What follows belongs to an exercise in optimizing a design on an open flow for small area, a short achievable clock period and few clock cycles per item; a production flow would make more cautious choices.
RTL that was checked went through simulation tests only; none was proved equivalent to the original.
Some runs may be left out. An edit can pass the tests and still lose a function that they never use.
No functional check of the RTL was part of runs 2 to 4 and 6 to 9.

==> flow/config.mk <==
export PLATFORM = sky130hd
export DESIGN_NAME = V_CORDIC_Unit
export DESIGN_NICKNAME = V_CORDIC_Unit
export VERILOG_FILES = /design/flow/design.v
export SDC_FILE = /design/flow/constraint.sdc
export NUM_CORES = 4
export LEC_CHECK = 0
export CAP_MARGIN = 20
export CORE_MARGIN = 2
export CORE_UTILIZATION = 40
export SLEW_MARGIN = 20
==> flow/constraint.sdc <==
create_clock -name core_clock -period 10.0 [get_ports {clk}]
set_input_delay 2.0000 -clock core_clock [delete_from_list [all_inputs] [get_ports {clk}]]
set_output_delay 2.0000 -clock core_clock [all_outputs]
set_load 0.01 [all_outputs]
==> flow/design.v <==
module LUT (
    input [3:0]       sel,
    input             en,
    input             clk,
    input             rst,
    output reg [31:0] value
);
    reg [31:0] mem1 [14:0];
    reg ON;
    always@(posedge clk or posedge rst)begin
        if(rst)begin
            mem1[0]<=32'b00101101000000000000000000000000;
            mem1[1]<=32'b00011010100100001111000011110101;
            mem1[2]<=32'b00001110000010010010011010100101;
            mem1[3]<=32'b00000111001000000010001111010000;
            mem1[4]<=32'b00000011100100110111101010111111;
            mem1[5]<=32'b00000001110010010101110010101101;
            mem1[6]<=32'b00000000111001001001001011100101;
            mem1[7]<=32'b00000000011100100010110100010110;
            mem1[8]<=32'b00000000001110010001110100111111;
            mem1[9]<=32'b00000000000111001100001111011101;
            mem1[10]<=32'b00000000000011100010010010000111;
            mem1[11]<=32'b00000000000001110010001010010000;
            mem1[12]<=32'b00000000000000111001000101111100;
            mem1[13]<=32'b00000000000000011110011001101110;
            mem1[14]<=32'b00000000000000001110010101010111;     
        end
    end
    always@(posedge clk or posedge rst)begin
        if(rst)begin
            ON <= 0;
        end
        else begin
            if(en)begin
                ON <= 1;
            end
        end
    end
    always@(*)begin
        if(ON)begin
            value = mem1[sel];
        end
        else 
            value = 0;
    end
endmodule
module V_CORDIC (
    input signed [31:0]      i_data_1, 
    input signed [31:0]      i_data_2,
    input                    en,
    input                    rst,
    input                    clk,
    input signed [31:0]      LUT,
    output reg signed [31:0] o_data_1,
    output reg signed [31:0] o_data_2,
    output reg signed [31:0] angle,
    output reg               done_flag, 
    output [3:0]             sel
);
    localparam signed [31:0] COS_ANG = 32'b00000000100110110111010011101111;  
    reg [3:0] counter;
    reg signed [31:0] buff_data_1;
    reg signed [31:0] buff_data_2;
    reg signed [31:0] buff_angle;
    wire signed [63:0] product1,product2;
    reg                ON;
    always@(posedge clk or posedge rst)begin
        if(rst)begin
            buff_data_1 <= 32'h0;
            buff_data_2 <= 32'h0;
            done_flag   <= 32'h0;
            buff_angle  <= 32'h0;
            angle       <= 32'h0;
            o_data_1    <= 32'h0;
            o_data_2    <= 32'h0;
            ON          <= 0;
            counter     <= 0;
        end
        else begin
            if(ON)begin
                if(counter == 15)begin
                    o_data_1  <= product1[31:0];
                    o_data_2  <= product2[31:0];
                    counter   <= 0;
                    done_flag <= 1;
                    angle     <= buff_angle;
                    ON        <= 0;
                end
                else begin
                    if(counter == 0)begin
                        if(i_data_2[31])begin
                            buff_data_1 <= i_data_1 - (i_data_2>>>(counter));
                            buff_data_2 <= i_data_2 + (i_data_1>>>(counter));
                            buff_angle  <= buff_angle + LUT; 
                        end
                        else begin
                            buff_data_1 <= i_data_1 + (i_data_2>>>(counter));
                            buff_data_2 <= i_data_2 - (i_data_1>>>(counter));
                            buff_angle  <= buff_angle - LUT;  
                        end
                    end
                    else begin
                        if(buff_data_2[31])begin
                            buff_data_1 <= buff_data_1 - (buff_data_2>>>(counter));
                            buff_data_2 <= buff_data_2 + (buff_data_1>>>(counter));
                            buff_angle  <= buff_angle + LUT;
                        end
                        else begin
                            buff_data_1 <= buff_data_1 + (buff_data_2>>>(counter));
                            buff_data_2 <= buff_data_2 - (buff_data_1>>>(counter));
                            buff_angle  <= buff_angle - LUT;
                        end
                    end
                end
                counter <= counter + 1;
            end
            if(en)begin
                ON <= 1;
            end
            if(done_flag)begin
                done_flag <= 0;
                buff_angle<= 0;
                buff_data_1<=0;
                buff_data_2<=0;
            end
        end
    end
    assign sel = counter;
    assign product1 = (COS_ANG*buff_data_1)>>>24;
    assign product2 = (COS_ANG*buff_data_2)>>>24;
endmodule
module V_CORDIC_Unit (
    input signed [31:0]      i_data_1, 
    input signed [31:0]      i_data_2,
    input                    en,
    input                    rst,
    input                    clk,
    output signed [31:0]     o_data_1,
    output signed [31:0]     o_data_2,
    output signed [31:0]     angle,
    output                   done_flag
);
    wire [31:0] LUT;
    wire [3:0]  sel;    
    V_CORDIC veccor (
        .i_data_1(i_data_1),
        .i_data_2(i_data_2),
        .en(en),
        .rst(rst),
        .clk(clk),
        .LUT(LUT),
        .o_data_1(o_data_1),
        .o_data_2(o_data_2),
        .angle(angle),
        .done_flag(done_flag),
        .sel(sel)
    );
    LUT lut (
        .sel(sel),
        .en(en),
        .clk(clk),
        .rst(rst),
        .value(LUT)
    );
endmodule
==> flow/run.sh <==
#!/bin/bash
# synth_recipe.tcl (not shown) runs the flow's synth.tcl, then flattens the netlist and writes it again
# the make line also repeats each setting of config.mk as NAME=value (left out here)
make -C /OpenROAD-flow-scripts/flow DESIGN_CONFIG=/design/flow/config.mk WORK_HOME=/design/flow/orfs CLKGATE_MAP_FILE= SYNTH_SCRIPT=/design/flow/synth_recipe.tcl finish
Figure 1. Sizing map (run 1).
The bar under the picture is 100 um long.
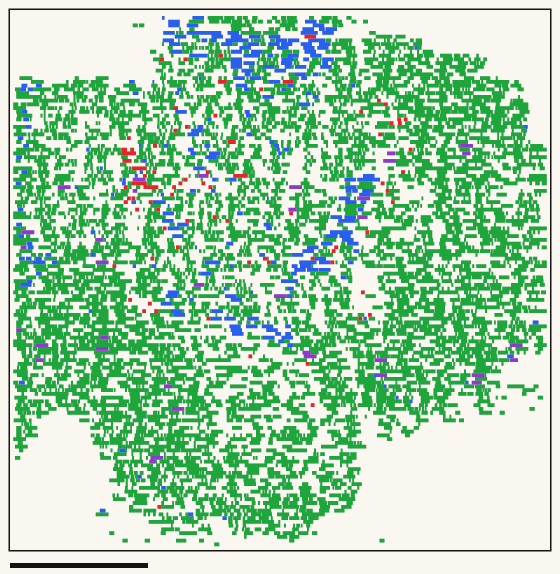
[green] drive 1 or less | cells: 6284 | share: 94%
[purple] drive 6 and up | cells: 35 | share: 0.53%
[red] drive 3 to 4 | cells: 79 | share: 1.2%
[blue] drive 2 | cells: 268 | share: 4.0%

Figure 2. Clock distribution (run 1).
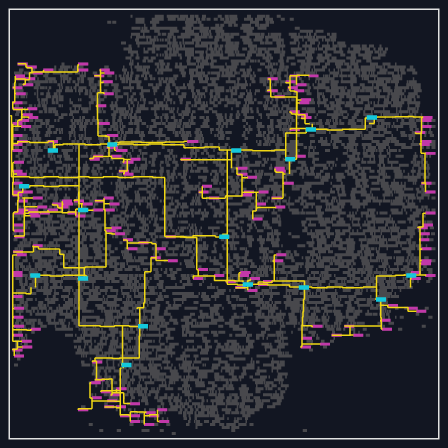
[cyan] cells driving clock nets | count: 17
[magenta] flip-flops | count: 199
[yellow] clock wires | length: 4310 um
routed clock nets: 18
flops lie: all over the die

Figure 3. Gate families picked out (run 1).
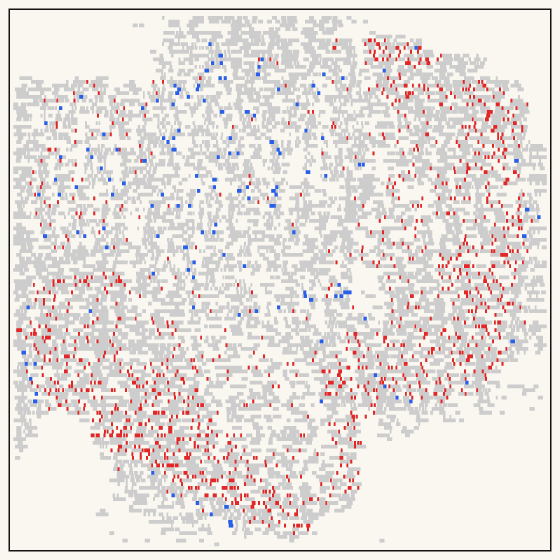
[blue] AND and OR gates | cells: 138 | most used: and3_1
[red] inverters | cells: 1270 | most used: inv_1 | where: all over the die

==> run 1: stage by stage <==
stage | cells | area [um2] | util, %
final | 8596 | 64100 | 43.3
after global routing | 8596 | 64100 | 43.3
after CTS | 8596 | 64100 | 43.3
after detailed placement | 8564 | 63500 | 42.9
after global placement | 8564 | 63500 | 42.9
after floorplan | 6612 | 59800 | -
==> run 1: cell families after synthesis <==
family,share of synthesized area (%)
buf+inv,9.61
mux,8.36
flops,8.33
simple gates,9.55
xor+xnor,6.17
fa+ha+maj,44.6
compound gates,13.4
==> run 1: sequential cells by signal, indices dropped and copies added, names as in the netlist, 4 cells and up <==
name                cells
veccor.angle           32
veccor.counter          4
veccor.buff_data_2     32
veccor.o_data_1        32
veccor.o_data_2        32
veccor.buff_data_1     32
veccor.buff_angle      32
==> run 1: worst max-delay path by stage <==
stage / end / depth (start not counted) / start / slack, ns
6_report: veccor.o_data_2[31] / 24 / veccor.buff_data_2[27] / 1.64
5_1_grt: veccor.o_data_1[31] / 24 / veccor.buff_data_1[13] / 1.19
4_1_cts: veccor.o_data_1[27] / 24 / veccor.buff_data_1[13] / 1.61
3_5_place_dp: veccor.o_data_2[31] / 24 / veccor.buff_data_2[27] / 1.64
3_3_place_gp: veccor.o_data_2[31] / 24 / veccor.buff_data_2[27] / 1.72
2_1_floorplan: veccor.o_data_2[31] / 24 / veccor.buff_data_2[31] / 1.74
==> run 1: worst max-delay path, cell delays in order (launching register included) <==
cell	delay, ns
dfrtp_1	0.93
fa_1	0.57
fa_1	0.56
inv_1	0.06
fa_1	0.62
inv_1	0.08
fa_1	0.49
fa_1	0.50
fa_1	0.49
inv_1	0.05
fa_1	0.48
inv_1	0.05
ha_1	0.34
and2_1	0.17
a311o_1	0.35
a221oi_1	0.28
o21ai_0	0.13
a21o_1	0.27
a211oi_2	0.39
o21ai_1	0.23
a221o_1	0.40
o41a_1	0.37
a21oi_1	0.19
xnor2_1	0.14
o21ai_1	0.07
==> run 1: routing by layer <==
| metal | vias up | part of all wire (%) | track usage (%) |
|---|---|---|---|
| met1 | 23900 | 43 | 34.6 |
| met2 | 1655 | 47 | 42.2 |
| met4 | 2 | 3.2 | 7.43 |
| met3 | 251 | 6.2 | 3.60 |
| met5 | - | 0.0067 | 0 |
| li1 | 22000 | - | - |
==> metrics.yaml, run 1 <==
status: "timing/DRC/antenna clean"
ys_types: 100
syn-cell-area_um2: 59800
hp-start: "veccor.o_data_2[9]"
path_class: "flop to flop"
path_max_fanout: 16
fmax_ghz: 0.120
yosysSeqAreaShare_pct: 8.33
yosysMostFrequentCell: "inv_1"
cts_buffers: 17
yosys_warnings: 3
die_y_um: 391
ant_nets: 0
clock_path_buffers: 2
drv_slew: 0
gp_congestion: 1.00
cp.arrival_ns: 8.79
hpwl_um: 159000
grt_pass1_vias: 48800
ff2ff_setup_slack_ns: 1.64
multi_input_comb_cells: 4933
ys_ff_latch: 199
firstDrtPassIters: 7
path_clk_slew_ns: 0.11
antenna_found_initial: 3
worstRegToRegCells: 24
skew_ns: 0.0321
synth.top_cell.area_share_pct: 26.9
drtIter0Drc: 3820
final_hold_viol_count: 0
initial_utilization_pct: 40.4
clock_sinks: 199
grt_pass1_wl_um: 299000
hold_path.class: "flop to flop"
cp-end-kind: "flop"
taps: 1930
timing.hold.ws_ns: 0.478
clk_latency_ns: 0.59
regArea_um2: 5000
crit_path_start_kind: "flop"
ys.flop_type: "dfrtp_1"
syn_area_per_cell_um2: 9.04
vias: 47800
fin_crit_sh_pct: 83.6
drc: 0
required_ns: 10.43
synth_enable_flop_cells: 0
worstMarginPinSlew_ns: 1.13
wl_per_cell_um: 22.4
cts_setup_buffers: 0
multiInputGateArea_um2: 49100
nNonClkInverters: 1270
finalWorstSetupSlack_ns: 1.64
relSlewSlack_pct: 24.7
netlist_top_cells_area: "fa_1 (27%), ha_1 (18%), dfrtp_1 (8.3%)"
n_all_buffers: 232
fillers: 14700
rr_endpoint: "veccor.o_data_2[31]"
clk_share_pct: 1.03
ioPinCount: 164
sh_seq_area_pct: 7.80
cts_tree: "built"
cts_resized: 0
row_count: 141
nets: 8367
nClkBuffers: 17
design.seq.count: 199
nonClkBufAreaFrac_pct: 3.38
finalSetupViolCount: 0
Testbench counts for the RTL of run 1, summed over its fixed seeds: cycles 8,712, items 512.
==> inputs of run 2 (changes only) <==
==> flow/design.v (replaced) <==
module LUT (
    input      [3:0]  sel,
    output reg [31:0] value
);
    always @(*) begin
        case (sel)
        4'd0:  value = 32'h5A000000;
        4'd1:  value = 32'h3521E1EA;
        4'd2:  value = 32'h1C124D4A;
        4'd3:  value = 32'h0E4047A0;
        4'd4:  value = 32'h0726F57E;
        4'd5:  value = 32'h0392B95A;
        4'd6:  value = 32'h01C925CA;
        4'd7:  value = 32'h00E45A2C;
        4'd8:  value = 32'h00723A7E;
        4'd9:  value = 32'h003987BA;
        4'd10: value = 32'h001C490E;
        4'd11: value = 32'h000E4520;
        4'd12: value = 32'h000722F8;
        4'd13: value = 32'h0003CCDC;
        4'd14: value = 32'h0001CAAE;
        default: value = 32'h0;
        endcase
    end
endmodule
module V_CORDIC (
    input signed [31:0]      i_data_1,
    input signed [31:0]      i_data_2,
    input                    en,
    input                    rst,
    input                    clk,
    input         [31:0]     LUT,
    output        [31:0]     o_data_1,
    output        [31:0]     o_data_2,
    output        [31:0]     angle,
    output reg               done_flag,
    output        [3:0]      sel
);
    localparam [31:0] ANG0 = 32'h9C20A7BB;    
    reg        busy;
    reg [4:0]  cnt;           
    reg [32:0] x, y;          
    reg [31:0] a;
    reg [32:0] hx, hy;
    reg        iter, swp, last, minv;
    reg [3:0]  sh;
    wire [4:0] cnt_n = busy ? cnt + 5'd1 : 5'd0;
    reg  [3:0] sh_n;
    reg        minv_n;
    always @(*) begin
        minv_n = 1'b0;
        case (cnt_n)
        5'd15: begin sh_n = 4'd1; minv_n = 1'b1; end
        5'd16: begin sh_n = 4'd3; end
        5'd17: begin sh_n = 4'd4; minv_n = 1'b1; end
        5'd18: begin sh_n = 4'd2; end
        5'd19: begin sh_n = 4'd2; minv_n = 1'b1; end
        5'd20: begin sh_n = 4'd3; end
        5'd21: begin sh_n = 4'd3; end
        5'd22: begin sh_n = 4'd3; minv_n = 1'b1; end
        5'd23: begin sh_n = 4'd2; end
        default: sh_n = cnt_n[3:0];
        endcase
    end
    wire neg = y[31];
    wire signed [32:0] shx = $signed(y) >>> sh;
    wire signed [32:0] shy = $signed(x) >>> sh;
    wire invx = iter ? neg  : minv;
    wire invy = iter ? ~neg : minv;
    wire cix  = iter & neg;
    wire ciy  = iter & ~neg;
    wire [32:0] ax = iter ? x : hx;
    wire [32:0] ay = iter ? y : hy;
    wire [32:0] sumx = ax + (shx ^ {33{invx}}) + {32'd0, cix};
    wire [32:0] sumy = ay + (shy ^ {33{invy}}) + {32'd0, ciy};
    wire [31:0] suma = a + (LUT & {32{neg}});
    wire [32:0] rx = iter ? {sumx[31], sumx[31:0]} : sumx;
    wire [32:0] ry = iter ? {sumy[31], sumy[31:0]} : sumy;
    always @(posedge clk or posedge rst) begin
        if (rst) begin
            busy      <= 1'b0;
            cnt       <= 5'd0;
            done_flag <= 1'b0;
            iter      <= 1'b1;
            swp     <= 1'b0;
            last      <= 1'b0;
            minv      <= 1'b0;
            sh        <= 4'd0;
        end else begin
            done_flag <= busy & last;
            busy      <= busy ? ~last : en;
            cnt       <= cnt_n;
            iter      <= (cnt_n < 5'd15);
            swp     <= (cnt_n >= 5'd14);
            last      <= (cnt_n == 5'd23);
            minv      <= minv_n;
            sh        <= sh_n;
        end
    end
    always @(posedge clk) begin
        if (!busy) begin
            x <= {i_data_1[31], i_data_1};
            y <= {i_data_2[31], i_data_2};
            a <= ANG0;
        end else begin
            x <= swp ? ry : rx;
            y <= swp ? rx : ry;
            if (iter)
                a <= suma;
        end
        if (iter) begin
            hx <= rx;
            hy <= ry;
        end
    end
    assign sel      = cnt[3:0];
    assign o_data_1 = y[32:1];
    assign o_data_2 = x[32:1];
    assign angle    = a;
endmodule
module V_CORDIC_Unit (
    input signed [31:0]      i_data_1, 
    input signed [31:0]      i_data_2,
    input                    en,
    input                    rst,
    input                    clk,
    output signed [31:0]     o_data_1,
    output signed [31:0]     o_data_2,
    output signed [31:0]     angle,
    output                   done_flag
);
    wire [31:0] LUT;
    wire [3:0]  sel;    
    V_CORDIC veccor (
        .i_data_1(i_data_1),
        .i_data_2(i_data_2),
        .en(en),
        .rst(rst),
        .clk(clk),
        .LUT(LUT),
        .o_data_1(o_data_1),
        .o_data_2(o_data_2),
        .angle(angle),
        .done_flag(done_flag),
        .sel(sel)
    );
    LUT lut (
        .sel(sel),
        .value(LUT)
    );
endmodule
--- a/flow/config.mk
+++ b/flow/config.mk
@@ -10,2 +10,3 @@
 export CORE_UTILIZATION = 40
+export SETUP_SLACK_MARGIN = 5
 export SLEW_MARGIN = 20
Figure 4. Gate families picked out (run 2).
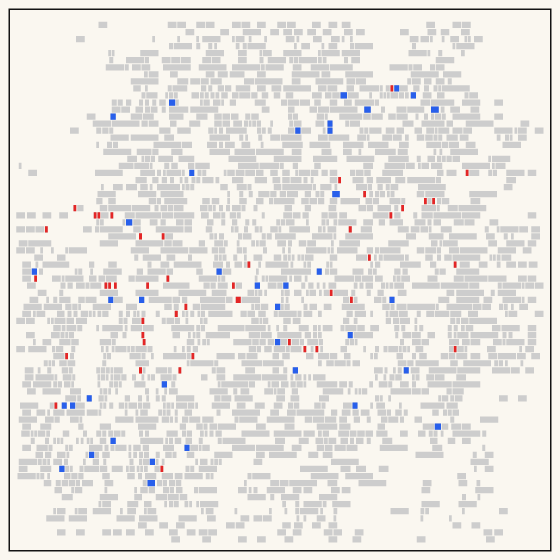
[blue] AND and OR gates | cells: 38 | most used: and3_1
[red] inverters | cells: 44 | most used: inv_1

Figure 5. Track usage over the die (run 2).
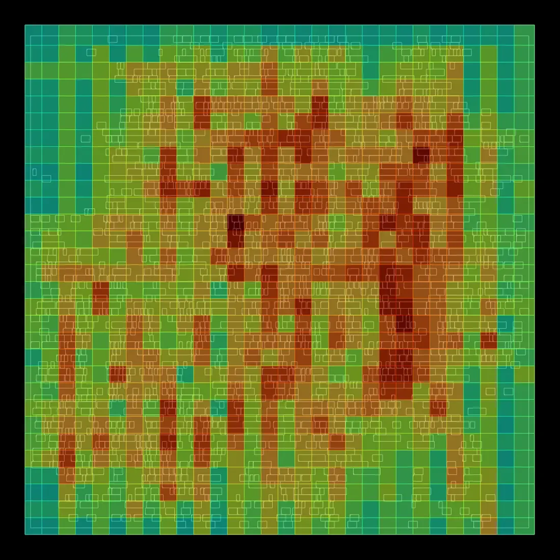
GRT met3 Usage: 3.91%
met1 Use GR: 32.5%
gr usage total: 23.5%

Figure 6. Where the registers sit (run 2).
Other sequential cells in the stronger grey, the rest of the logic in the fainter grey.
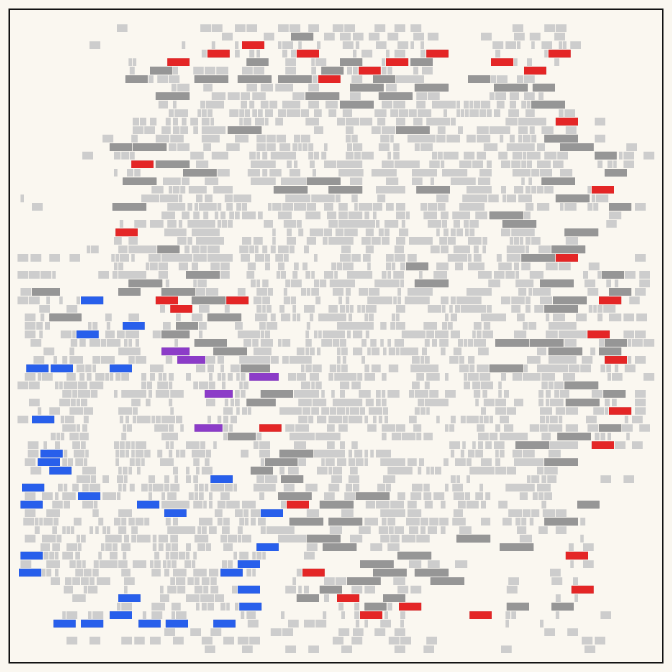
[red] veccor.x | flops: 33 | where: all over the die
[blue] veccor.a | flops: 31
[purple] veccor.cnt | flops: 5
not coloured: 109

==> run 2 against run 1 <==
Still clean on timing, DRC and antenna; via count decreased by 70%; design area fell by 70%; clock skew fell by 0.014 ns; final cell count decreased by 71%; synthesized area down 72%.
==> metrics.yaml, run 2 <==
status: "timing/DRC/antenna clean"
dieArea_um2: 43400
netlist_top_cells_area: "edfxtp_1 (12%), dfxtp_1 (12%), ha_1 (7.7%)"
skew_ns: 0.0177  # -0.0143 ns
ant_nets: 0  # unchanged
hpwl_um: 37800  # -76%
antenna_cells: 0
vias: 14300  # -70%
path_max_fanout: 52  # +36
yosysMostFrequentCell: "a21oi_1"
cp.arrival_ns: 5.14  # -3.65 ns
drv_slew: 0  # unchanged
ys.flop_type: "dfxtp_1"
nets: 2092  # -75%
wl_per_cell_um: 21.0  # -6.4%
cp-end-kind: "flop"
portBuffers: 162
ctsRootBufferMaster: "clkbuf_16"
antenna_found_initial: 0  # -3
rsz0062_at_grt: "yes"
die_y_um: 208  # -47%
post-route-util_pct: 46.7  # +3.4 points
mostFrequentLayoutCells: "a21oi_1 (184), nor2_1 (162), clkdlybuf4s50_1 (162)"
setup_tns_ns: 0
grt.overflow.total: 0
fin_cells: 2462  # -71%
synth.top_cell.area_share_pct: 11.9  # -15 points
fmax_ghz: 0.210  # +75%
synth_enable_flop_cells: 66  # +66
netlist_instances: 1886
initial_utilization_pct: 40.8  # +0.36 points
row_count: 74  # -48%
gp_congestion: 0.932  # -7.2%
syn2layout_area_growth_pct: 14.7
finalSetupViolCount: 0  # unchanged
drc: 0  # unchanged
grt_pass1_vias: 13800  # -72%
yosys.area.top_type: "edfxtp_1"
path_clk_slew_ns: 0.08  # -0.03 ns
drtIter0Drc: 1285  # -66%
cts_buffers: 17  # unchanged
viasPerCell: 5.80
cts_hold_buf: 0
yosys-top-cells-count: "a21oi_1 (185), nor2_1 (164), nand2_1 (152), mux2i_1 (121), ha_1 (103)"
die_width_um: 208
ys_ff_latch: 178  # -11%
synth_fp_nets: 2061
wl_um: 51700
firstDrtPassIters: 5  # -2
htreeDepth: 4
required_ns: 10.37  # -0.06 ns
async_reset_ff_share_pct: 8.43
grt_pass1_wl_um: 80000  # -73%
worstMarginPinSlew_ns: 0.948  # -0.179 ns
clk_latency_ns: 0.46  # -0.13 ns
yosys_warnings: 2  # -1
syn_area_per_cell_um2: 8.86  # -2.0%
yosysSeqAreaShare_pct: 25.7  # +17 points
ys_types: 100  # unchanged
crit_chain: "buf_12 -> inv_4 -> buf_12 -> mux4_2 -> nor2_1 -> a21oi_1 -> xor2_1 -> fa_2 -> fa_2 -> a21oi_2 -> o221ai_4 -> a31oi_4 -> o31a_4 -> o21ai_2 -> a31o_1 -> a2111o_1 -> nand4_1 -> o21ai_2 -> o221ai_1"
cp_slowest_cell: "mux4_2"
clock_path_buffers: 2  # unchanged
relSlewSlack_pct: 36.8  # +12 points
drive_gt1_share_pct: 13.7
final_common_cell: "a21oi_1"
ioPinCount: 164  # unchanged
fin_crit_sh_pct: 47.7  # -36 points
core_um2: 41000
crit_path_start_kind: "flop"
dp.cells: 2414  # -72%
final_hold_viol_count: 0  # unchanged
slowest_delay_ns: 0.52  # -0.41 ns
maxCapViolations: 0
fin_crit_ns: 4.77
syn-cell-area_um2: 16700  # -72%
clock_sinks: 178  # -11%
cts_tree: "built"
path_class: "flop to flop"
grt_max_degree: 90
hold_path.class: "flop to flop"
run 2: changes by cell type after synthesis, moves of 201 or more:
| cell | before | now |
|---|---|---|
| nand2_1 | 466 | 152 |
| o21ai_0 | 312 | 102 |
| nor2_1 | 365 | 164 |
| fa_1 | 803 | 5 |
| ha_1 | 844 | 103 |
| inv_1 | 1262 | 41 |
run 2: metal layers:
metal / global-route usage [%] / routed length, um / up-vias
li1: - / - / 6877
met1: 32.5 / 23900 / 6916
met2: 37.6 / 23900 / 450
met3: 3.91 / 2850 / 47
met4: 7.19 / 1090 / 0
met5: 0 / 0 / -
run 2: area by class of cell:
| class | instances | area, um2 |
|---|---|---|
| clock buffers | 19 | 475 |
| clock inverters | 13 | 106 |
| fillers | 3954 | 21900 |
| inverters | 44 | 168 |
| multi-input cells | 1482 | 11400 |
| flip-flops and latches | 178 | 4320 |
| well taps | 532 | 666 |
| repair buffers | 194 | 2050 |
run 2: critical path, delay by kind of cell (launching register included):
kind                       cells  cell delay [ns]
muxes                          1             0.52
and+or+nand+nor                2             0.21
adders and majority gates      2             0.83
DFF                            1             0.42
buffers and inverters          3             0.51
xor gates and xnor gates       1             0.19
AOI/OAI and AO/OA             10             1.97
run 2: worst paths after layout:
kind	startpoint	to	slack, ns	cells after the start
worst max-delay path	veccor.sh[2]	veccor.y[32]	5.23	19
worst min-delay path	veccor.a[25]	veccor.a[25]	0.50	2
worst max register to register	veccor.sh[2]	veccor.y[32]	5.23	19
worst min register to register	veccor.a[25]	veccor.a[25]	0.50	2
max in group asynchronous	rst	veccor.swp	7.58	2
min in group asynchronous	rst	veccor.busy	1.92	2
run 2: kinds of logic after synthesis:
family	Yosys count	synth area share, %
compound gates	524	21.4
simple gates	463	12.4
mux	235	17.0
buf+inv	226	6.80
flops	178	25.7
xor+xnor	151	8.34
fa+ha+maj	108	8.31
other cells	1	0.0224
run 2: what timing repair did:
item | CTS | global route
setup buffers | 10 | 3
gates cloned | 2 | 1
endpoints found under the setup margin | 68 | 40
gates resized for setup | 23 | 20
pin swaps | 2 | 11
run 2: metrics by stage:
stage	instance area (um2)	hold slack, ns	setup slack, ns
global placement	18200	0.478	4.11
global route	19200	0.530	4.95
floorplan	16700	0.416	5.10
detailed placement	18200	0.485	4.09
CTS	19000	0.495	4.99
finish	19200	0.498	5.23
==> inputs of run 3 (changes only) <==
--- a/flow/config.mk
+++ b/flow/config.mk
@@ -10,3 +10,2 @@
 export CORE_UTILIZATION = 40
-export SETUP_SLACK_MARGIN = 5
 export SLEW_MARGIN = 20
Figure 7. Track usage over the die (run 3).
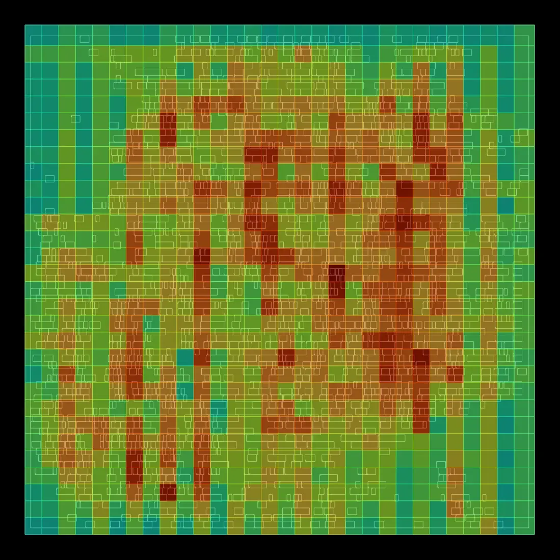
Avg WL per Cell: 20.3 um
GRT met3 Usage: 3.44%
most used routing layer: met2

Figure 8. Clock distribution (run 3).
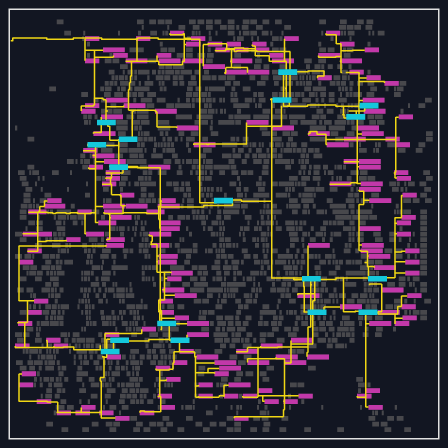
[magenta] flip-flops | count: 178
[yellow] clock wires | length: 2880 um
[cyan] cells driving clock nets | count: 17
routed clock nets: 18
flops lie: all over the die

Figure 9. Where the registers sit (run 3).
Other sequential cells in the stronger grey, the rest of the logic in the fainter grey.
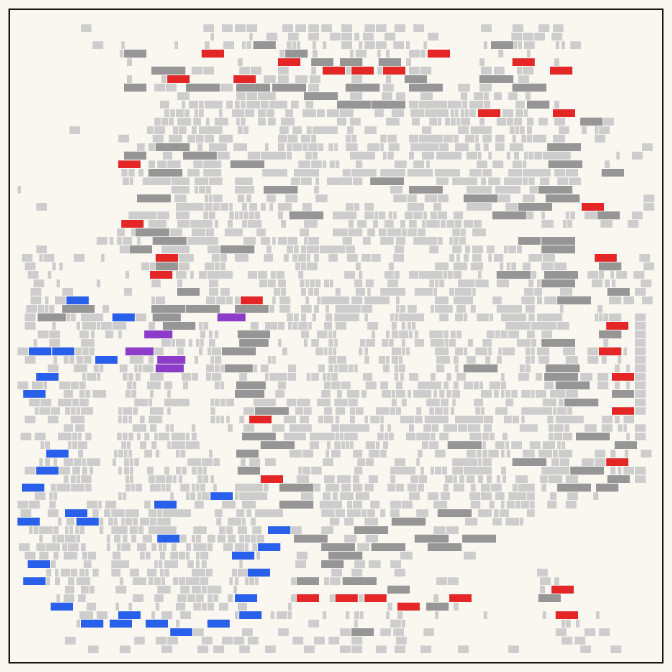
[purple] veccor.cnt | flops: 5 | where: left middle
[red] veccor.x | flops: 33 | where: all over the die
[blue] veccor.a | flops: 31
not coloured: 109

==> run 3 against run 2 <==
Core utilization decreased by 0.99 points; sequential share of layout area rose by 0.47 points; count of clock-buffer cells in the layout up 3; design area is 2.1% lower; global-route usage fell by 1.0 points; register-to-register slack worse by 1.5 ns; non-clock buffer count is 16 lower.
==> metrics.yaml, run 3 <==
status: "timing/DRC/antenna clean"
portBuffers: 162  # unchanged
ys_types: 100  # unchanged
dieArea_um2: 43400  # unchanged
ff2ff_setup_slack_ns: 3.75  # -1.48 ns
drc: 0  # unchanged
drv_slew: 0  # unchanged
firstDrtPassIters: 6  # +1
ioPinCount: 164  # unchanged
rsz0062_at_grt: "no"
final_common_cell: "a21oi_1"
die_y_um: 208  # unchanged
dp_slack_ns: 3.78  # -0.311 ns
nets: 2076  # -0.76%
gp_congestion: 0.881  # -5.5%
regArea_um2: 4320  # about the same
syn_area_per_cell_um2: 8.86  # unchanged
grt_use_total_pct: 22.5  # -1.0 points
fmax_ghz: 0.160  # -24%
wl_um: 49600  # -4.0%
final_hold_viol_count: 0  # unchanged
dp.cells: 2414  # unchanged
cts_tree: "built"
worstMarginPinSlew_ns: 0.894  # -0.0538 ns
die_width_um: 208  # unchanged
fin_cells: 2446  # -0.65%
grt_max_degree: 72  # -20%
cts_buffers: 17  # unchanged
skew_ns: 0.0140  # -0.00366 ns
yosys_warnings: 2  # unchanged
drtIter0Drc: 1187  # -7.6%
path_max_fanout: 71  # +37%
antenna_found_initial: 1  # +1
grt_pass1_wl_um: 77000  # -3.7%
hold_path.class: "flop to flop"
hpwl_um: 37400  # -1.2%
netlist_instances: 1886  # unchanged
maxCapViolations: 0  # unchanged
finalWorstSetupSlack_ns: 3.75  # -1.48 ns
cp.arrival_ns: 6.46  # +1.32 ns
worstRegToRegCells: 17  # -2
clock_path_buffers: 2  # unchanged
viasPerCell: 5.77  # -0.65%
cp-end-kind: "flop"
path_class: "flop to flop"
ys.flop_type: "dfxtp_1"
yosysMostFrequentCell: "a21oi_1"
syn-cell-area_um2: 16700  # unchanged
crit_chain: "inv_1 -> nor2_1 -> a21o_1 -> buf_4 -> xnor2_1 -> fa_1 -> fa_1 -> a211oi_2 -> o21ai_2 -> o2111ai_2 -> a21oi_2 -> a21boi_4 -> o21bai_2 -> a311oi_1 -> xnor2_1 -> mux2i_4 -> inv_1"
synth_fp_nets: 2061  # unchanged
clk_latency_ns: 0.47  # about the same
relSlewSlack_pct: 40.0  # +3.2 points
cts_hold_buf: 0  # unchanged
drive_gt1_share_pct: 12.1  # -1.6 points
ys_ff_latch: 178  # unchanged
grt_pass1_vias: 13500  # -2.4%
antenna_cells: 0  # unchanged
hold_path_depth: 1  # -1
cts_resized: 0  # -100%
yosys.area.top_type: "edfxtp_1"
cts_setup_buffers: 0  # -10
ctsRootBufferMaster: "clkbuf_16"
yosys-top-cells-count: "a21oi_1 (185), nor2_1 (164), nand2_1 (152), mux2i_1 (121), ha_1 (103)"
initial_utilization_pct: 40.8  # unchanged
row_count: 74  # unchanged
slowest_delay_ns: 1.18  # +0.66 ns
synth.top_cell.area_share_pct: 11.9  # unchanged
setup_tns_ns: 0  # unchanged
mostFrequentLayoutCells: "a21oi_1 (184), nor2_1 (164), clkdlybuf4s50_1 (162)"
required_ns: 10.21  # -0.16 ns
multiInputGateArea_um2: 11300  # -0.78%
clock_sinks: 178  # unchanged
synth_enable_flop_cells: 66  # unchanged
syn2layout_area_growth_pct: 12.2
grt.overflow.total: 0  # unchanged
yosysSeqAreaShare_pct: 25.7  # unchanged
ant_nets: 0  # unchanged
htreeDepth: 4  # unchanged
finalSetupViolCount: 0  # unchanged
fin_crit_ns: 6.25  # +1.48 ns
path_clk_slew_ns: 0.07  # about the same
fin_crit_sh_pct: 62.5  # +15 points
netlist_top_cells_area: "edfxtp_1 (12%), dfxtp_1 (12%), ha_1 (7.7%)"
vias: 14100  # -1.3%
fillers: 3971  # +0.43%
cp_slowest_cell: "dfstp_4"
async_reset_ff_share_pct: 8.43  # unchanged
crit_path_start_kind: "flop"
core_um2: 41000  # unchanged
-- run 3: final cells by class --
class                           instances  share of cell area (%)
Timing Repair Buffer                  178                    9.28
Inverter                               44                   0.880
Tap cell                              532                    3.55
Sequential cell                       178                    23.0
Clock buffer                           22                    2.59
Multi-Input combinational cell       1482                    60.2
Clock inverter                         10                   0.494
-- run 3: logic make-up (layout without fill, tap and decap cells) --
logic type | Yosys count | after routing | share of synthesized area, %
compound gates | 524 | 524 | 21.4
xor+xnor | 151 | 151 | 8.34
fa+ha+maj | 108 | 108 | 8.31
buf+inv | 226 | 254 | 6.80
flops | 178 | 178 | 25.7
mux | 235 | 235 | 17.0
other cells | 1 | 1 | 0.0224
simple gates | 463 | 463 | 12.4
-- run 3: routing by layer --
metal | GRT usage [%] | wire length [um] | up-vias | part of all wire (%)
met5 | 0 | 0 | - | 0
met4 | 6.55 | 1030 | 0 | 2.1
met3 | 3.44 | 2870 | 55 | 5.8
met2 | 36.5 | 22700 | 489 | 46
met1 | 31.0 | 23000 | 6730 | 46
li1 | - | - | 6831 | -
-- run 3: metrics by stage --
| stage | hold WS [ns] | instance area (um2) | util [%] |
|---|---|---|---|
| after floorplan | 0.416 | 16700 | - |
| after global placement | 0.473 | 18200 | 44.3 |
| after detailed placement | 0.485 | 18200 | 44.3 |
| after CTS | 0.498 | 18800 | 45.7 |
| after global routing | 0.529 | 18800 | 45.7 |
| final | 0.502 | 18800 | 45.7 |
-- run 3: final timing paths --
kind,start,to
max,veccor.iter,veccor.hy[32]
min,veccor.last,veccor.busy
max in group asynchronous,rst,veccor.sh[1]
max reg2reg,veccor.iter,veccor.hy[32]
min in group asynchronous,rst,veccor.cnt[3]
min reg2reg,veccor.last,veccor.busy
-- run 3: critical path, delay by kind of cell (launching register included) --
| family | cells | cell delay, ns |
|---|---|---|
| AO/OA/AOI/OAI | 8 | 1.95 |
| multiplexers | 1 | 0.20 |
| buffers and inverters | 3 | 0.96 |
| AND/OR/NAND/NOR | 1 | 0.30 |
| adder cells (fa/ha/maj) | 2 | 1.01 |
| flip-flops | 1 | 1.18 |
| XOR/XNOR | 2 | 0.39 |
==> inputs of run 4 (changes only) <==
==> flow/flow/run.sh (new file) <==
#!/bin/bash
# Standard ORFS layout, with repair_timing aiming at a larger setup margin.
set -o pipefail
bash standard.sh SETUP_SLACK_MARGIN=6.5 finish > standard.log 2>&1
==> flow/standard.sh (new file) <==
#!/bin/bash
# synth_recipe.tcl (not shown) runs the flow's synth.tcl, then flattens the netlist and writes it again
# the make line also repeats each setting of config.mk as NAME=value (left out here)
make -C /OpenROAD-flow-scripts/flow DESIGN_CONFIG=/design/flow/config.mk WORK_HOME=/design/flow/orfs CLKGATE_MAP_FILE= SYNTH_SCRIPT=/design/flow/synth_recipe.tcl "${@:-finish}"
removed: flow/run.sh
Figure 10. Track usage over the die (run 4).
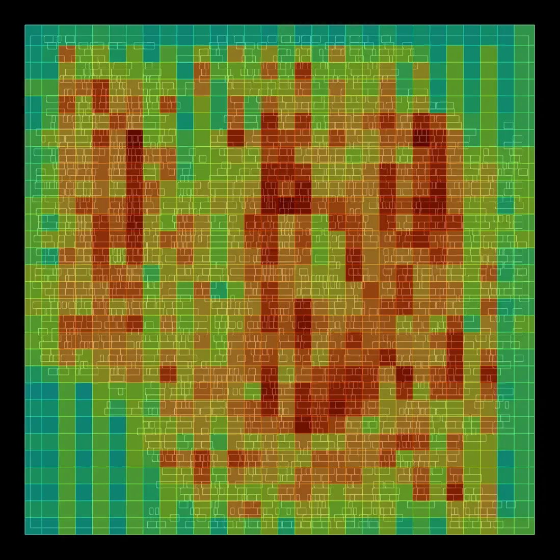
Avg WL per Cell: 21.8 um
GRT met2 Usage: 42.6%
gr usage total: 25.2%

Figure 11. Routed metal per tile (run 4).
The bar under the picture is 50 um long. 21 x 21 tiles, from dark purple (low) to yellow (high), scaled to the fullest tile. Values are wire area over tile area, all layers added.
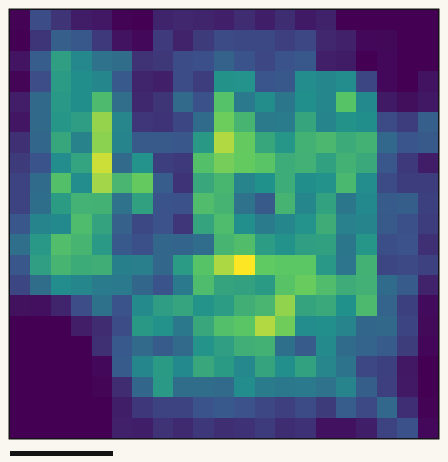
emptiest ninth of the die: bottom left
mean over tiles: 0.21
nearly empty tiles: 10%
tiles over half the peak: 28%
fullest tile: 0.63
densest ninth of the die: middle

Figure 12. Gate families picked out (run 4).
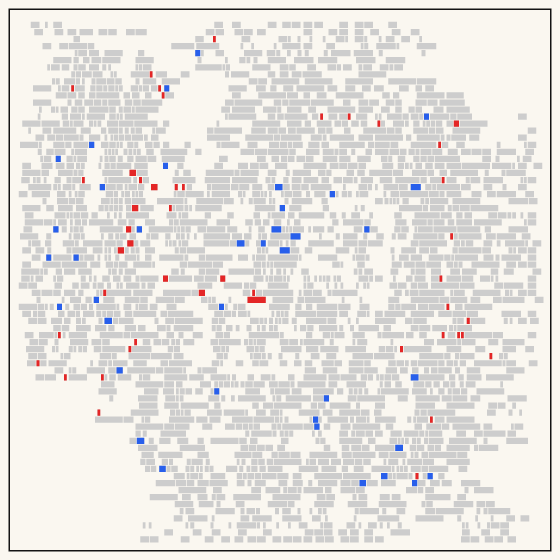
[red] inverters | cells: 46 | most used: inv_1
[blue] AND and OR gates | cells: 38 | most used: and3_1

==> run 4 against run 3 <==
Register-to-register slack better by 1.7 ns; critical path depth fell by 1; synthesized area unchanged; critical path type unchanged; largest cell class unchanged; highest routed layer is now met5.
==> metrics.yaml, run 4 <==
drtIter0Drc: 1318  # +11%
use_met3_pct: 5.27  # +1.8 points
ctsRootBufferMaster: "clkbuf_16"
wl_um: 57100  # +15%
status: "timing/DRC/antenna clean"
ant_nets: 0  # unchanged
async_reset_ff_share_pct: 8.43  # unchanged
relSlewSlack_pct: 47.5  # +7.5 points
clock_path_buffers: 2  # unchanged
final_common_cell: "clkdlybuf4s50_1"
syn_area_per_cell_um2: 8.86  # unchanged
maxCapViolations: 0  # unchanged
cts_buffers: 17  # unchanged
path_clk_slew_ns: 0.08  # about the same
worstMarginPinSlew_ns: 0.787  # -0.107 ns
yosys.area.top_type: "edfxtp_1"
initial_utilization_pct: 40.8  # unchanged
synth_fa_ha_area_share_pct: 8.31  # unchanged
core_um2: 41000  # unchanged
grt_pass1_wl_um: 85700  # +11%
clock_sinks: 178  # unchanged
htreeDepth: 4  # unchanged
dp.cells: 2411  # -0.12%
fmax_ghz: 0.217  # +36%
synth.top_cell.area_share_pct: 11.9  # unchanged
drc: 0  # unchanged
cts_tree: "built"
firstDrtPassIters: 6  # unchanged
yosys.area_share.simple_pct: 12.4  # unchanged
fin_crit_ns: 4.60  # -1.65 ns
skew_ns: 0.0143  # +0.000259 ns
synth_enable_flop_cells: 66  # unchanged
dieArea_um2: 43400  # unchanged
ys_types: 100  # unchanged
synth_compound_area_share_pct: 21.4  # unchanged
path_max_fanout: 7  # -90%
clk_latency_ns: 0.46  # about the same
cp-end-kind: "flop"
hold_path.class: "flop to flop"
fin_crit_sh_pct: 46.0  # -17 points
fillers: 3626  # -8.7%
antenna_found_initial: 1  # unchanged
synth_top_family_by_area: "compound AO/OA/AOI/OAI gates"
row_count: 74  # unchanged
top_usage_layer: "met2"
rsz0062_at_grt: "yes"
ys_ff_latch: 178  # unchanged
ys.flop_type: "dfxtp_1"
nets: 2251  # +8.4%
hpwl_um: 38200  # +2.3%
fin_cells: 2621  # +7.2%
synth-xor-area-share_pct: 8.34  # unchanged
final_hold_viol_count: 0  # unchanged
mostFrequentLayoutCells: "clkdlybuf4s50_1 (152), a21oi_1 (149), nand2_1 (147), nor2_1 (147), buf_4 (122)"
vias: 15400  # +9.5%
finalSetupViolCount: 0  # unchanged
grt_max_degree: 79  # +9.7%
grt.overflow.total: 0  # unchanged
setup_tns_ns: 0  # unchanged
syn-cell-area_um2: 16700  # unchanged
required_ns: 10.22  # about the same
grt_pass1_vias: 15100  # +12%
die_width_um: 208  # unchanged
viasPerCell: 5.89  # +2.1%
ioPinCount: 164  # unchanged
drive_gt1_share_pct: 33.9  # +22 points
portBuffers: 162  # unchanged
path_class: "flop to flop"
synth_fp_nets: 2061  # unchanged
gp_congestion: 0.918  # +4.2%
drv_slew: 0  # unchanged
netlist_instances: 1886  # unchanged
synth.area.mux_share_pct: 17.0  # unchanged
yosysMostFrequentCell: "a21oi_1"
met1_usage_pct: 31.9  # +0.91 points
die_y_um: 208  # unchanged
netlist_top_cells_area: "edfxtp_1 (12%), dfxtp_1 (12%), ha_1 (7.7%)"
## run 4: worst max-delay path, cell delays in order, from the launching register on
cell and delay, ns:
dfrtp_4 0.54, buf_12 0.16, mux4_2 0.56, mux2_2 0.32, a21oi_1 0.20, xnor2_1 0.10, ha_2 0.43, o211ai_1 0.15
o21ai_2 0.26, o2111ai_4 0.18, a21oi_4 0.28, a21boi_4 0.12, buf_6 0.14, o31ai_2 0.31, a31oi_2 0.18, mux2i_2 0.20
or2_4 0.23
## run 4: layer usage
| layer | wire (um) | up-vias |
|---|---|---|
| met5 | 13 | - |
| met4 | 1740 | 2 |
| met3 | 3720 | 115 |
| met2 | 27600 | 614 |
| met1 | 24000 | 7525 |
| li1 | - | 7182 |
## run 4: final cells by class
cell class	instances	area [um2]	area share, %
clock buffers	18	429	1.90
clock inverters	14	191	0.849
inverters	44	206	0.915
multi-input cells	1482	13100	58.0
flip-flops and latches	178	4420	19.6
well taps	532	666	2.95
repair buffers	351	3550	15.8
repair inverters	2	15.0	0.0666
## run 4: timing repair
item,in CTS,in global routing
buffers inserted,112,58
resized for setup,292,182
gates cloned,6,2
setup endpoints to repair,205,149
pin swaps,104,115
hold buffers,0,0
## run 4: through the flow
step                      cell area [um2]  setup slack (ns)  hold WS (ns)  util, %
final                               22600              5.40         0.436     55.0
after global routing                22600              5.24         0.473     55.0
after CTS                           21300              5.45         0.444     51.9
after detailed placement            18300              4.39         0.431     44.7
after global placement              18300              4.49         0.417     44.7
after floorplan                     17000              5.61         0.416        -
## run 4: logic make-up after synthesis
kind of cell | Yosys count
flip-flops | 178
AND/OR/NAND/NOR | 463
AO/OA/AOI/OAI | 524
multiplexers | 235
XOR/XNOR | 151
buffers and inverters | 226
other | 1
adder cells (fa/ha/maj) | 108
## run 4: path summary, 6_finish.rpt
check                      slack (ns)          endpoint  cells past startpoint          from
max                              5.40     veccor.hy[30]                     16  veccor.sh[0]
min reg2reg                      0.44       veccor.busy                      1   veccor.last
min                              0.44       veccor.busy                      1   veccor.last
max reg2reg                      5.40     veccor.hy[30]                     16  veccor.sh[0]
max in group asynchronous        7.60      veccor.sh[2]                      2           rst
min in group asynchronous        1.92  veccor.done_flag                      2           rst
==> inputs of run 5 (changes only) <==
==> flow/design.v (replaced) <==
module LUT (
    input      [3:0]  sel,
    output reg [31:0] value
);
    always @(*) begin
        case (sel)
        4'd0:  value = 32'h5A000000;
        4'd1:  value = 32'h3521E1EA;
        4'd2:  value = 32'h1C124D4A;
        4'd3:  value = 32'h0E4047A0;
        4'd4:  value = 32'h0726F57E;
        4'd5:  value = 32'h0392B95A;
        4'd6:  value = 32'h01C925CA;
        4'd7:  value = 32'h00E45A2C;
        4'd8:  value = 32'h00723A7E;
        4'd9:  value = 32'h003987BA;
        4'd10: value = 32'h001C490E;
        4'd11: value = 32'h000E4520;
        4'd12: value = 32'h000722F8;
        4'd13: value = 32'h0003CCDC;
        4'd14: value = 32'h0001CAAE;
        default: value = 32'h0;
        endcase
    end
endmodule
module V_CORDIC (
    input  signed [31:0] i_data_1,
    input  signed [31:0] i_data_2,
    input                en,
    input                rst,
    input                clk,
    input         [31:0] LUT,
    output        [31:0] o_data_1,
    output        [31:0] o_data_2,
    output        [31:0] angle,
    output reg           done_flag,
    output        [3:0]  sel
);
    localparam [31:0] ANG0 = 32'h9C20A7BB;    
    reg        busy;
    reg [4:0]  cnt;           
    reg [31:0] x, y, a;
    reg [32:0] t1, t2;
    wire iter = (cnt < 5'd15);
    wire last = (cnt == 5'd23);
    reg [3:0] msh;
    reg       minv;
    always @(*) begin
        case (cnt)
        5'd15: begin msh = 4'd1; minv = 1'b1; end
        5'd16: begin msh = 4'd3; minv = 1'b0; end
        5'd17: begin msh = 4'd4; minv = 1'b1; end
        5'd18: begin msh = 4'd2; minv = 1'b0; end
        5'd19: begin msh = 4'd2; minv = 1'b1; end
        5'd20: begin msh = 4'd3; minv = 1'b0; end
        5'd21: begin msh = 4'd3; minv = 1'b0; end
        5'd22: begin msh = 4'd3; minv = 1'b1; end
        5'd23: begin msh = 4'd2; minv = 1'b0; end
        default: begin msh = 4'd0; minv = 1'b0; end
        endcase
    end
    wire [3:0] sh  = iter ? cnt[3:0] : msh;
    wire       neg = y[31];
    wire signed [32:0] srcx = iter ? {y[31], y} : t1;
    wire signed [32:0] srcy = iter ? {x[31], x} : t2;
    wire        [32:0] shx  = srcx >>> sh;
    wire        [32:0] shy  = srcy >>> sh;
    wire invx = iter ? neg  : minv;
    wire invy = iter ? ~neg : minv;
    wire cix  = iter & neg;
    wire ciy  = iter & ~neg;
    wire [32:0] sumx = {x[31], x} + (shx ^ {33{invx}}) + {32'd0, cix};
    wire [32:0] sumy = {y[31], y} + (shy ^ {33{invy}}) + {32'd0, ciy};
    wire [31:0] suma = a + (LUT & {32{neg}});
    always @(posedge clk or posedge rst) begin
        if (rst) begin
            busy      <= 1'b0;
            cnt       <= 5'd0;
            done_flag <= 1'b0;
        end else begin
            done_flag <= busy & last;
            if (busy) begin
                cnt  <= cnt + 5'd1;
                busy <= ~last;
            end else begin
                cnt  <= 5'd0;
                busy <= en;
            end
        end
    end
    always @(posedge clk) begin
        if (!busy) begin
            x <= i_data_1;
            y <= i_data_2;
            a <= ANG0;
        end else if (iter) begin
            x <= sumx[31:0];
            y <= sumy[31:0];
            a <= suma;
        end
        if (busy) begin
            t1 <= {iter ? sumx[31] : sumx[32], sumx[31:0]};
            t2 <= {iter ? sumy[31] : sumy[32], sumy[31:0]};
        end
    end
    assign sel      = cnt[3:0];
    assign o_data_1 = t1[32:1];
    assign o_data_2 = t2[32:1];
    assign angle    = a;
endmodule
module V_CORDIC_Unit (
    input signed [31:0]      i_data_1, 
    input signed [31:0]      i_data_2,
    input                    en,
    input                    rst,
    input                    clk,
    output signed [31:0]     o_data_1,
    output signed [31:0]     o_data_2,
    output signed [31:0]     angle,
    output                   done_flag
);
    wire [31:0] LUT;
    wire [3:0]  sel;    
    V_CORDIC veccor (
        .i_data_1(i_data_1),
        .i_data_2(i_data_2),
        .en(en),
        .rst(rst),
        .clk(clk),
        .LUT(LUT),
        .o_data_1(o_data_1),
        .o_data_2(o_data_2),
        .angle(angle),
        .done_flag(done_flag),
        .sel(sel)
    );
    LUT lut (
        .sel(sel),
        .value(LUT)
    );
endmodule
==> flow/run.sh (new file) <==
#!/bin/bash
# synth_recipe.tcl (not shown) runs the flow's synth.tcl, then flattens the netlist and writes it again
# the make line also repeats each setting of config.mk as NAME=value (left out here)
make -C /OpenROAD-flow-scripts/flow DESIGN_CONFIG=/design/flow/config.mk WORK_HOME=/design/flow/orfs CLKGATE_MAP_FILE= SYNTH_SCRIPT=/design/flow/synth_recipe.tcl finish
removed: flow/flow/run.sh
removed: flow/standard.sh
Figure 13. Clock distribution (run 5).
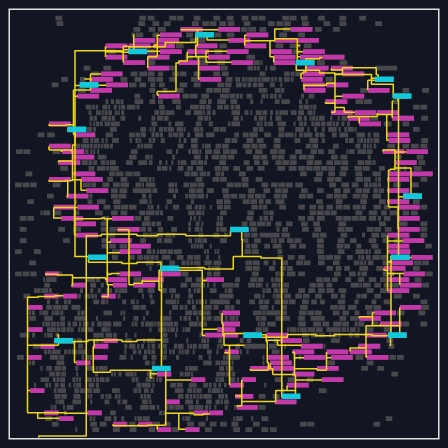
[yellow] clock wires | length: 2660 um
[magenta] flip-flops | count: 168
[cyan] cells driving clock nets | count: 17
routed clock nets: 18
flops lie: all over the die

Figure 14. Track usage over the die (run 5).
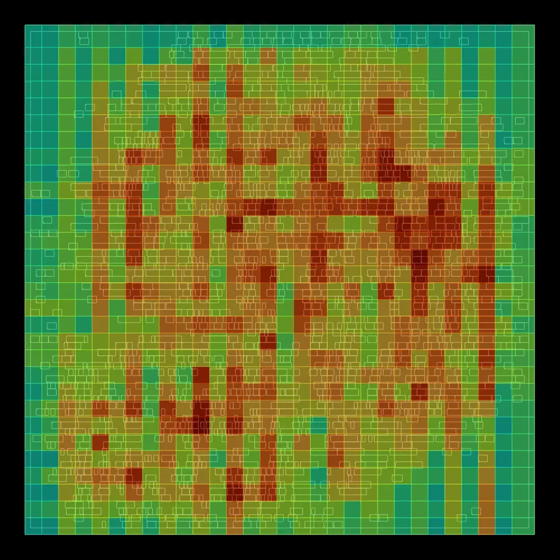
GRT met3 Usage: 4.49%
GRT met2 Usage: 38.3%

Figure 15. Where the registers sit (run 5).
Other sequential cells in the stronger grey, the rest of the logic in the fainter grey.
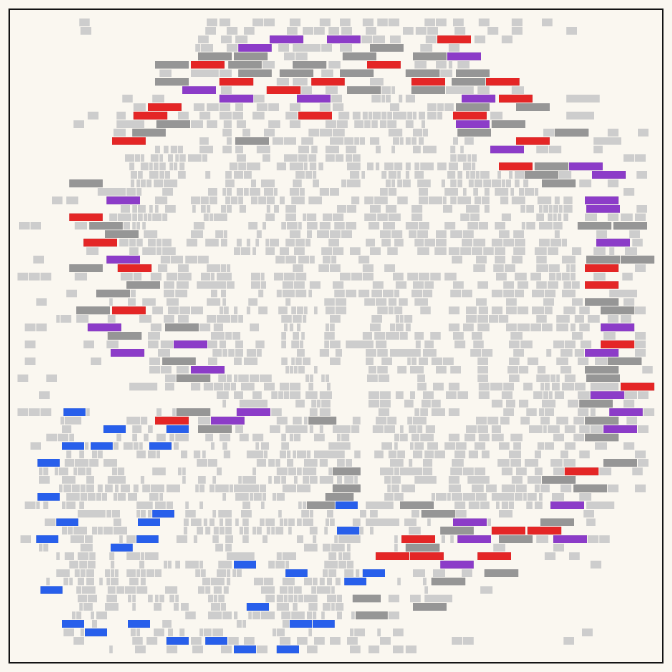
[blue] veccor.a | flops: 31
[red] veccor.x | flops: 32 | where: all over the die
[purple] veccor.t2 | flops: 33 | where: all over the die
not coloured: 72

==> run 5 against run 4 <==
Design area is 16% lower; synthesized cell count is 8.0% lower; sequential share of layout area is 5.2 points higher; critical endpoint is now veccor.y[25]; hold slack better by 0.047 ns.
==> metrics.yaml, run 5 <==
nets: 1951  # -13%
final_common_cell: "mux2i_1"
ioPinCount: 164  # unchanged
path_clk_slew_ns: 0.07  # about the same
synth-xor-area-share_pct: 7.74  # -0.60 points
cts_tree: "built"
clock_sinks: 168  # -5.6%
ctsRootBufferMaster: "clkbuf_16"
clk_latency_ns: 0.49  # +0.03 ns
synth_enable_flop_cells: 130  # +97%
core_um2: 41800  # +1.8%
worstRegToRegCells: 22  # +6
yosys-top-cells-count: "mux2i_1 (284), edfxtp_1 (130), mux2_2 (123), nand2_1 (118), xnor2_1 (114)"
wl_per_cell_um: 22.2  # +1.9%
crit_chain: "clkinv_1 -> ha_1 -> nor2b_1 -> o21ai_1 -> o21a_4 -> buf_12 -> buf_4 -> mux2i_1 -> mux2_2 -> mux2i_1 -> mux2i_1 -> mux2i_1 -> xnor2_1 -> ha_1 -> o21ai_0 -> nor3_1 -> a21boi_0 -> nor2_1 -> o21a_1 -> o21a_1 -> o311ai_0 -> mux2_2"
ff2ff_setup_slack_ns: 2.18  # -3.22 ns
grt_pass1_vias: 13300  # -12%
cts_resized: 0  # -100%
crit_path_start_kind: "flop"
cts_buffers: 17  # unchanged
finalSetupViolCount: 0  # unchanged
initial_utilization_pct: 40.4  # -0.36 points
mostFrequentLayoutCells: "mux2i_1 (284), clkdlybuf4s50_1 (162), edfxtp_1 (130)"
cts_setup_buffers: 0  # -100%
cp.arrival_ns: 8.17
synth_compound_area_share_pct: 14.6  # -6.7 points
hold_path.class: "flop to flop"
ys_ff_latch: 168  # -5.6%
setup_tns_ns: 0  # unchanged
slowest_delay_ns: 0.84  # +0.28 ns
grt_pass1_wl_um: 78700  # -8.2%
cp_slowest_cell: "a21boi_0"
drive_gt1_share_pct: 11.5  # -22 points
synth.top_cell.area_share_pct: 23.1  # +11 points
ys.flop_type: "edfxtp_1"
top_usage_layer: "met2"
path_class: "flop to flop"
required_ns: 10.35  # +0.13 ns
yosys.area.top_type: "edfxtp_1"
syn-cell-area_um2: 16900  # +0.91%
cts_hold_buf: 0  # unchanged
met1_usage_pct: 31.0  # -0.85 points
grt_max_degree: 68  # -14%
yosysSeqAreaShare_pct: 27.9
rr_startpoint: "veccor.cnt[0]"
yosysMostFrequentCell: "mux2i_1"
async_reset_ff_share_pct: 4.17  # -4.3 points
min_to: "veccor.a[22]"
die_width_um: 209  # +0.44%
syn2layout_area_growth_pct: 12.2
hp-start: "veccor.a[22]"
drv_slew: 0  # unchanged
clock_path_buffers: 2  # unchanged
firstDrtPassIters: 5  # -1
synth_top_family_by_area: "multiplexers"
antenna_cells: 0
dp_slack_ns: 2.37  # -2.02 ns
hold_path_depth: 2  # +1
gp_congestion: 0.948  # +3.3%
status: "timing/DRC/antenna clean"
vias: 13400  # -13%
synth_fp_nets: 1909  # -7.4%
antenna_found_initial: 0  # -1
skew_ns: 0.0126  # -0.00165 ns
final_hold_viol_count: 0  # unchanged
yosys_warnings: 2
portBuffers: 162  # unchanged
yosys.area_share.simple_pct: 9.38  # -3.1 points
dpl_cell_area_um2: 18400  # about the same
viasPerCell: 5.75  # -2.3%
fmax_ghz: 0.128  # -41%
rr_endpoint: "veccor.y[25]"
grt_use_total_pct: 23.6  # -1.6 points
wl_um: 51700  # -9.4%
die_y_um: 209  # +0.44%
syn_area_per_cell_um2: 9.72  # +9.6%
netlist_top_cells_area: "edfxtp_1 (23%), mux2i_1 (17%), mux2_2 (8.2%)"
cp-end-kind: "flop"
dieArea_um2: 43800  # +0.89%
row_count: 75  # +1.4%
drc: 0  # unchanged
fin_crit_sh_pct: 78.2  # +32 points
rsz0062_at_grt: "no"
ys_types: 88  # -12%
hpwl_um: 40100  # +4.8%
netlist_instances: 1736  # -8.0%
maxCapViolations: 0  # unchanged
synth.area.mux_share_pct: 25.3  # +8.3 points
fin_crit_ns: 7.82  # +3.22 ns
ant_nets: 0  # unchanged
worst_path_most_repeated_cell: "mux2i_1"
finalWorstSetupSlack_ns: 2.18  # -3.22 ns
fin_area_um2: 18900  # -16%
synth_fa_ha_area_share_pct: 8.09  # -0.22 points
reg.largest.list: "veccor.t1: 33 flops, veccor.t2: 33 flops"
grt.overflow.total: 0  # unchanged
relSlewSlack_pct: 28.9  # -19 points
htreeDepth: 4  # unchanged
path_max_fanout: 47  # +40
worstMarginPinSlew_ns: 1.06  # +0.275 ns
drtIter0Drc: 1127  # -14%
Testbench counts for the RTL of run 5, summed over its fixed seeds: cycles 12,808, items 512.
[run 5: cell count changes in the layout (fill, tap and decap cells not counted), sizes merged, moves of 37 or more]
cell / delta
nor2: -83
edfxtp: +64
mux2i: +162
o21ai: -37
dfxtp: -66
mux2: +41
buf: -163
a21oi: -90
[run 5: worst max-delay path by stage]
stage | startpoint | end | slack [ns] | cells past startpoint
2_1_floorplan | veccor.cnt[1] | veccor.x[26] | 4.31 | 27
3_3_place_gp | veccor.cnt[0] | veccor.y[25] | 2.40 | 22
3_5_place_dp | veccor.cnt[0] | veccor.y[25] | 2.37 | 22
4_1_cts | veccor.cnt[0] | veccor.y[25] | 2.35 | 22
5_1_grt | veccor.cnt[0] | veccor.y[25] | 1.80 | 22
6_report | veccor.cnt[0] | veccor.y[25] | 2.18 | 22
[run 5: logic make-up after synthesis]
kind of cell	Yosys count
compound gates	367
xor+xnor	149
fa+ha+maj	106
buf+inv	203
flops	168
mux	409
other cells	1
simple gates	333
[run 5: metal layers]
metal  up-vias  share of wire [%]
li1       6448                  -
met1      6527                 45
met2       352                 47
met3        75                4.9
met4         0                2.9
met5         -                  0
[run 5: per-stage QoR]
step           hold slack, ns  utilization [%]  std cells
4_1_cts                 0.484             45.3       2330
3_5_place_dp            0.472             44.0       2298
2_1_floorplan           0.492                -       1736
3_3_place_gp            0.470             44.0       2298
5_1_grt                 0.501             45.3       2330
6_report                0.482             45.3       2330
[run 5: layout make-up]
class	count	area (um2)
fill	3970	22800
multi-input combinational	1365	11000
sequential	168	4700
timing repair buffer	183	1790
tap	539	674
clock buffer	20	447
inverter	43	161
clock inverter	12	126
[run 5: worst max-delay path, delay by kind of cell, from the launching register on]
| family | cells | cell delay [ns] |
|---|---|---|
| xor+xnor | 1 | 0.12 |
| simple gates | 3 | 0.66 |
| mux | 6 | 1.34 |
| fa+ha+maj | 2 | 0.81 |
| buf+inv | 3 | 1.05 |
| flops | 1 | 0.66 |
| compound gates | 7 | 3.03 |
## Run 6: files that changed since run 5, shown whole
==> flow/design.v <==
module LUT (
    input      [3:0]  sel,
    output reg [31:0] value
);
    always @(*) begin
        case (sel)
        4'd0:  value = 32'h5A000000;
        4'd1:  value = 32'h3521E1EA;
        4'd2:  value = 32'h1C124D4A;
        4'd3:  value = 32'h0E4047A0;
        4'd4:  value = 32'h0726F57E;
        4'd5:  value = 32'h0392B95A;
        4'd6:  value = 32'h01C925CA;
        4'd7:  value = 32'h00E45A2C;
        4'd8:  value = 32'h00723A7E;
        4'd9:  value = 32'h003987BA;
        4'd10: value = 32'h001C490E;
        4'd11: value = 32'h000E4520;
        4'd12: value = 32'h000722F8;
        4'd13: value = 32'h0003CCDC;
        4'd14: value = 32'h0001CAAE;
        default: value = 32'h0;
        endcase
    end
endmodule
module V_CORDIC (
    input signed [31:0]      i_data_1,
    input signed [31:0]      i_data_2,
    input                    en,
    input                    rst,
    input                    clk,
    input         [31:0]     LUT,
    output        [31:0]     o_data_1,
    output        [31:0]     o_data_2,
    output        [31:0]     angle,
    output reg               done_flag,
    output        [3:0]      sel
);
    localparam [31:0] ANG0 = 32'h9C20A7BB;    
    reg        busy;
    reg [4:0]  cnt;           
    reg [32:0] x, y;          
    reg [31:0] a;
    reg [32:0] hx, hy;
    reg        iter, swp, last, minv;
    reg [3:0]  sh;
    wire [4:0] cnt_n = busy ? cnt + 5'd1 : 5'd0;
    reg  [3:0] sh_n;
    reg        minv_n;
    always @(*) begin
        minv_n = 1'b0;
        case (cnt_n)
        5'd15: begin sh_n = 4'd1; minv_n = 1'b1; end
        5'd16: begin sh_n = 4'd3; end
        5'd17: begin sh_n = 4'd4; minv_n = 1'b1; end
        5'd18: begin sh_n = 4'd2; end
        5'd19: begin sh_n = 4'd2; minv_n = 1'b1; end
        5'd20: begin sh_n = 4'd3; end
        5'd21: begin sh_n = 4'd3; end
        5'd22: begin sh_n = 4'd3; minv_n = 1'b1; end
        5'd23: begin sh_n = 4'd2; end
        default: sh_n = cnt_n[3:0];
        endcase
    end
    wire neg = y[31];
    wire signed [32:0] shx = $signed(y) >>> sh;
    wire signed [32:0] shy = $signed(x) >>> sh;
    wire invx = iter ? neg  : minv;
    wire invy = iter ? ~neg : minv;
    wire cix  = iter & neg;
    wire ciy  = iter & ~neg;
    wire [32:0] ax = iter ? x : hx;
    wire [32:0] ay = iter ? y : hy;
    wire [32:0] sumx, sumy;
    cordic_add33 addx (.a(ax), .b(shx ^ {33{invx}}), .ci(cix), .s(sumx));
    cordic_add33 addy (.a(ay), .b(shy ^ {33{invy}}), .ci(ciy), .s(sumy));
    wire [31:0] suma = a + (LUT & {32{neg}});
    wire [32:0] rx = iter ? {sumx[31], sumx[31:0]} : sumx;
    wire [32:0] ry = iter ? {sumy[31], sumy[31:0]} : sumy;
    always @(posedge clk or posedge rst) begin
        if (rst) begin
            busy      <= 1'b0;
            cnt       <= 5'd0;
            done_flag <= 1'b0;
            iter      <= 1'b1;
            swp     <= 1'b0;
            last      <= 1'b0;
            minv      <= 1'b0;
            sh        <= 4'd0;
        end else begin
            done_flag <= busy & last;
            busy      <= busy ? ~last : en;
            cnt       <= cnt_n;
            iter      <= (cnt_n < 5'd15);
            swp     <= (cnt_n >= 5'd14);
            last      <= (cnt_n == 5'd23);
            minv      <= minv_n;
            sh        <= sh_n;
        end
    end
    always @(posedge clk) begin
        if (!busy) begin
            x <= {i_data_1[31], i_data_1};
            y <= {i_data_2[31], i_data_2};
            a <= ANG0;
        end else begin
            x <= swp ? ry : rx;
            y <= swp ? rx : ry;
            if (iter)
                a <= suma;
        end
        if (iter) begin
            hx <= rx;
            hy <= ry;
        end
    end
    assign sel      = cnt[3:0];
    assign o_data_1 = y[32:1];
    assign o_data_2 = x[32:1];
    assign angle    = a;
endmodule
module cordic_add33(input [32:0] a, input [32:0] b, input ci, output [32:0] s);
  wire [33:0] g0, p0;
  assign g0 = {a & b, ci};
  assign p0 = {a ^ b, 1'b0};
  wire g1_1 = g0[1] | (p0[1] & g0[0]);
  wire p1_1 = p0[1] & p0[0];
  wire g1_3 = g0[3] | (p0[3] & g0[2]);
  wire p1_3 = p0[3] & p0[2];
  wire g1_5 = g0[5] | (p0[5] & g0[4]);
  wire p1_5 = p0[5] & p0[4];
  wire g1_7 = g0[7] | (p0[7] & g0[6]);
  wire p1_7 = p0[7] & p0[6];
  wire g1_9 = g0[9] | (p0[9] & g0[8]);
  wire p1_9 = p0[9] & p0[8];
  wire g1_11 = g0[11] | (p0[11] & g0[10]);
  wire p1_11 = p0[11] & p0[10];
  wire g1_13 = g0[13] | (p0[13] & g0[12]);
  wire p1_13 = p0[13] & p0[12];
  wire g1_15 = g0[15] | (p0[15] & g0[14]);
  wire p1_15 = p0[15] & p0[14];
  wire g1_17 = g0[17] | (p0[17] & g0[16]);
  wire p1_17 = p0[17] & p0[16];
  wire g1_19 = g0[19] | (p0[19] & g0[18]);
  wire p1_19 = p0[19] & p0[18];
  wire g1_21 = g0[21] | (p0[21] & g0[20]);
  wire p1_21 = p0[21] & p0[20];
  wire g1_23 = g0[23] | (p0[23] & g0[22]);
  wire p1_23 = p0[23] & p0[22];
  wire g1_25 = g0[25] | (p0[25] & g0[24]);
  wire p1_25 = p0[25] & p0[24];
  wire g1_27 = g0[27] | (p0[27] & g0[26]);
  wire p1_27 = p0[27] & p0[26];
  wire g1_29 = g0[29] | (p0[29] & g0[28]);
  wire p1_29 = p0[29] & p0[28];
  wire g1_31 = g0[31] | (p0[31] & g0[30]);
  wire p1_31 = p0[31] & p0[30];
  wire g1_33 = g0[33] | (p0[33] & g0[32]);
  wire p1_33 = p0[33] & p0[32];
  wire g2_2 = g0[2] | (p0[2] & g1_1);
  wire p2_2 = p0[2] & p1_1;
  wire g2_3 = g1_3 | (p1_3 & g1_1);
  wire p2_3 = p1_3 & p1_1;
  wire g2_6 = g0[6] | (p0[6] & g1_5);
  wire p2_6 = p0[6] & p1_5;
  wire g2_7 = g1_7 | (p1_7 & g1_5);
  wire p2_7 = p1_7 & p1_5;
  wire g2_10 = g0[10] | (p0[10] & g1_9);
  wire p2_10 = p0[10] & p1_9;
  wire g2_11 = g1_11 | (p1_11 & g1_9);
  wire p2_11 = p1_11 & p1_9;
  wire g2_14 = g0[14] | (p0[14] & g1_13);
  wire p2_14 = p0[14] & p1_13;
  wire g2_15 = g1_15 | (p1_15 & g1_13);
  wire p2_15 = p1_15 & p1_13;
  wire g2_18 = g0[18] | (p0[18] & g1_17);
  wire p2_18 = p0[18] & p1_17;
  wire g2_19 = g1_19 | (p1_19 & g1_17);
  wire p2_19 = p1_19 & p1_17;
  wire g2_22 = g0[22] | (p0[22] & g1_21);
  wire p2_22 = p0[22] & p1_21;
  wire g2_23 = g1_23 | (p1_23 & g1_21);
  wire p2_23 = p1_23 & p1_21;
  wire g2_26 = g0[26] | (p0[26] & g1_25);
  wire p2_26 = p0[26] & p1_25;
  wire g2_27 = g1_27 | (p1_27 & g1_25);
  wire p2_27 = p1_27 & p1_25;
  wire g2_30 = g0[30] | (p0[30] & g1_29);
  wire p2_30 = p0[30] & p1_29;
  wire g2_31 = g1_31 | (p1_31 & g1_29);
  wire p2_31 = p1_31 & p1_29;
  wire g3_4 = g0[4] | (p0[4] & g2_3);
  wire p3_4 = p0[4] & p2_3;
  wire g3_5 = g1_5 | (p1_5 & g2_3);
  wire p3_5 = p1_5 & p2_3;
  wire g3_6 = g2_6 | (p2_6 & g2_3);
  wire p3_6 = p2_6 & p2_3;
  wire g3_7 = g2_7 | (p2_7 & g2_3);
  wire p3_7 = p2_7 & p2_3;
  wire g3_12 = g0[12] | (p0[12] & g2_11);
  wire p3_12 = p0[12] & p2_11;
  wire g3_13 = g1_13 | (p1_13 & g2_11);
  wire p3_13 = p1_13 & p2_11;
  wire g3_14 = g2_14 | (p2_14 & g2_11);
  wire p3_14 = p2_14 & p2_11;
  wire g3_15 = g2_15 | (p2_15 & g2_11);
  wire p3_15 = p2_15 & p2_11;
  wire g3_20 = g0[20] | (p0[20] & g2_19);
  wire p3_20 = p0[20] & p2_19;
  wire g3_21 = g1_21 | (p1_21 & g2_19);
  wire p3_21 = p1_21 & p2_19;
  wire g3_22 = g2_22 | (p2_22 & g2_19);
  wire p3_22 = p2_22 & p2_19;
  wire g3_23 = g2_23 | (p2_23 & g2_19);
  wire p3_23 = p2_23 & p2_19;
  wire g3_28 = g0[28] | (p0[28] & g2_27);
  wire p3_28 = p0[28] & p2_27;
  wire g3_29 = g1_29 | (p1_29 & g2_27);
  wire p3_29 = p1_29 & p2_27;
  wire g3_30 = g2_30 | (p2_30 & g2_27);
  wire p3_30 = p2_30 & p2_27;
  wire g3_31 = g2_31 | (p2_31 & g2_27);
  wire p3_31 = p2_31 & p2_27;
  wire g4_8 = g0[8] | (p0[8] & g3_7);
  wire p4_8 = p0[8] & p3_7;
  wire g4_9 = g1_9 | (p1_9 & g3_7);
  wire p4_9 = p1_9 & p3_7;
  wire g4_10 = g2_10 | (p2_10 & g3_7);
  wire p4_10 = p2_10 & p3_7;
  wire g4_11 = g2_11 | (p2_11 & g3_7);
  wire p4_11 = p2_11 & p3_7;
  wire g4_12 = g3_12 | (p3_12 & g3_7);
  wire p4_12 = p3_12 & p3_7;
  wire g4_13 = g3_13 | (p3_13 & g3_7);
  wire p4_13 = p3_13 & p3_7;
  wire g4_14 = g3_14 | (p3_14 & g3_7);
  wire p4_14 = p3_14 & p3_7;
  wire g4_15 = g3_15 | (p3_15 & g3_7);
  wire p4_15 = p3_15 & p3_7;
  wire g4_24 = g0[24] | (p0[24] & g3_23);
  wire p4_24 = p0[24] & p3_23;
  wire g4_25 = g1_25 | (p1_25 & g3_23);
  wire p4_25 = p1_25 & p3_23;
  wire g4_26 = g2_26 | (p2_26 & g3_23);
  wire p4_26 = p2_26 & p3_23;
  wire g4_27 = g2_27 | (p2_27 & g3_23);
  wire p4_27 = p2_27 & p3_23;
  wire g4_28 = g3_28 | (p3_28 & g3_23);
  wire p4_28 = p3_28 & p3_23;
  wire g4_29 = g3_29 | (p3_29 & g3_23);
  wire p4_29 = p3_29 & p3_23;
  wire g4_30 = g3_30 | (p3_30 & g3_23);
  wire p4_30 = p3_30 & p3_23;
  wire g4_31 = g3_31 | (p3_31 & g3_23);
  wire p4_31 = p3_31 & p3_23;
  wire g5_16 = g0[16] | (p0[16] & g4_15);
  wire p5_16 = p0[16] & p4_15;
  wire g5_17 = g1_17 | (p1_17 & g4_15);
  wire p5_17 = p1_17 & p4_15;
  wire g5_18 = g2_18 | (p2_18 & g4_15);
  wire p5_18 = p2_18 & p4_15;
  wire g5_19 = g2_19 | (p2_19 & g4_15);
  wire p5_19 = p2_19 & p4_15;
  wire g5_20 = g3_20 | (p3_20 & g4_15);
  wire p5_20 = p3_20 & p4_15;
  wire g5_21 = g3_21 | (p3_21 & g4_15);
  wire p5_21 = p3_21 & p4_15;
  wire g5_22 = g3_22 | (p3_22 & g4_15);
  wire p5_22 = p3_22 & p4_15;
  wire g5_23 = g3_23 | (p3_23 & g4_15);
  wire p5_23 = p3_23 & p4_15;
  wire g5_24 = g4_24 | (p4_24 & g4_15);
  wire p5_24 = p4_24 & p4_15;
  wire g5_25 = g4_25 | (p4_25 & g4_15);
  wire p5_25 = p4_25 & p4_15;
  wire g5_26 = g4_26 | (p4_26 & g4_15);
  wire p5_26 = p4_26 & p4_15;
  wire g5_27 = g4_27 | (p4_27 & g4_15);
  wire p5_27 = p4_27 & p4_15;
  wire g5_28 = g4_28 | (p4_28 & g4_15);
  wire p5_28 = p4_28 & p4_15;
  wire g5_29 = g4_29 | (p4_29 & g4_15);
  wire p5_29 = p4_29 & p4_15;
  wire g5_30 = g4_30 | (p4_30 & g4_15);
  wire p5_30 = p4_30 & p4_15;
  wire g5_31 = g4_31 | (p4_31 & g4_15);
  wire p5_31 = p4_31 & p4_15;
  wire g6_32 = g0[32] | (p0[32] & g5_31);
  wire p6_32 = p0[32] & p5_31;
  wire g6_33 = g1_33 | (p1_33 & g5_31);
  wire p6_33 = p1_33 & p5_31;
  wire [32:0] c = {g6_32, g5_31, g5_30, g5_29, g5_28, g5_27, g5_26, g5_25, g5_24, g5_23, g5_22, g5_21, g5_20, g5_19, g5_18, g5_17, g5_16, g4_15, g4_14, g4_13, g4_12, g4_11, g4_10, g4_9, g4_8, g3_7, g3_6, g3_5, g3_4, g2_3, g2_2, g1_1, g0[0]};
  assign s = p0[33:1] ^ c;
endmodule
module V_CORDIC_Unit (
    input signed [31:0]      i_data_1, 
    input signed [31:0]      i_data_2,
    input                    en,
    input                    rst,
    input                    clk,
    output signed [31:0]     o_data_1,
    output signed [31:0]     o_data_2,
    output signed [31:0]     angle,
    output                   done_flag
);
    wire [31:0] LUT;
    wire [3:0]  sel;    
    V_CORDIC veccor (
        .i_data_1(i_data_1),
        .i_data_2(i_data_2),
        .en(en),
        .rst(rst),
        .clk(clk),
        .LUT(LUT),
        .o_data_1(o_data_1),
        .o_data_2(o_data_2),
        .angle(angle),
        .done_flag(done_flag),
        .sel(sel)
    );
    LUT lut (
        .sel(sel),
        .value(LUT)
    );
endmodule
==> flow/config.mk <==
export PLATFORM = sky130hd
export DESIGN_NAME = V_CORDIC_Unit
export DESIGN_NICKNAME = V_CORDIC_Unit
export VERILOG_FILES = /design/flow/design.v
export SDC_FILE = /design/flow/constraint.sdc
export NUM_CORES = 4
export LEC_CHECK = 0
export CAP_MARGIN = 20
export CORE_MARGIN = 2
export CORE_UTILIZATION = 40
export SETUP_SLACK_MARGIN = 5
export SLEW_MARGIN = 20
Figure 16. Track usage over the die (run 6).
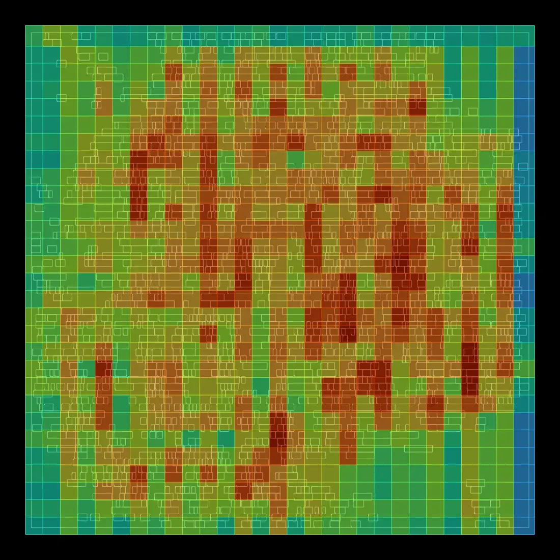
GRT met2 Usage: 39.2%
gr usage total: 23.5%
Avg WL per Cell: 20.4 um
GRT met3 Usage: 3.94%
Final Util: 48.5%

Figure 17. Where the registers sit (run 6).
Other sequential cells in the stronger grey, the rest of the logic in the fainter grey.
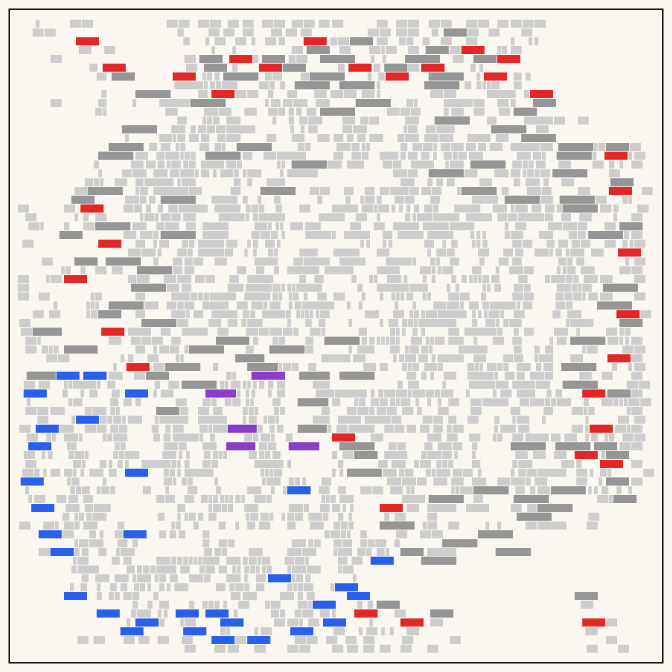
[red] veccor.x | flops: 33 | where: all over the die
[purple] veccor.cnt | flops: 5
[blue] veccor.a | flops: 31

Figure 18. Gate families picked out (run 6).
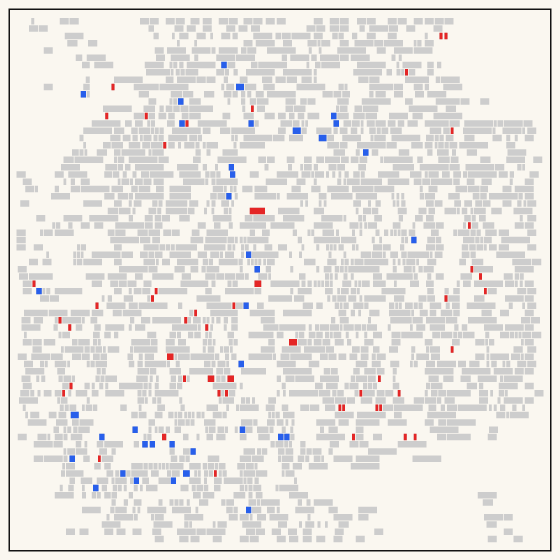
[red] inverters | cells: 50 | most used: inv_1
[blue] AND and OR gates | cells: 37 | most used: and2_1

==> run 6 against run 5 <==
Design area fell by 1.1%; critical path type unchanged; first-iteration DRC count is 28% lower; flip-flop and latch count grew 10; die area decreased by 7.4%; synthesized cell count is 1.2% higher; still clean on timing, DRC and antenna; setup slack gained 2.8 ns; non-clock buffer count increased by 41; largest cell class unchanged; critical path depth is 7 higher; routed wire length shrank 6.7%.
==> metrics.yaml, run 6 <==
wl_um: 48300  # -6.7%
ys_types: 77  # -13%
final_hold_viol_count: 0  # unchanged
cp_slowest_cell: "dfrtp_4"
core_um2: 38600  # -7.7%
status: "timing/DRC/antenna clean"
drive_gt1_share_pct: 16.9  # +5.4 points
fin_cells: 2366  # +1.5%
crit_path_start_kind: "flop"
mostFrequentLayoutCells: "nand2_1 (184), clkdlybuf4s50_1 (162), nor2_1 (151)"
hold_path.class: "flop to flop"
path_clk_slew_ns: 0.07  # about the same
die_width_um: 201  # -3.8%
synth_fp_nets: 1935  # +1.4%
path_max_fanout: 8  # -83%
yosysSeqAreaShare_pct: 27.6  # -0.28 points
yosys-top-cells-count: "nand2_1 (185), nor2_1 (153), a21oi_1 (139), mux2i_1 (104), ha_1 (99)"
clock_path_buffers: 2  # unchanged
row_count: 72  # -4.0%
timing.hold.ws_ns: 0.449  # -0.0338 ns
cp.arrival_ns: 5.38  # -2.79 ns
syn2layout_area_growth_pct: 20.0
ioPinCount: 164  # unchanged
dieArea_um2: 40600  # -7.4%
required_ns: 10.39  # +0.04 ns
syn_area_per_cell_um2: 8.88  # -8.6%
path_class: "flop to flop"
worstMarginPinSlew_ns: 0.987  # -0.0750 ns
maxCapViolations: 0  # unchanged
antenna_cells: 0  # unchanged
synth.top_cell.area_share_pct: 12.7  # -10 points
cts_tree: "built"
netlist_instances: 1756  # +1.2%
hpwl_um: 34600  # -14%
yosys_warnings: 2  # unchanged
slowest_delay_ns: 0.57  # -0.27 ns
htreeDepth: 4  # unchanged
cp_num_buf_inv: 3  # unchanged
finalSetupViolCount: 0  # unchanged
rsz0062_at_grt: "yes"
vias: 13300  # -0.51%
crit_family: "compound AO/OA/AOI/OAI gates"
netlist_top_cells_area: "edfxtp_1 (13%), dfxtp_1 (12%), ha_1 (7.9%)"
fmax_ghz: 0.201  # +57%
drv_slew: 0  # unchanged
die_y_um: 201  # -3.8%
async_reset_ff_share_pct: 8.43  # +4.3 points
cts_buffers: 17  # unchanged
fin_crit_sh_pct: 49.8  # -28 points
antenna_found_initial: 0  # unchanged
skew_ns: 0.0147  # +0.00209 ns
grt_pass1_wl_um: 74500  # -5.3%
fin_crit_ns: 4.98  # -2.84 ns
yosysMostFrequentCell: "nand2_1"
yosys.area.top_type: "edfxtp_1"
drtIter0Drc: 810  # -28%
ant_nets: 0  # unchanged
ys.flop_type: "dfxtp_1"
relSlewSlack_pct: 33.9  # +5.0 points
portBuffers: 162  # unchanged
firstDrtPassIters: 5  # unchanged
grt_max_degree: 75  # +10%
drc: 0  # unchanged
setup_tns_ns: 0  # unchanged
initial_utilization_pct: 40.4  # +0.041 points
grt_pass1_vias: 13200  # -0.84%
ys_ff_latch: 178  # +6.0%
synth_enable_flop_cells: 66  # -49%
gp_congestion: 0.911  # -4.0%
viasPerCell: 5.64  # -2.0%
final_common_cell: "nand2_1"
syn-cell-area_um2: 15600  # -7.6%
ctsRootBufferMaster: "clkbuf_16"
cp-end-kind: "flop"
grt.overflow.total: 0  # unchanged
dp.cells: 2287  # -0.48%
nets: 2014  # +3.2%
clock_sinks: 178  # +6.0%
clk_latency_ns: 0.46  # -0.03 ns
cts_hold_buf: 0  # unchanged
run 6: path summary, 6_finish.rpt:
| check | depth (start not counted) | to | startpoint | slack, ns |
|---|---|---|---|---|
| setup / recovery | 29 | veccor.y[32] | veccor.sh[1] | 5.02 |
| hold / removal | 1 | veccor.busy | veccor.last | 0.45 |
| setup reg to reg | 29 | veccor.y[32] | veccor.sh[1] | 5.02 |
| hold reg to reg | 1 | veccor.busy | veccor.last | 0.45 |
| max in group asynchronous | 2 | veccor.sh[1] | rst | 7.60 |
| min in group asynchronous | 2 | veccor.done_flag | rst | 1.92 |
run 6: layer usage:
| metal | vias up | wire length, um | track usage (%) | share of wire (%) |
|---|---|---|---|---|
| met4 | 0 | 991 | 6.72 | 2.1 |
| li1 | 6414 | - | - | - |
| met1 | 6458 | 21600 | 31.3 | 45 |
| met3 | 52 | 2510 | 3.94 | 5.2 |
| met5 | - | 0 | 0 | 0 |
| met2 | 410 | 23100 | 39.2 | 48 |
run 6: kinds of logic after synthesis:
logic type	count (synthesis)	synth area share, %
other	1	0.0241
xor gates and xnor gates	141	7.92
buffers and inverters	214	6.81
adders and majority gates	112	9.61
and+or+nand+nor	478	13.6
AOI/OAI and AO/OA	408	16.5
muxes	224	17.9
DFF	178	27.6
run 6: per-stage QoR:
step / utilization [%] / setup slack [ns] / area [um2]
after global placement: 44.4 / 3.66 / 17100
after global routing: 48.5 / 4.73 / 18700
after detailed placement: 44.4 / 3.55 / 17100
final: 48.5 / 5.02 / 18700
after CTS: 47.7 / 4.99 / 18400
after floorplan: - / 5.00 / 15600
run 6: what timing repair did:
action | 4_1_cts | 5_1_grt
endpoints found under the setup margin | 88 | 11
buffers inserted | 26 | 13
gates cloned | 5 | 3
pin swaps | 27 | 30
resized for setup | 86 | 33
run 6: cell type report:
class	instances	area, um2
fillers	3740	19800
multi-input cells	1364	10600
flip-flops and latches	178	4320
repair buffers	224	2340
well taps	518	648
clock buffers	18	439
inverters	49	216
clock inverters	14	128
repair inverters	1	5.00
==> inputs of run 7 (changes only) <==
==> flow/flow/run.sh (new file) <==
#!/bin/bash
# Standard ORFS layout, with repair_timing aiming at a larger setup margin.
set -o pipefail
bash standard.sh SETUP_SLACK_MARGIN=6.5 finish > standard.log 2>&1
==> flow/standard.sh (new file) <==
#!/bin/bash
# synth_recipe.tcl (not shown) runs the flow's synth.tcl, then flattens the netlist and writes it again
# the make line also repeats each setting of config.mk as NAME=value (left out here)
make -C /OpenROAD-flow-scripts/flow DESIGN_CONFIG=/design/flow/config.mk WORK_HOME=/design/flow/orfs CLKGATE_MAP_FILE= SYNTH_SCRIPT=/design/flow/synth_recipe.tcl "${@:-finish}"
--- a/flow/config.mk
+++ b/flow/config.mk
@@ -10,3 +10,2 @@
 export CORE_UTILIZATION = 40
-export SETUP_SLACK_MARGIN = 5
 export SLEW_MARGIN = 20
removed: flow/run.sh
Figure 19. Gate families picked out (run 7).
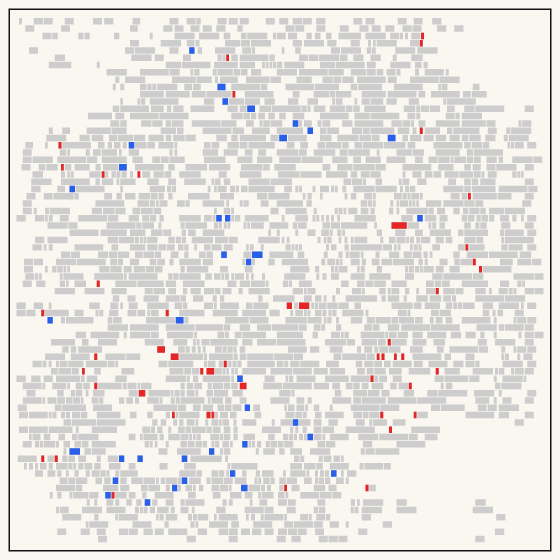
[blue] AND and OR gates | cells: 37 | most used: and2_1
[red] inverters | cells: 49 | most used: inv_1

Figure 20. Track usage over the die (run 7).
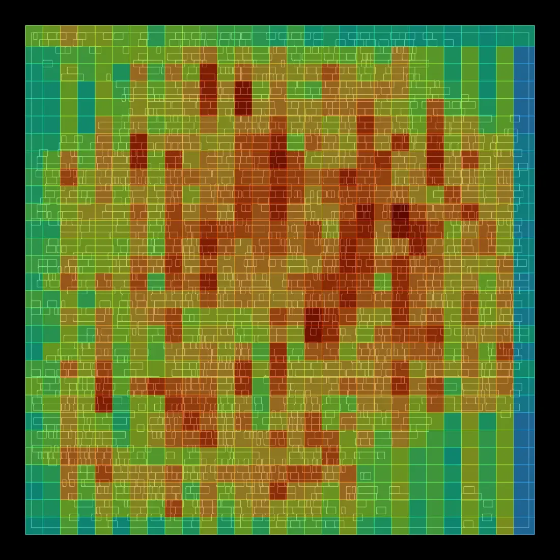
gr usage total: 25.0%
Final Util: 55.2%
GRT met3 Usage: 3.79%
met1 Use GR: 34.8%

Figure 21. Clock distribution (run 7).
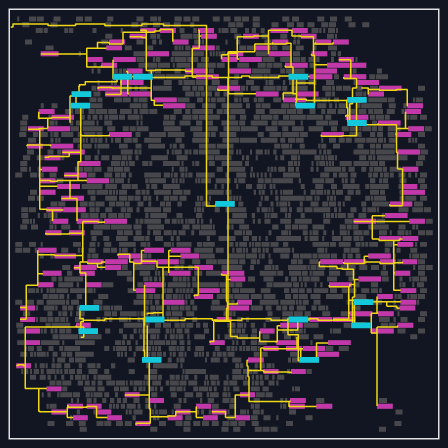
[cyan] cells driving clock nets | count: 17
[yellow] clock wires | length: 2830 um
[magenta] flip-flops | count: 178
flops lie: all over the die

==> run 7 against run 6 <==
Still clean on timing, DRC and antenna; fmax is 0.45% lower; final cell count is 4.1% higher; core utilization grew 6.6 points; die area unchanged; flip-flop and latch count is the same; largest cell class unchanged.
==> metrics.yaml, run 7 <==
gp_congestion: 0.906  # -0.52%
path_max_fanout: 6  # -2
antenna_cells: 0  # unchanged
dieArea_um2: 40600  # unchanged
ant_nets: 0  # unchanged
firstDrtPassIters: 5  # unchanged
grt_max_degree: 77  # +2.7%
portBuffers: 162  # unchanged
clk_latency_ns: 0.46  # about the same
drtIter0Drc: 913  # +13%
cts_buffers: 17  # unchanged
yosys.area.top_type: "edfxtp_1"
netlist_instances: 1756  # unchanged
wl_met1_um: 23700  # +9.5%
drv_slew: 0  # unchanged
grt_pass1_wl_um: 79300  # +6.4%
wl_met2_um: 24500  # +5.7%
nets: 2110  # +4.8%
met3_length_um: 2750  # +9.8%
ys_ff_latch: 178  # unchanged
worstMarginPinSlew_ns: 1.14  # +0.156 ns
syn2layout_area_growth_pct: 36.4
required_ns: 10.38  # about the same
cts_hold_buf: 0  # unchanged
yosys-top-cells-count: "nand2_1 (185), nor2_1 (153), a21oi_1 (139), mux2i_1 (104), ha_1 (99)"
wl_per_cell_um: 21.2  # +3.8%
vias: 13900  # +4.5%
hpwl_um: 34800  # +0.83%
syn_area_per_cell_um2: 8.88  # unchanged
final_hold_viol_count: 0  # unchanged
path_clk_slew_ns: 0.07  # about the same
fin_crit_sh_pct: 50.1  # +0.23 points
ys_types: 77  # unchanged
yosys_warnings: 2  # unchanged
ys.flop_type: "dfxtp_1"
setup_tns_ns: 0  # unchanged
skew_ns: 0.0146  # -0.000153 ns
async_reset_ff_share_pct: 8.43  # unchanged
clock_path_buffers: 2  # unchanged
die_y_um: 201  # unchanged
crit_path_start_kind: "flop"
fillers: 3460  # -7.5%
cp-end-kind: "flop"
ioPinCount: 164  # unchanged
dp.cells: 2284  # -0.13%
status: "timing/DRC/antenna clean"
grt.overflow.total: 0  # unchanged
htreeDepth: 4  # unchanged
synth_fp_nets: 1935  # unchanged
maxCapViolations: 0  # unchanged
cts_resized: 244  # +180%
wl_um: 52100  # +8.0%
fin_cells: 2462  # +4.1%
met2_usage_pct: 40.4  # +1.2 points
syn-cell-area_um2: 15600  # unchanged
top_usage_layer: "met2"
grt_pass1_vias: 13700  # +3.8%
yosysSeqAreaShare_pct: 27.6  # unchanged
yosysMostFrequentCell: "nand2_1"
final_common_cell: "nand2_1"
path_class: "flop to flop"
cts_setup_buffers: 79  # +200%
ctsRootBufferMaster: "clkbuf_16"
rsz0062_at_grt: "yes"
row_count: 72  # unchanged
run 7: through the flow:
step	area, um2	setup slack [ns]	hold slack [ns]	utilization (%)
after floorplan	16400	5.37	0.416	-
after global placement	17700	3.54	0.440	45.8
after detailed placement	17700	3.39	0.440	45.8
after CTS	20100	5.06	0.455	52.1
after global routing	21300	4.77	0.490	55.2
final	21300	4.99	0.450	55.2
run 7: cells by family after synthesis:
family          after synthesis  share of synthesized area, %
simple gates                478                          13.6
compound gates              408                          16.5
mux                         224                          17.9
buf+inv                     214                          6.81
flops                       178                          27.6
xor+xnor                    141                          7.92
fa+ha+maj                   112                          9.61
other cells                   1                        0.0241
run 7: cell type report:
type | count | area, um2 | share of cell area (%)
multi-input cells | 1364 | 12100 | 57.0
flip-flops and latches | 178 | 4410 | 20.7
repair buffers | 321 | 3300 | 15.5
well taps | 518 | 648 | 3.05
clock buffers | 21 | 460 | 2.17
inverters | 49 | 230 | 1.08
clock inverters | 11 | 103 | 0.482
run 7: worst max-delay path, stage by stage, from the launching register on:
cell      delay, ns
dfrtp_4        0.51
buf_12         0.15
buf_16         0.14
buf_12         0.15
buf_6          0.12
mux4_2         0.33
nand2_1        0.12
o21ai_2        0.08
a21oi_2        0.22
xnor2_2        0.10
ha_1           0.34
o211ai_1       0.10
buf_4          0.15
nor3_4         0.16
o21ai_4        0.12
o211ai_4       0.29
a21oi_4        0.12
o21ai_2        0.17
o41a_1         0.19
a21oi_2        0.08
fa_2           0.37
xnor2_2        0.15
xnor2_1        0.20
xnor2_1        0.14
nand2_1        0.08
o21ai_2        0.10
mux2i_1        0.09
a21oi_1        0.14
run 7: final timing paths:
path,from,endpoint,cells after the start
max in group asynchronous,rst,veccor.cnt[3],2
min in group asynchronous,rst,veccor.done_flag,2
max reg2reg,veccor.sh[1],veccor.x[32],27
min reg2reg,veccor.last,veccor.busy,1
max,veccor.sh[1],veccor.x[32],27
min,veccor.last,veccor.busy,1
==> inputs of run 8 (changes only) <==
--- a/flow/design.v
+++ b/flow/design.v
@@ -1,3 +1,3 @@
 module LUT (
-    input      [3:0]  sel,
+    input      [4:0]  sel,
     output reg [31:0] value
@@ -6,17 +6,17 @@
         case (sel)
-        4'd0:  value = 32'h5A000000;
-        4'd1:  value = 32'h3521E1EA;
-        4'd2:  value = 32'h1C124D4A;
-        4'd3:  value = 32'h0E4047A0;
-        4'd4:  value = 32'h0726F57E;
-        4'd5:  value = 32'h0392B95A;
-        4'd6:  value = 32'h01C925CA;
-        4'd7:  value = 32'h00E45A2C;
-        4'd8:  value = 32'h00723A7E;
-        4'd9:  value = 32'h003987BA;
-        4'd10: value = 32'h001C490E;
-        4'd11: value = 32'h000E4520;
-        4'd12: value = 32'h000722F8;
-        4'd13: value = 32'h0003CCDC;
-        4'd14: value = 32'h0001CAAE;
+        5'd0:  value = 32'h5A000000;
+        5'd1:  value = 32'h3521E1EA;
+        5'd2:  value = 32'h1C124D4A;
+        5'd3:  value = 32'h0E4047A0;
+        5'd4:  value = 32'h0726F57E;
+        5'd5:  value = 32'h0392B95A;
+        5'd6:  value = 32'h01C925CA;
+        5'd7:  value = 32'h00E45A2C;
+        5'd8:  value = 32'h00723A7E;
+        5'd9:  value = 32'h003987BA;
+        5'd10: value = 32'h001C490E;
+        5'd11: value = 32'h000E4520;
+        5'd12: value = 32'h000722F8;
+        5'd13: value = 32'h0003CCDC;
+        5'd14: value = 32'h0001CAAE;
         default: value = 32'h0;
@@ -36,3 +36,3 @@
     output reg               done_flag,
-    output        [3:0]      sel
+    output        [4:0]      sel
 );
@@ -41,8 +41,10 @@
     reg [4:0]  cnt;           
-    reg [32:0] x, y;          
-    reg [31:0] a;
-    reg [32:0] hx, hy;
-    reg        iter, swp, last, minv;
-    reg [3:0]  sh;
-    wire [4:0] cnt_n = busy ? cnt + 5'd1 : 5'd0;
+    reg [32:0] x, y;
+    reg [31:1] a;             
+    reg [31:0] hx, hy;
+    reg        iter, mul, usehi, last, minv;
+    reg [3:0]  shx_lo, shx_hr, shy_lo_n, shy_hr_n;    
+    reg [1:0]  shx_hm, shy_hm_n;                      
+    wire [4:0] cnt_n  = busy ? cnt + 5'd1 : 5'd0;
+    wire       iter_n = (cnt_n < 5'd15);
     reg  [3:0] sh_n;
@@ -64,11 +66,20 @@
     end
+    wire [3:0] lo_n = 4'b0001 << sh_n[1:0];
+    wire [3:0] hi_n = 4'b0001 << sh_n[3:2];
+    wire [3:0] hr_n = iter_n ? hi_n : 4'b0000;
+    wire [1:0] hm_n = iter_n ? 2'b00 : hi_n[1:0];
     wire neg = y[31];
-    wire signed [32:0] shx = $signed(y) >>> sh;
-    wire signed [32:0] shy = $signed(x) >>> sh;
-    wire invx = iter ? neg  : minv;
-    wire invy = iter ? ~neg : minv;
+    wire xs = usehi ? x[32] : x[31];
+    wire ys = usehi ? y[32] : y[31];
+    wire [32:0] shx, shy;
+    cordic_sra33 srx (.r({y[31], y[31:0]}), .m({xs, x[31:0]}),
+                      .s_lo(shx_lo), .s_hr(shx_hr), .s_hm(shx_hm), .q(shx));
+    cordic_sra33 sry (.r({x[31], x[31:0]}), .m({ys, y[31:0]}),
+                      .s_lo(~shy_lo_n), .s_hr(~shy_hr_n), .s_hm(~shy_hm_n), .q(shy));
+    wire invx = (iter & neg)  | minv;
+    wire invy = (iter & ~neg) | minv;
     wire cix  = iter & neg;
     wire ciy  = iter & ~neg;
-    wire [32:0] ax = iter ? x : hx;
-    wire [32:0] ay = iter ? y : hy;
+    wire [32:0] ax = mul ? {hx[31], hx} : {x[31], x[31:0]};
+    wire [32:0] ay = mul ? {hy[31], hy} : {y[31], y[31:0]};
     wire [32:0] sumx, sumy;
@@ -76,5 +87,3 @@
     cordic_add33 addy (.a(ay), .b(shy ^ {33{invy}}), .ci(ciy), .s(sumy));
-    wire [31:0] suma = a + (LUT & {32{neg}});
-    wire [32:0] rx = iter ? {sumx[31], sumx[31:0]} : sumx;
-    wire [32:0] ry = iter ? {sumy[31], sumy[31:0]} : sumy;
+    wire [31:1] suma = a + (LUT[31:1] & {31{neg}});
     always @(posedge clk or posedge rst) begin
@@ -84,7 +93,2 @@
             done_flag <= 1'b0;
-            iter      <= 1'b1;
-            swp     <= 1'b0;
-            last      <= 1'b0;
-            minv      <= 1'b0;
-            sh        <= 4'd0;
         end else begin
@@ -93,7 +97,2 @@
             cnt       <= cnt_n;
-            iter      <= (cnt_n < 5'd15);
-            swp     <= (cnt_n >= 5'd14);
-            last      <= (cnt_n == 5'd23);
-            minv      <= minv_n;
-            sh        <= sh_n;
         end
@@ -101,21 +100,48 @@
     always @(posedge clk) begin
-        if (!busy) begin
-            x <= {i_data_1[31], i_data_1};
-            y <= {i_data_2[31], i_data_2};
-            a <= ANG0;
-        end else begin
-            x <= swp ? ry : rx;
-            y <= swp ? rx : ry;
-            if (iter)
-                a <= suma;
-        end
-        if (iter) begin
-            hx <= rx;
-            hy <= ry;
+        iter     <= iter_n;
+        mul      <= ~iter_n;
+        usehi    <= (cnt_n >= 5'd16);
+        last     <= (cnt_n == 5'd23);
+        minv     <= minv_n;
+        shx_lo   <= lo_n;
+        shx_hr   <= hr_n;
+        shx_hm   <= hm_n;
+        shy_lo_n <= ~lo_n;
+        shy_hr_n <= ~hr_n;
+        shy_hm_n <= ~hm_n;
+        x        <= busy ? sumx : {i_data_1[31], i_data_1};
+        y        <= busy ? sumy : {i_data_2[31], i_data_2};
+        a        <= busy ? suma : ANG0[31:1];
+        if (!mul) begin
+            hx <= sumx[31:0];
+            hy <= sumy[31:0];
         end
     end
-    assign sel      = cnt[3:0];
-    assign o_data_1 = y[32:1];
-    assign o_data_2 = x[32:1];
-    assign angle    = a;
+    assign sel      = cnt;
+    assign o_data_1 = x[32:1];
+    assign o_data_2 = y[32:1];
+    assign angle    = {a, 1'b1};
+endmodule
+module cordic_sra33 (
+    input  [32:0] r,
+    input  [32:0] m,
+    input  [3:0]  s_lo,
+    input  [3:0]  s_hr,
+    input  [1:0]  s_hm,
+    output [32:0] q
+);
+    wire [44:0] re = {{12{r[32]}}, r};
+    wire [36:0] me = {{4{m[32]}}, m};
+    wire [32:0] t;
+    wire [35:0] te = {{3{t[32]}}, t};
+    genvar j;
+    generate
+        for (j = 0; j < 33; j = j + 1) begin : g
+            assign t[j] = (s_hr[0] & re[j])     | (s_hr[1] & re[j + 4]) |
+                          (s_hr[2] & re[j + 8]) | (s_hr[3] & re[j + 12]) |
+                          (s_hm[0] & me[j])     | (s_hm[1] & me[j + 4]);
+            assign q[j] = (s_lo[0] & te[j])     | (s_lo[1] & te[j + 1]) |
+                          (s_lo[2] & te[j + 2]) | (s_lo[3] & te[j + 3]);
+        end
+    endgenerate
 endmodule
@@ -306,3 +332,3 @@
     wire [31:0] LUT;
-    wire [3:0]  sel;    
+    wire [4:0]  sel;    
     V_CORDIC veccor (
==> flow/flow/run.sh (replaced) <==
#!/bin/bash
# Standard ORFS layout with two changes: port buffers are buf_1 cells, and
# repair_timing aims at a setup margin of 5.5 ns.
set -o pipefail
bash standard.sh 'BUFFER_PORTS_ARGS=-buffer_cell sky130_fd_sc_hd__buf_1' SETUP_SLACK_MARGIN=5.5 finish > standard.log 2>&1
--- a/flow/config.mk
+++ b/flow/config.mk
@@ -9,3 +9,4 @@
 export CORE_MARGIN = 2
-export CORE_UTILIZATION = 40
+export CORE_UTILIZATION = 65
+export PLACE_DENSITY = 0.8
 export SLEW_MARGIN = 20
Figure 22. Gate families picked out (run 8).
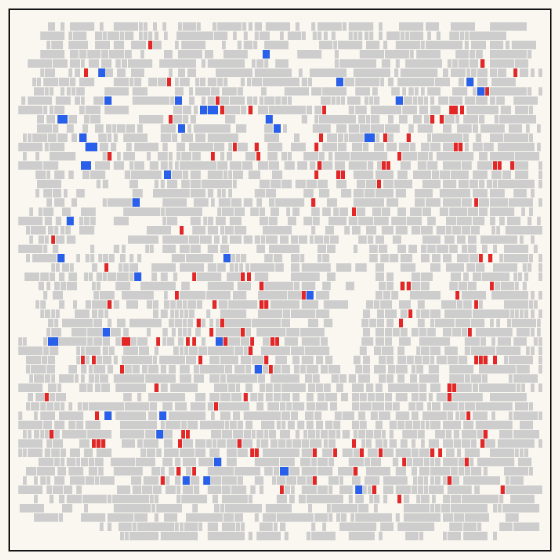
[red] inverters | cells: 126 | most used: inv_1 | where: all over the die
[blue] AND and OR gates | cells: 37 | most used: and3_1

Figure 23. Routed metal per tile (run 8).
The bar under the picture is 50 um long. 32 x 32 tiles, from dark purple (low) to yellow (high), scaled to the fullest tile. Values are wire area over tile area, all layers added.
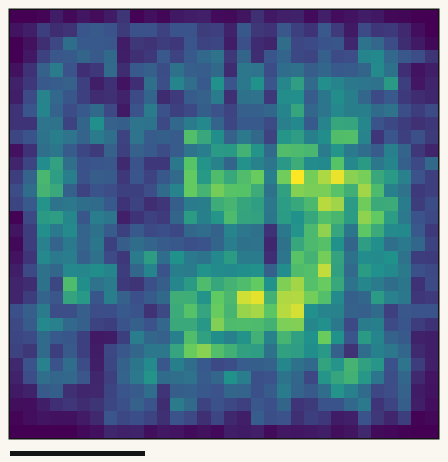
mean over tiles: 0.34
tiles over half the peak: 19%
densest ninth of the die: right middle
nearly empty tiles: 2.1%
fullest tile: 1.0

Figure 24. Clock distribution (run 8).
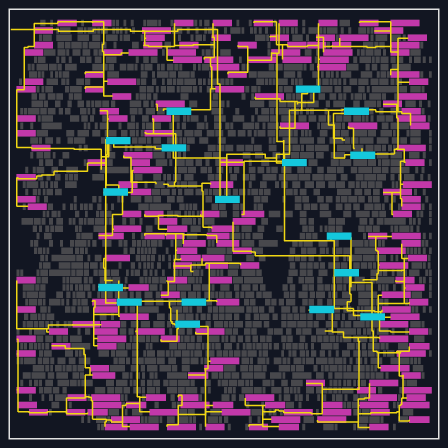
[yellow] clock wires | length: 2670 um
[magenta] flip-flops | count: 193
[cyan] cells driving clock nets | count: 17
flops lie: all over the die

==> run 8 against run 7 <==
Hold slack improved by 0.0019 ns; via count increased by 9.3%.
==> metrics.yaml, run 8 <==
fin_cells: 2267  # -7.9%
ant_nets: 0  # unchanged
path_class: "flop to flop"
clock_path_buffers: 2  # unchanged
drv_slew: 0  # unchanged
ff2ff_setup_slack_ns: 5.60
drc: 0
fillers: 1831  # -47%
fmax_ghz: 0.227
syn_area_per_cell_um2: 8.28  # -6.7%
grt_use_total_pct: 37.0  # +12 points
fin_area_um2: 17300  # -19%
fin_crit_ns: 4.40
grt_max_degree: 69  # -10%
yosys.area.top_type: "dfxtp_1"
drive_gt1_share_pct: 15.6
wl_met1_um: 18200  # -23%
ys_types: 82  # +6.5%
clk_latency_ns: 0.46  # about the same
final_hold_viol_count: 0  # unchanged
dieArea_um2: 25100  # -38%
slowest_delay_ns: 0.34  # -0.17 ns
viasPerCell: 6.72
synth_enable_flop_cells: 64
path_clk_slew_ns: 0.08  # about the same
hpwl_um: 34400  # -1.4%
clock_sinks: 193
die_width_um: 159
async_reset_ff_share_pct: 3.63  # -4.8 points
final_common_cell: "nand2_1"
rsz0062_at_grt: "yes"
firstDrtPassIters: 10  # +5
crit_path_start_kind: "flop"
ys_ff_latch: 193  # +8.4%
dp.cells: 2188  # -4.2%
htreeDepth: 4  # unchanged
syn-cell-area_um2: 15500  # -0.44%
ctsRootBufferMaster: "clkbuf_16"
grt_pass1_vias: 14100  # +2.9%
cts_tree: "built"
yosys-top-cells-count: "nand2_1 (171), o22ai_1 (128), inv_1 (125), dfxtp_1 (122), nor2_1 (121)"
skew_ns: 0.0152  # +0.000607 ns
path_max_fanout: 33  # +27
wl_per_cell_um: 21.6  # +2.1%
die_y_um: 159  # -21%
cp-end-kind: "flop"
initial_utilization_pct: 66.1
vias: 15200  # +9.3%
maxCapViolations: 0  # unchanged
worstRegToRegCells: 19  # -30%
grt_pass1_wl_um: 73000  # -7.9%
met3_length_um: 4880  # +77%
antenna_found_initial: 0
synth_fp_nets: 2053  # +6.1%
critPathLaunch: "veccor.shx_hm[0]"
drtIter0Drc: 1993  # +120%
yosysSeqAreaShare_pct: 29.2  # +1.7 points
relSlewSlack_pct: 49.0
core_um2: 23500
gp_congestion: 0.985  # +8.7%
netlist_top_cells_area: "dfxtp_1 (16%), edfxtp_1 (12%), ha_1 (8.0%)"
setup_tns_ns: 0  # unchanged
cts_buffers: 17  # unchanged
cp.arrival_ns: 4.74
grt.overflow.total: 0  # unchanged
reg.largest.list: "veccor.x: 33 flops, veccor.y: 33 flops"
worstMarginPinSlew_ns: 0.764  # -0.379 ns
nets: 2113  # +0.14%
ys.flop_type: "dfxtp_1"
hold_path.class: "flop to flop"
rr_endpoint: "veccor.x[32]"
yosysMostFrequentCell: "nand2_1"
dpl_cell_area_um2: 15700  # -11%
cp_slowest_cell: "fa_2"
row_count: 56  # -22%
yosys_warnings: 2  # unchanged
syn2layout_area_growth_pct: 11.3
status: "timing/DRC/antenna clean"
required_ns: 10.34  # -0.04 ns
ioPinCount: 164  # unchanged
fin_crit_sh_pct: 44.0  # -6.1 points
crit_chain: "buf_6 -> a22oi_1 -> nand3_2 -> a22o_1 -> a221oi_2 -> xor2_1 -> fa_2 -> a211oi_2 -> o21ai_2 -> o2111ai_4 -> a21o_1 -> a211oi_4 -> o211ai_1 -> a21oi_2 -> a21oi_2 -> fa_2 -> xnor2_1 -> xnor2_1 -> mux2_2"
wl_met2_um: 22200  # -9.4%
synth.top_cell.area_share_pct: 15.7
netlist_instances: 1874  # +6.7%
topRoutingLayerUsed: "met4"
rr_startpoint: "veccor.shx_hm[0]"
wl_um: 49000  # -6.0%
mostFrequentLayoutCells: "nand2_1 (171), buf_1 (162), o22ai_1 (128)"
finalSetupViolCount: 0
portBuffers: 162  # unchanged
crit_end: "veccor.x[32]"
-- run 8: final cells by class --
| type | count | area [um2] | area share (%) |
|---|---|---|---|
| multi-input cells | 1380 | 10000 | 58.2 |
| diodes | 1 | 2.50 | 0.0145 |
| flip-flops and latches | 193 | 4620 | 26.8 |
| clock inverters | 15 | 179 | 1.04 |
| inverters | 126 | 480 | 2.78 |
| well taps | 319 | 399 | 2.31 |
| repair buffers | 216 | 1120 | 6.48 |
| clock buffers | 17 | 425 | 2.46 |
-- run 8: repair_timing --
item / in CTS / in global routing
pin swaps: 3 / 30
resized for setup: 36 / 121
gates cloned: 1 / 0
hold buffers: 0 / 0
endpoints found under the setup margin: 26 / 20
buffers inserted: 5 / 40
-- run 8: through the flow --
| stage | util (%) | hold WS [ns] | setup slack, ns |
|---|---|---|---|
| finish | 73.6 | 0.452 | 5.60 |
| global route | 73.6 | 0.495 | 5.40 |
| CTS | 70.5 | 0.446 | 5.42 |
| detailed placement | 67.1 | 0.425 | 4.86 |
| global placement | 67.1 | 0.425 | 5.00 |
| floorplan | - | 0.400 | 5.44 |
-- run 8: how the worst min path moves through the flow --
| stage | from | endpoint | cells after the start |
|---|---|---|---|
| floorplan | veccor.last | veccor.busy | 1 |
| global placement | veccor.last | veccor.busy | 1 |
| detailed placement | veccor.last | veccor.busy | 1 |
| CTS | veccor.last | veccor.busy | 1 |
| global route | veccor.last | veccor.busy | 1 |
| finish | veccor.last | veccor.busy | 1 |
-- run 8: kinds of logic after synthesis --
family / synth area share [%]
adder cells (fa/ha/maj): 9.66
XOR/XNOR: 7.22
AO/OA/AOI/OAI: 27.6
AND/OR/NAND/NOR: 13.0
buffers and inverters: 8.87
other: 0.0242
multiplexers: 4.36
flip-flops: 29.2
-- run 8: critical path, delay by kind of cell (launching register included) --
| kind | cells | cell delay (ns) |
|---|---|---|
| buffers and inverters | 1 | 0.19 |
| DFF | 1 | 0.31 |
| xor gates and xnor gates | 3 | 0.52 |
| adders and majority gates | 2 | 0.62 |
| muxes | 1 | 0.26 |
| and+or+nand+nor | 1 | 0.16 |
| AOI/OAI and AO/OA | 11 | 2.19 |
-- run 8: routing by layer --
metal,GRT usage (%),up-vias
li1,-,6924
met1,43.4,7021
met2,60.7,1012
met3,8.44,272
met4,24.9,0
met5,0,-
--- run 9: outline of the changes from run 8 ---
flow/design.v: 351 -> 284 lines; modules unchanged: 2
  V_CORDIC: edited, 99 -> 101 lines
  cordic_add33: edited, 173 -> 127 lines
  removed: cordic_sra33
==> flow/run.sh (new file) <==
#!/bin/bash
# synth_recipe.tcl (not shown) runs the flow's synth.tcl, then flattens the netlist and writes it again
# the make line also repeats each setting of config.mk as NAME=value (left out here)
make -C /OpenROAD-flow-scripts/flow DESIGN_CONFIG=/design/flow/config.mk WORK_HOME=/design/flow/orfs CLKGATE_MAP_FILE= SYNTH_SCRIPT=/design/flow/synth_recipe.tcl finish
--- a/flow/config.mk
+++ b/flow/config.mk
@@ -8,5 +8,5 @@
 export CAP_MARGIN = 20
 export CORE_MARGIN = 2
-export CORE_UTILIZATION = 65
-export PLACE_DENSITY = 0.8
+export CORE_UTILIZATION = 40
+export SETUP_SLACK_MARGIN = 5
 export SLEW_MARGIN = 20
removed: flow/flow/run.sh
removed: flow/standard.sh
Figure 25. Track usage over the die (run 9).
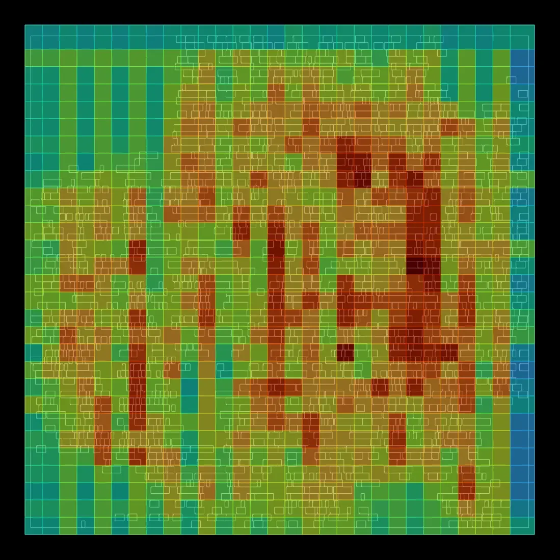
gr usage total: 21.9%
Avg WL per Cell: 20.0 um
GRT met2 Usage: 37.0%
met1 Use GR: 28.7%

Figure 26. Gate families picked out (run 9).
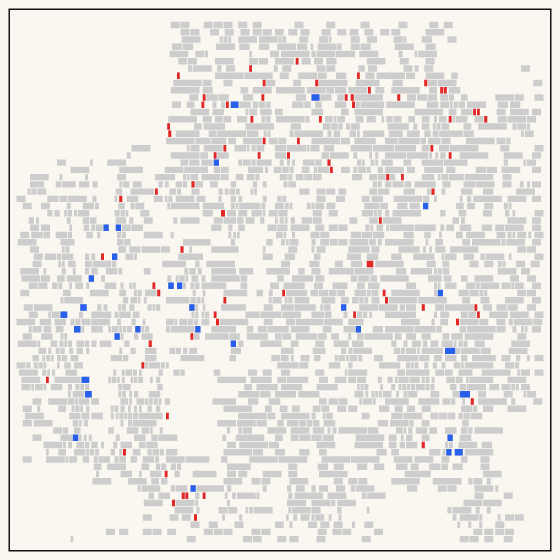
[blue] AND and OR gates | cells: 30 | most used: and2_1
[red] inverters | cells: 74 | most used: inv_1

Figure 27. Clock distribution (run 9).
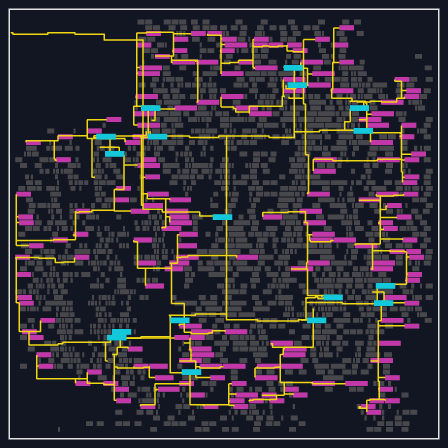
[yellow] clock wires | length: 2770 um
[magenta] flip-flops | count: 182
[cyan] cells driving clock nets | count: 17
flops lie: all over the die

==> run 9 against run 8 <==
Hold slack got worse by 0.0036 ns; fmax decreased by 9.0%; via count decreased by 17%; first-iteration DRC count decreased by 50%; count of clock-buffer cells in the layout increased by 2; clock skew decreased by 0.0029 ns; register-to-register slack got worse by 0.44 ns; still clean on timing, DRC and antenna; core utilization decreased by 26 points; non-clock buffer count decreased by 2.
==> metrics.yaml, run 9 <==
rr_startpoint: "veccor.shy_a[0]"
clk_latency_ns: 0.46  # about the same
wl_um: 45500  # -7.2%
cts_buffers: 17  # unchanged
core_um2: 38800  # +65%
synth.top_cell.area_share_pct: 12.3  # -3.5 points
async_reset_ff_share_pct: 11.5  # +7.9 points
worstRegToRegCells: 16  # -3
required_ns: 10.41  # +0.07 ns
post-route-util_pct: 47.9  # -26 points
final_common_cell: "clkdlybuf4s50_1"
rr_endpoint: "veccor.x[29]"
ant_nets: 0  # unchanged
skew_ns: 0.0123  # -0.00290 ns
rsz0062_at_grt: "yes"
path_max_fanout: 6  # -82%
hp-start: "veccor.last"
cp.arrival_ns: 5.25  # +0.51 ns
critPathLaunch: "veccor.shy_a[0]"
die_y_um: 203  # +28%
cp-end-kind: "flop"
syn2layout_area_growth_pct: 17.5
path_class: "flop to flop"
firstDrtPassIters: 5  # -5
yosys-top-cells-count: "mux2i_1 (169), nand2_1 (153), a21oi_1 (128), nor2_1 (109), ha_1 (99)"
reg.largest.list: "veccor.x: 33 flops, veccor.y: 33 flops"
cts_tree: "built"
finalSetupViolCount: 0  # unchanged
clock_path_buffers: 2  # unchanged
antenna_cells: 0  # -1
viasPerCell: 5.55  # -17%
ctsRootBufferMaster: "clkbuf_16"
drive_gt1_share_pct: 16.1  # +0.53 points
dieArea_um2: 41200  # +64%
die_width_um: 203  # +28%
vias: 12600  # -17%
fin_crit_ns: 4.84  # +0.438 ns
ff2ff_setup_slack_ns: 5.16  # -0.44 ns
antenna_found_initial: 1  # +1
netlist_top_cells_area: "dfxtp_1 (12%), edfxtp_1 (12%), mux2i_1 (11%)"
portBuffers: 162  # unchanged
drtIter0Drc: 992  # -50%
fin_crit_sh_pct: 48.4  # +4.4 points
yosysSeqAreaShare_pct: 27.8  # -1.5 points
yosys.area.top_type: "dfxtp_1"
path_clk_slew_ns: 0.07  # about the same
mostFrequentLayoutCells: "clkdlybuf4s50_1 (162), mux2i_1 (158), nand2_1 (150)"
grt_pass1_wl_um: 70500  # -3.4%
clock_sinks: 182  # -5.7%
status: "timing/DRC/antenna clean"
setup_tns_ns: 0  # unchanged
fmax_ghz: 0.207  # -9.0%
syn-cell-area_um2: 15800  # +1.9%
synth_enable_flop_cells: 64  # unchanged
ys_ff_latch: 182  # -5.7%
synth_fp_nets: 1875  # -8.7%
grt_pass1_vias: 12600  # -10%
final_hold_viol_count: 0  # unchanged
relSlewSlack_pct: 37.1  # -12 points
row_count: 72  # +29%
hpwl_um: 34400  # about the same
netlist_instances: 1674  # -11%
ioPinCount: 164  # unchanged
drc: 0  # unchanged
ys.flop_type: "dfxtp_1"
syn_area_per_cell_um2: 9.45  # +14%
maxCapViolations: 0  # unchanged
initial_utilization_pct: 40.7  # -25 points
grt.overflow.total: 0  # unchanged
run 9: metal layers:
layer	part of all wire [%]	global-route usage, %	wire length [um]	vias to the layer above
li1	-	-	-	6083
met1	45	28.7	20300	6120
met2	48	37.0	21800	362
met3	5.1	3.68	2320	60
met4	2.3	6.88	1040	2
met5	0.026	0	12	-
run 9: through the flow:
stage          worst slack (ns)  cells  cell area, um2
2_1_floorplan              5.28   1674           15800
3_5_place_dp               4.23   2204           17300
4_1_cts                    4.97   2247           18100
5_1_grt                    4.91   2277           18600
3_3_place_gp               4.26   2204           17300
6_report                   5.16   2277           18600
run 9: how the worst min path moves through the flow:
stage	slack [ns]	to	cells past startpoint
2_1_floorplan	0.42	veccor.busy	1
3_3_place_gp	0.45	veccor.busy	1
3_5_place_dp	0.45	veccor.busy	1
4_1_cts	0.46	veccor.busy	1
5_1_grt	0.50	veccor.busy	1
6_report	0.45	veccor.busy	1
run 9: kinds of logic (layout without fill, tap and decap cells):
group,Yosys count,in the layout,share of synthesized area [%]
adders and majority gates,134,134,12.3
xor gates and xnor gates,120,120,6.64
and+or+nand+nor,360,360,9.98
AOI/OAI and AO/OA,352,352,13.7
buffers and inverters,235,320,7.53
muxes,290,290,22.1
other,1,1,0.0237
DFF,182,182,27.8
run 9: what timing repair did:
| action | CTS | global route |
|---|---|---|
| pin swaps | 2 | 32 |
| setup endpoints to repair | 57 | 48 |
| hold buffers | 0 | 0 |
| gates cloned | 1 | 1 |
| setup buffers | 10 | 29 |
| resized for setup | 19 | 65 |
run 9: cell type report:
cell class                 count  area, um2
fill                        3676      20200
multi-input combinational   1257      10500
sequential                   182       4430
timing repair buffer         214       2160
tap                          518        648
clock buffer                  19        433
inverter                      74        283
clock inverter                13        145
run 9: critical path, cell delays in order, from the launching register on:
cell       delay [ns]
dfstp_4          0.66
buf_4            0.17
mux4_2           0.54
mux2i_2          0.19
mux2i_1          0.14
xnor2_1          0.19
ha_1             0.35
a21oi_1          0.33
nor3_1           0.14
a2111oi_2        0.47
o21ai_4          0.15
a21oi_4          0.26
nor2_1           0.11
a41oi_2          0.26
fa_1             0.50
mux2i_1          0.16
mux2_2           0.15

## Gallery

Where the registers sit.
Other sequential cells in the stronger grey, the rest of the logic in the fainter grey.
(a)
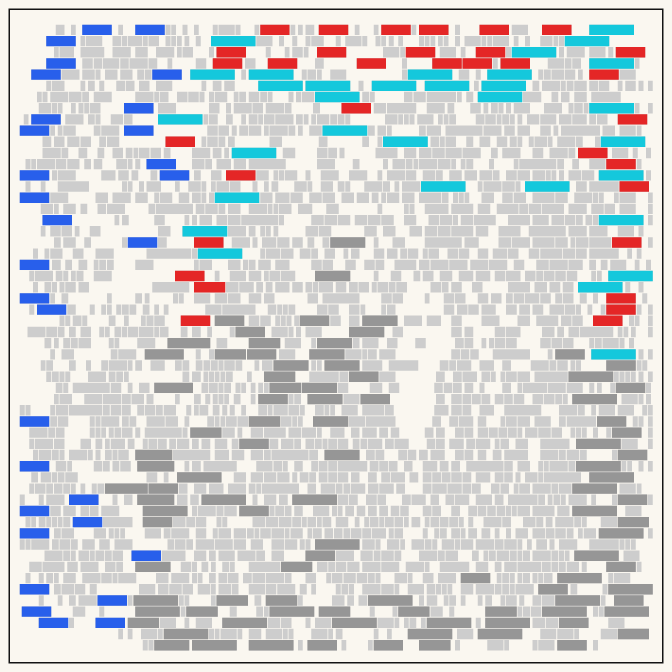
(b)
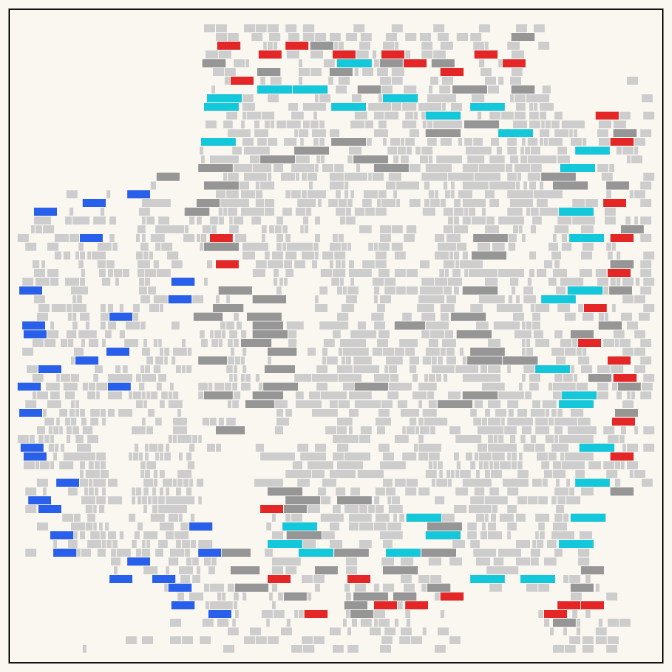
(c)
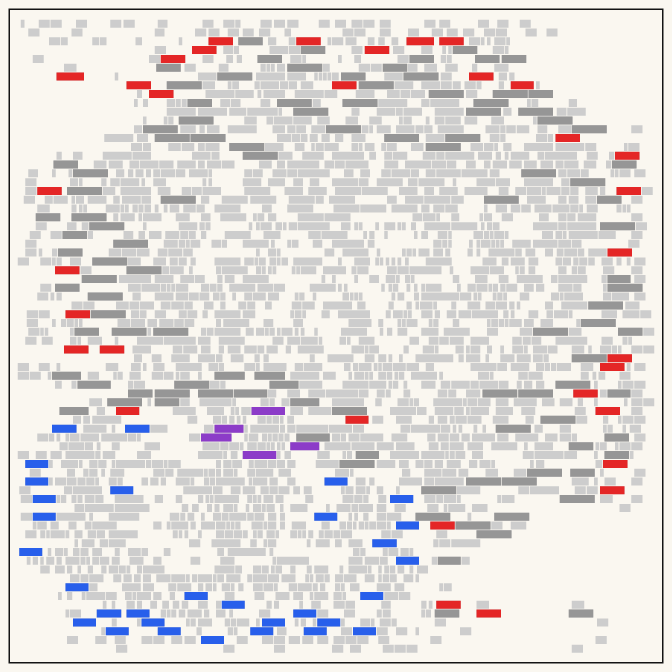
(d)
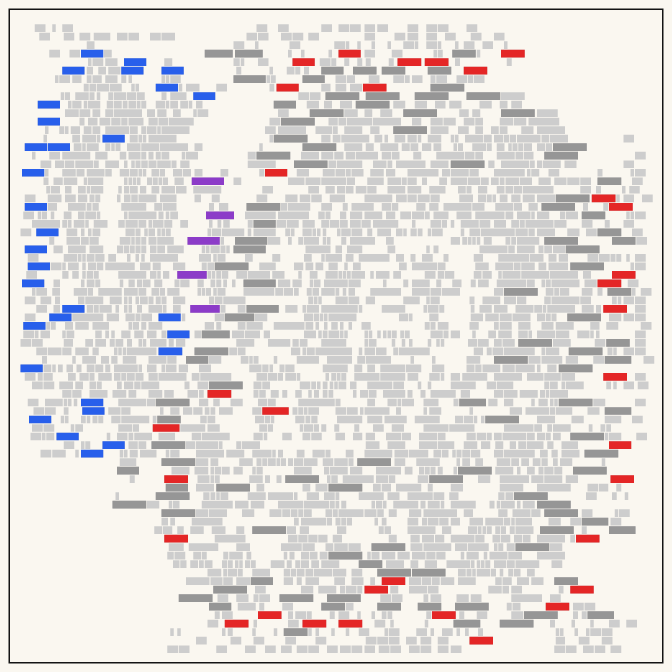
| from | picture |
|---|---|
| run 7 | (c) |
| run 9 | (b) |
| run 4 | (d) |
| run 8 | (a) |


==> notes/layouts.md <==
Pictures saved along the way, in no particular order.

Clock distribution.
image #1
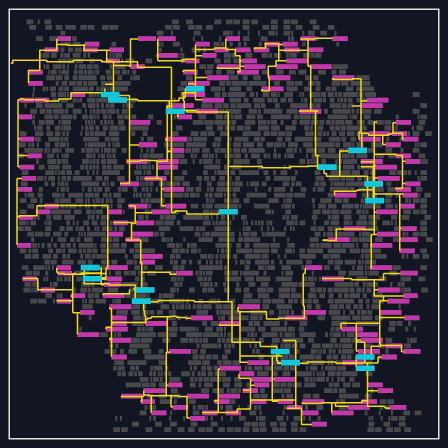
image #2
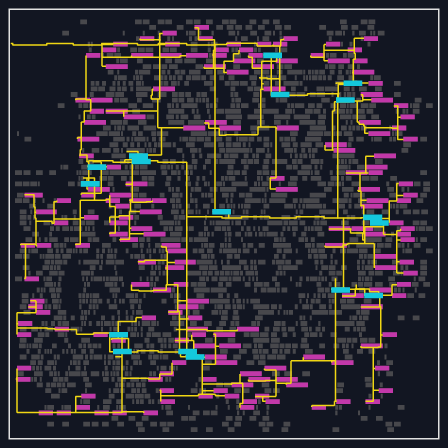
image #3
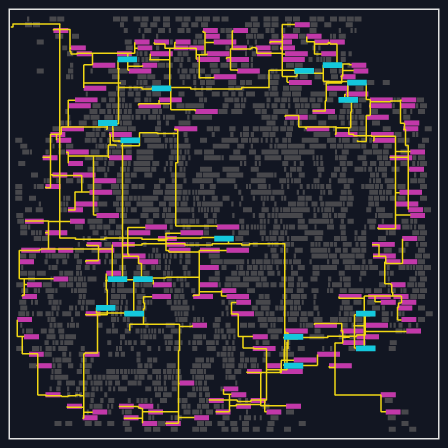
| from | picture |
|---|---|
| run 4 | image #1 |
| run 6 | image #3 |
| run 2 | image #2 |

Key to image #1:
[cyan] cells driving clock nets | count: 17
[yellow] clock wires | length: 2870 um
[magenta] flip-flops | count: 178
flops lie: all over the die

## re-timing with driven ports
How much do the figures lean on ideal ports? The routed layouts below were timed once more, with nothing changed but the port constraints. Step 1, drivers: a clkbuf_16 drives clk and a buf_2 each remaining input, both assumed. Step 2 adds t to the input delays and takes it off the output delays; t is the mean of the earliest and latest rising clock arrival at the registers after step 1. Input paths then give back, and output paths get back, about the clock's delay inside the block. Three values: no drivers, after step 1, after step 2; two values: the first two.
| run | t, ns | slack for setup (ns) | slew at the worst register clock pin (ns) | pins driven straight from the clock port |
|---|---|---|---|---|
| run 1 | 0.644 | 1.642 / 1.642 / 1.642 | 0.12 / 0.12 | 1 |
| run 2 | 0.510 | 5.228 / 5.228 / 5.228 | 0.08 / 0.08 | 1 |
| run 3 | 0.513 | 3.745 / 3.745 / 3.745 | 0.08 / 0.08 | 1 |
| run 4 | 0.506 | 5.397 / 5.397 / 5.397 | 0.08 / 0.08 | 1 |
| run 5 | 0.538 | 2.180 / 2.180 / 2.180 | 0.07 / 0.07 | 1 |
| run 6 | 0.508 | 5.015 / 5.015 / 5.015 | 0.08 / 0.08 | 1 |
| run 7 | 0.507 | 4.992 / 4.992 / 4.992 | 0.08 / 0.08 | 1 |
| run 8 | 0.502 | 5.599 / 5.599 / 5.599 | 0.09 / 0.09 | 1 |
| run 9 | 0.509 | 5.161 / 5.161 / 5.161 | 0.08 / 0.08 | 1 |
After both steps setup and hold are still met in every run listed.
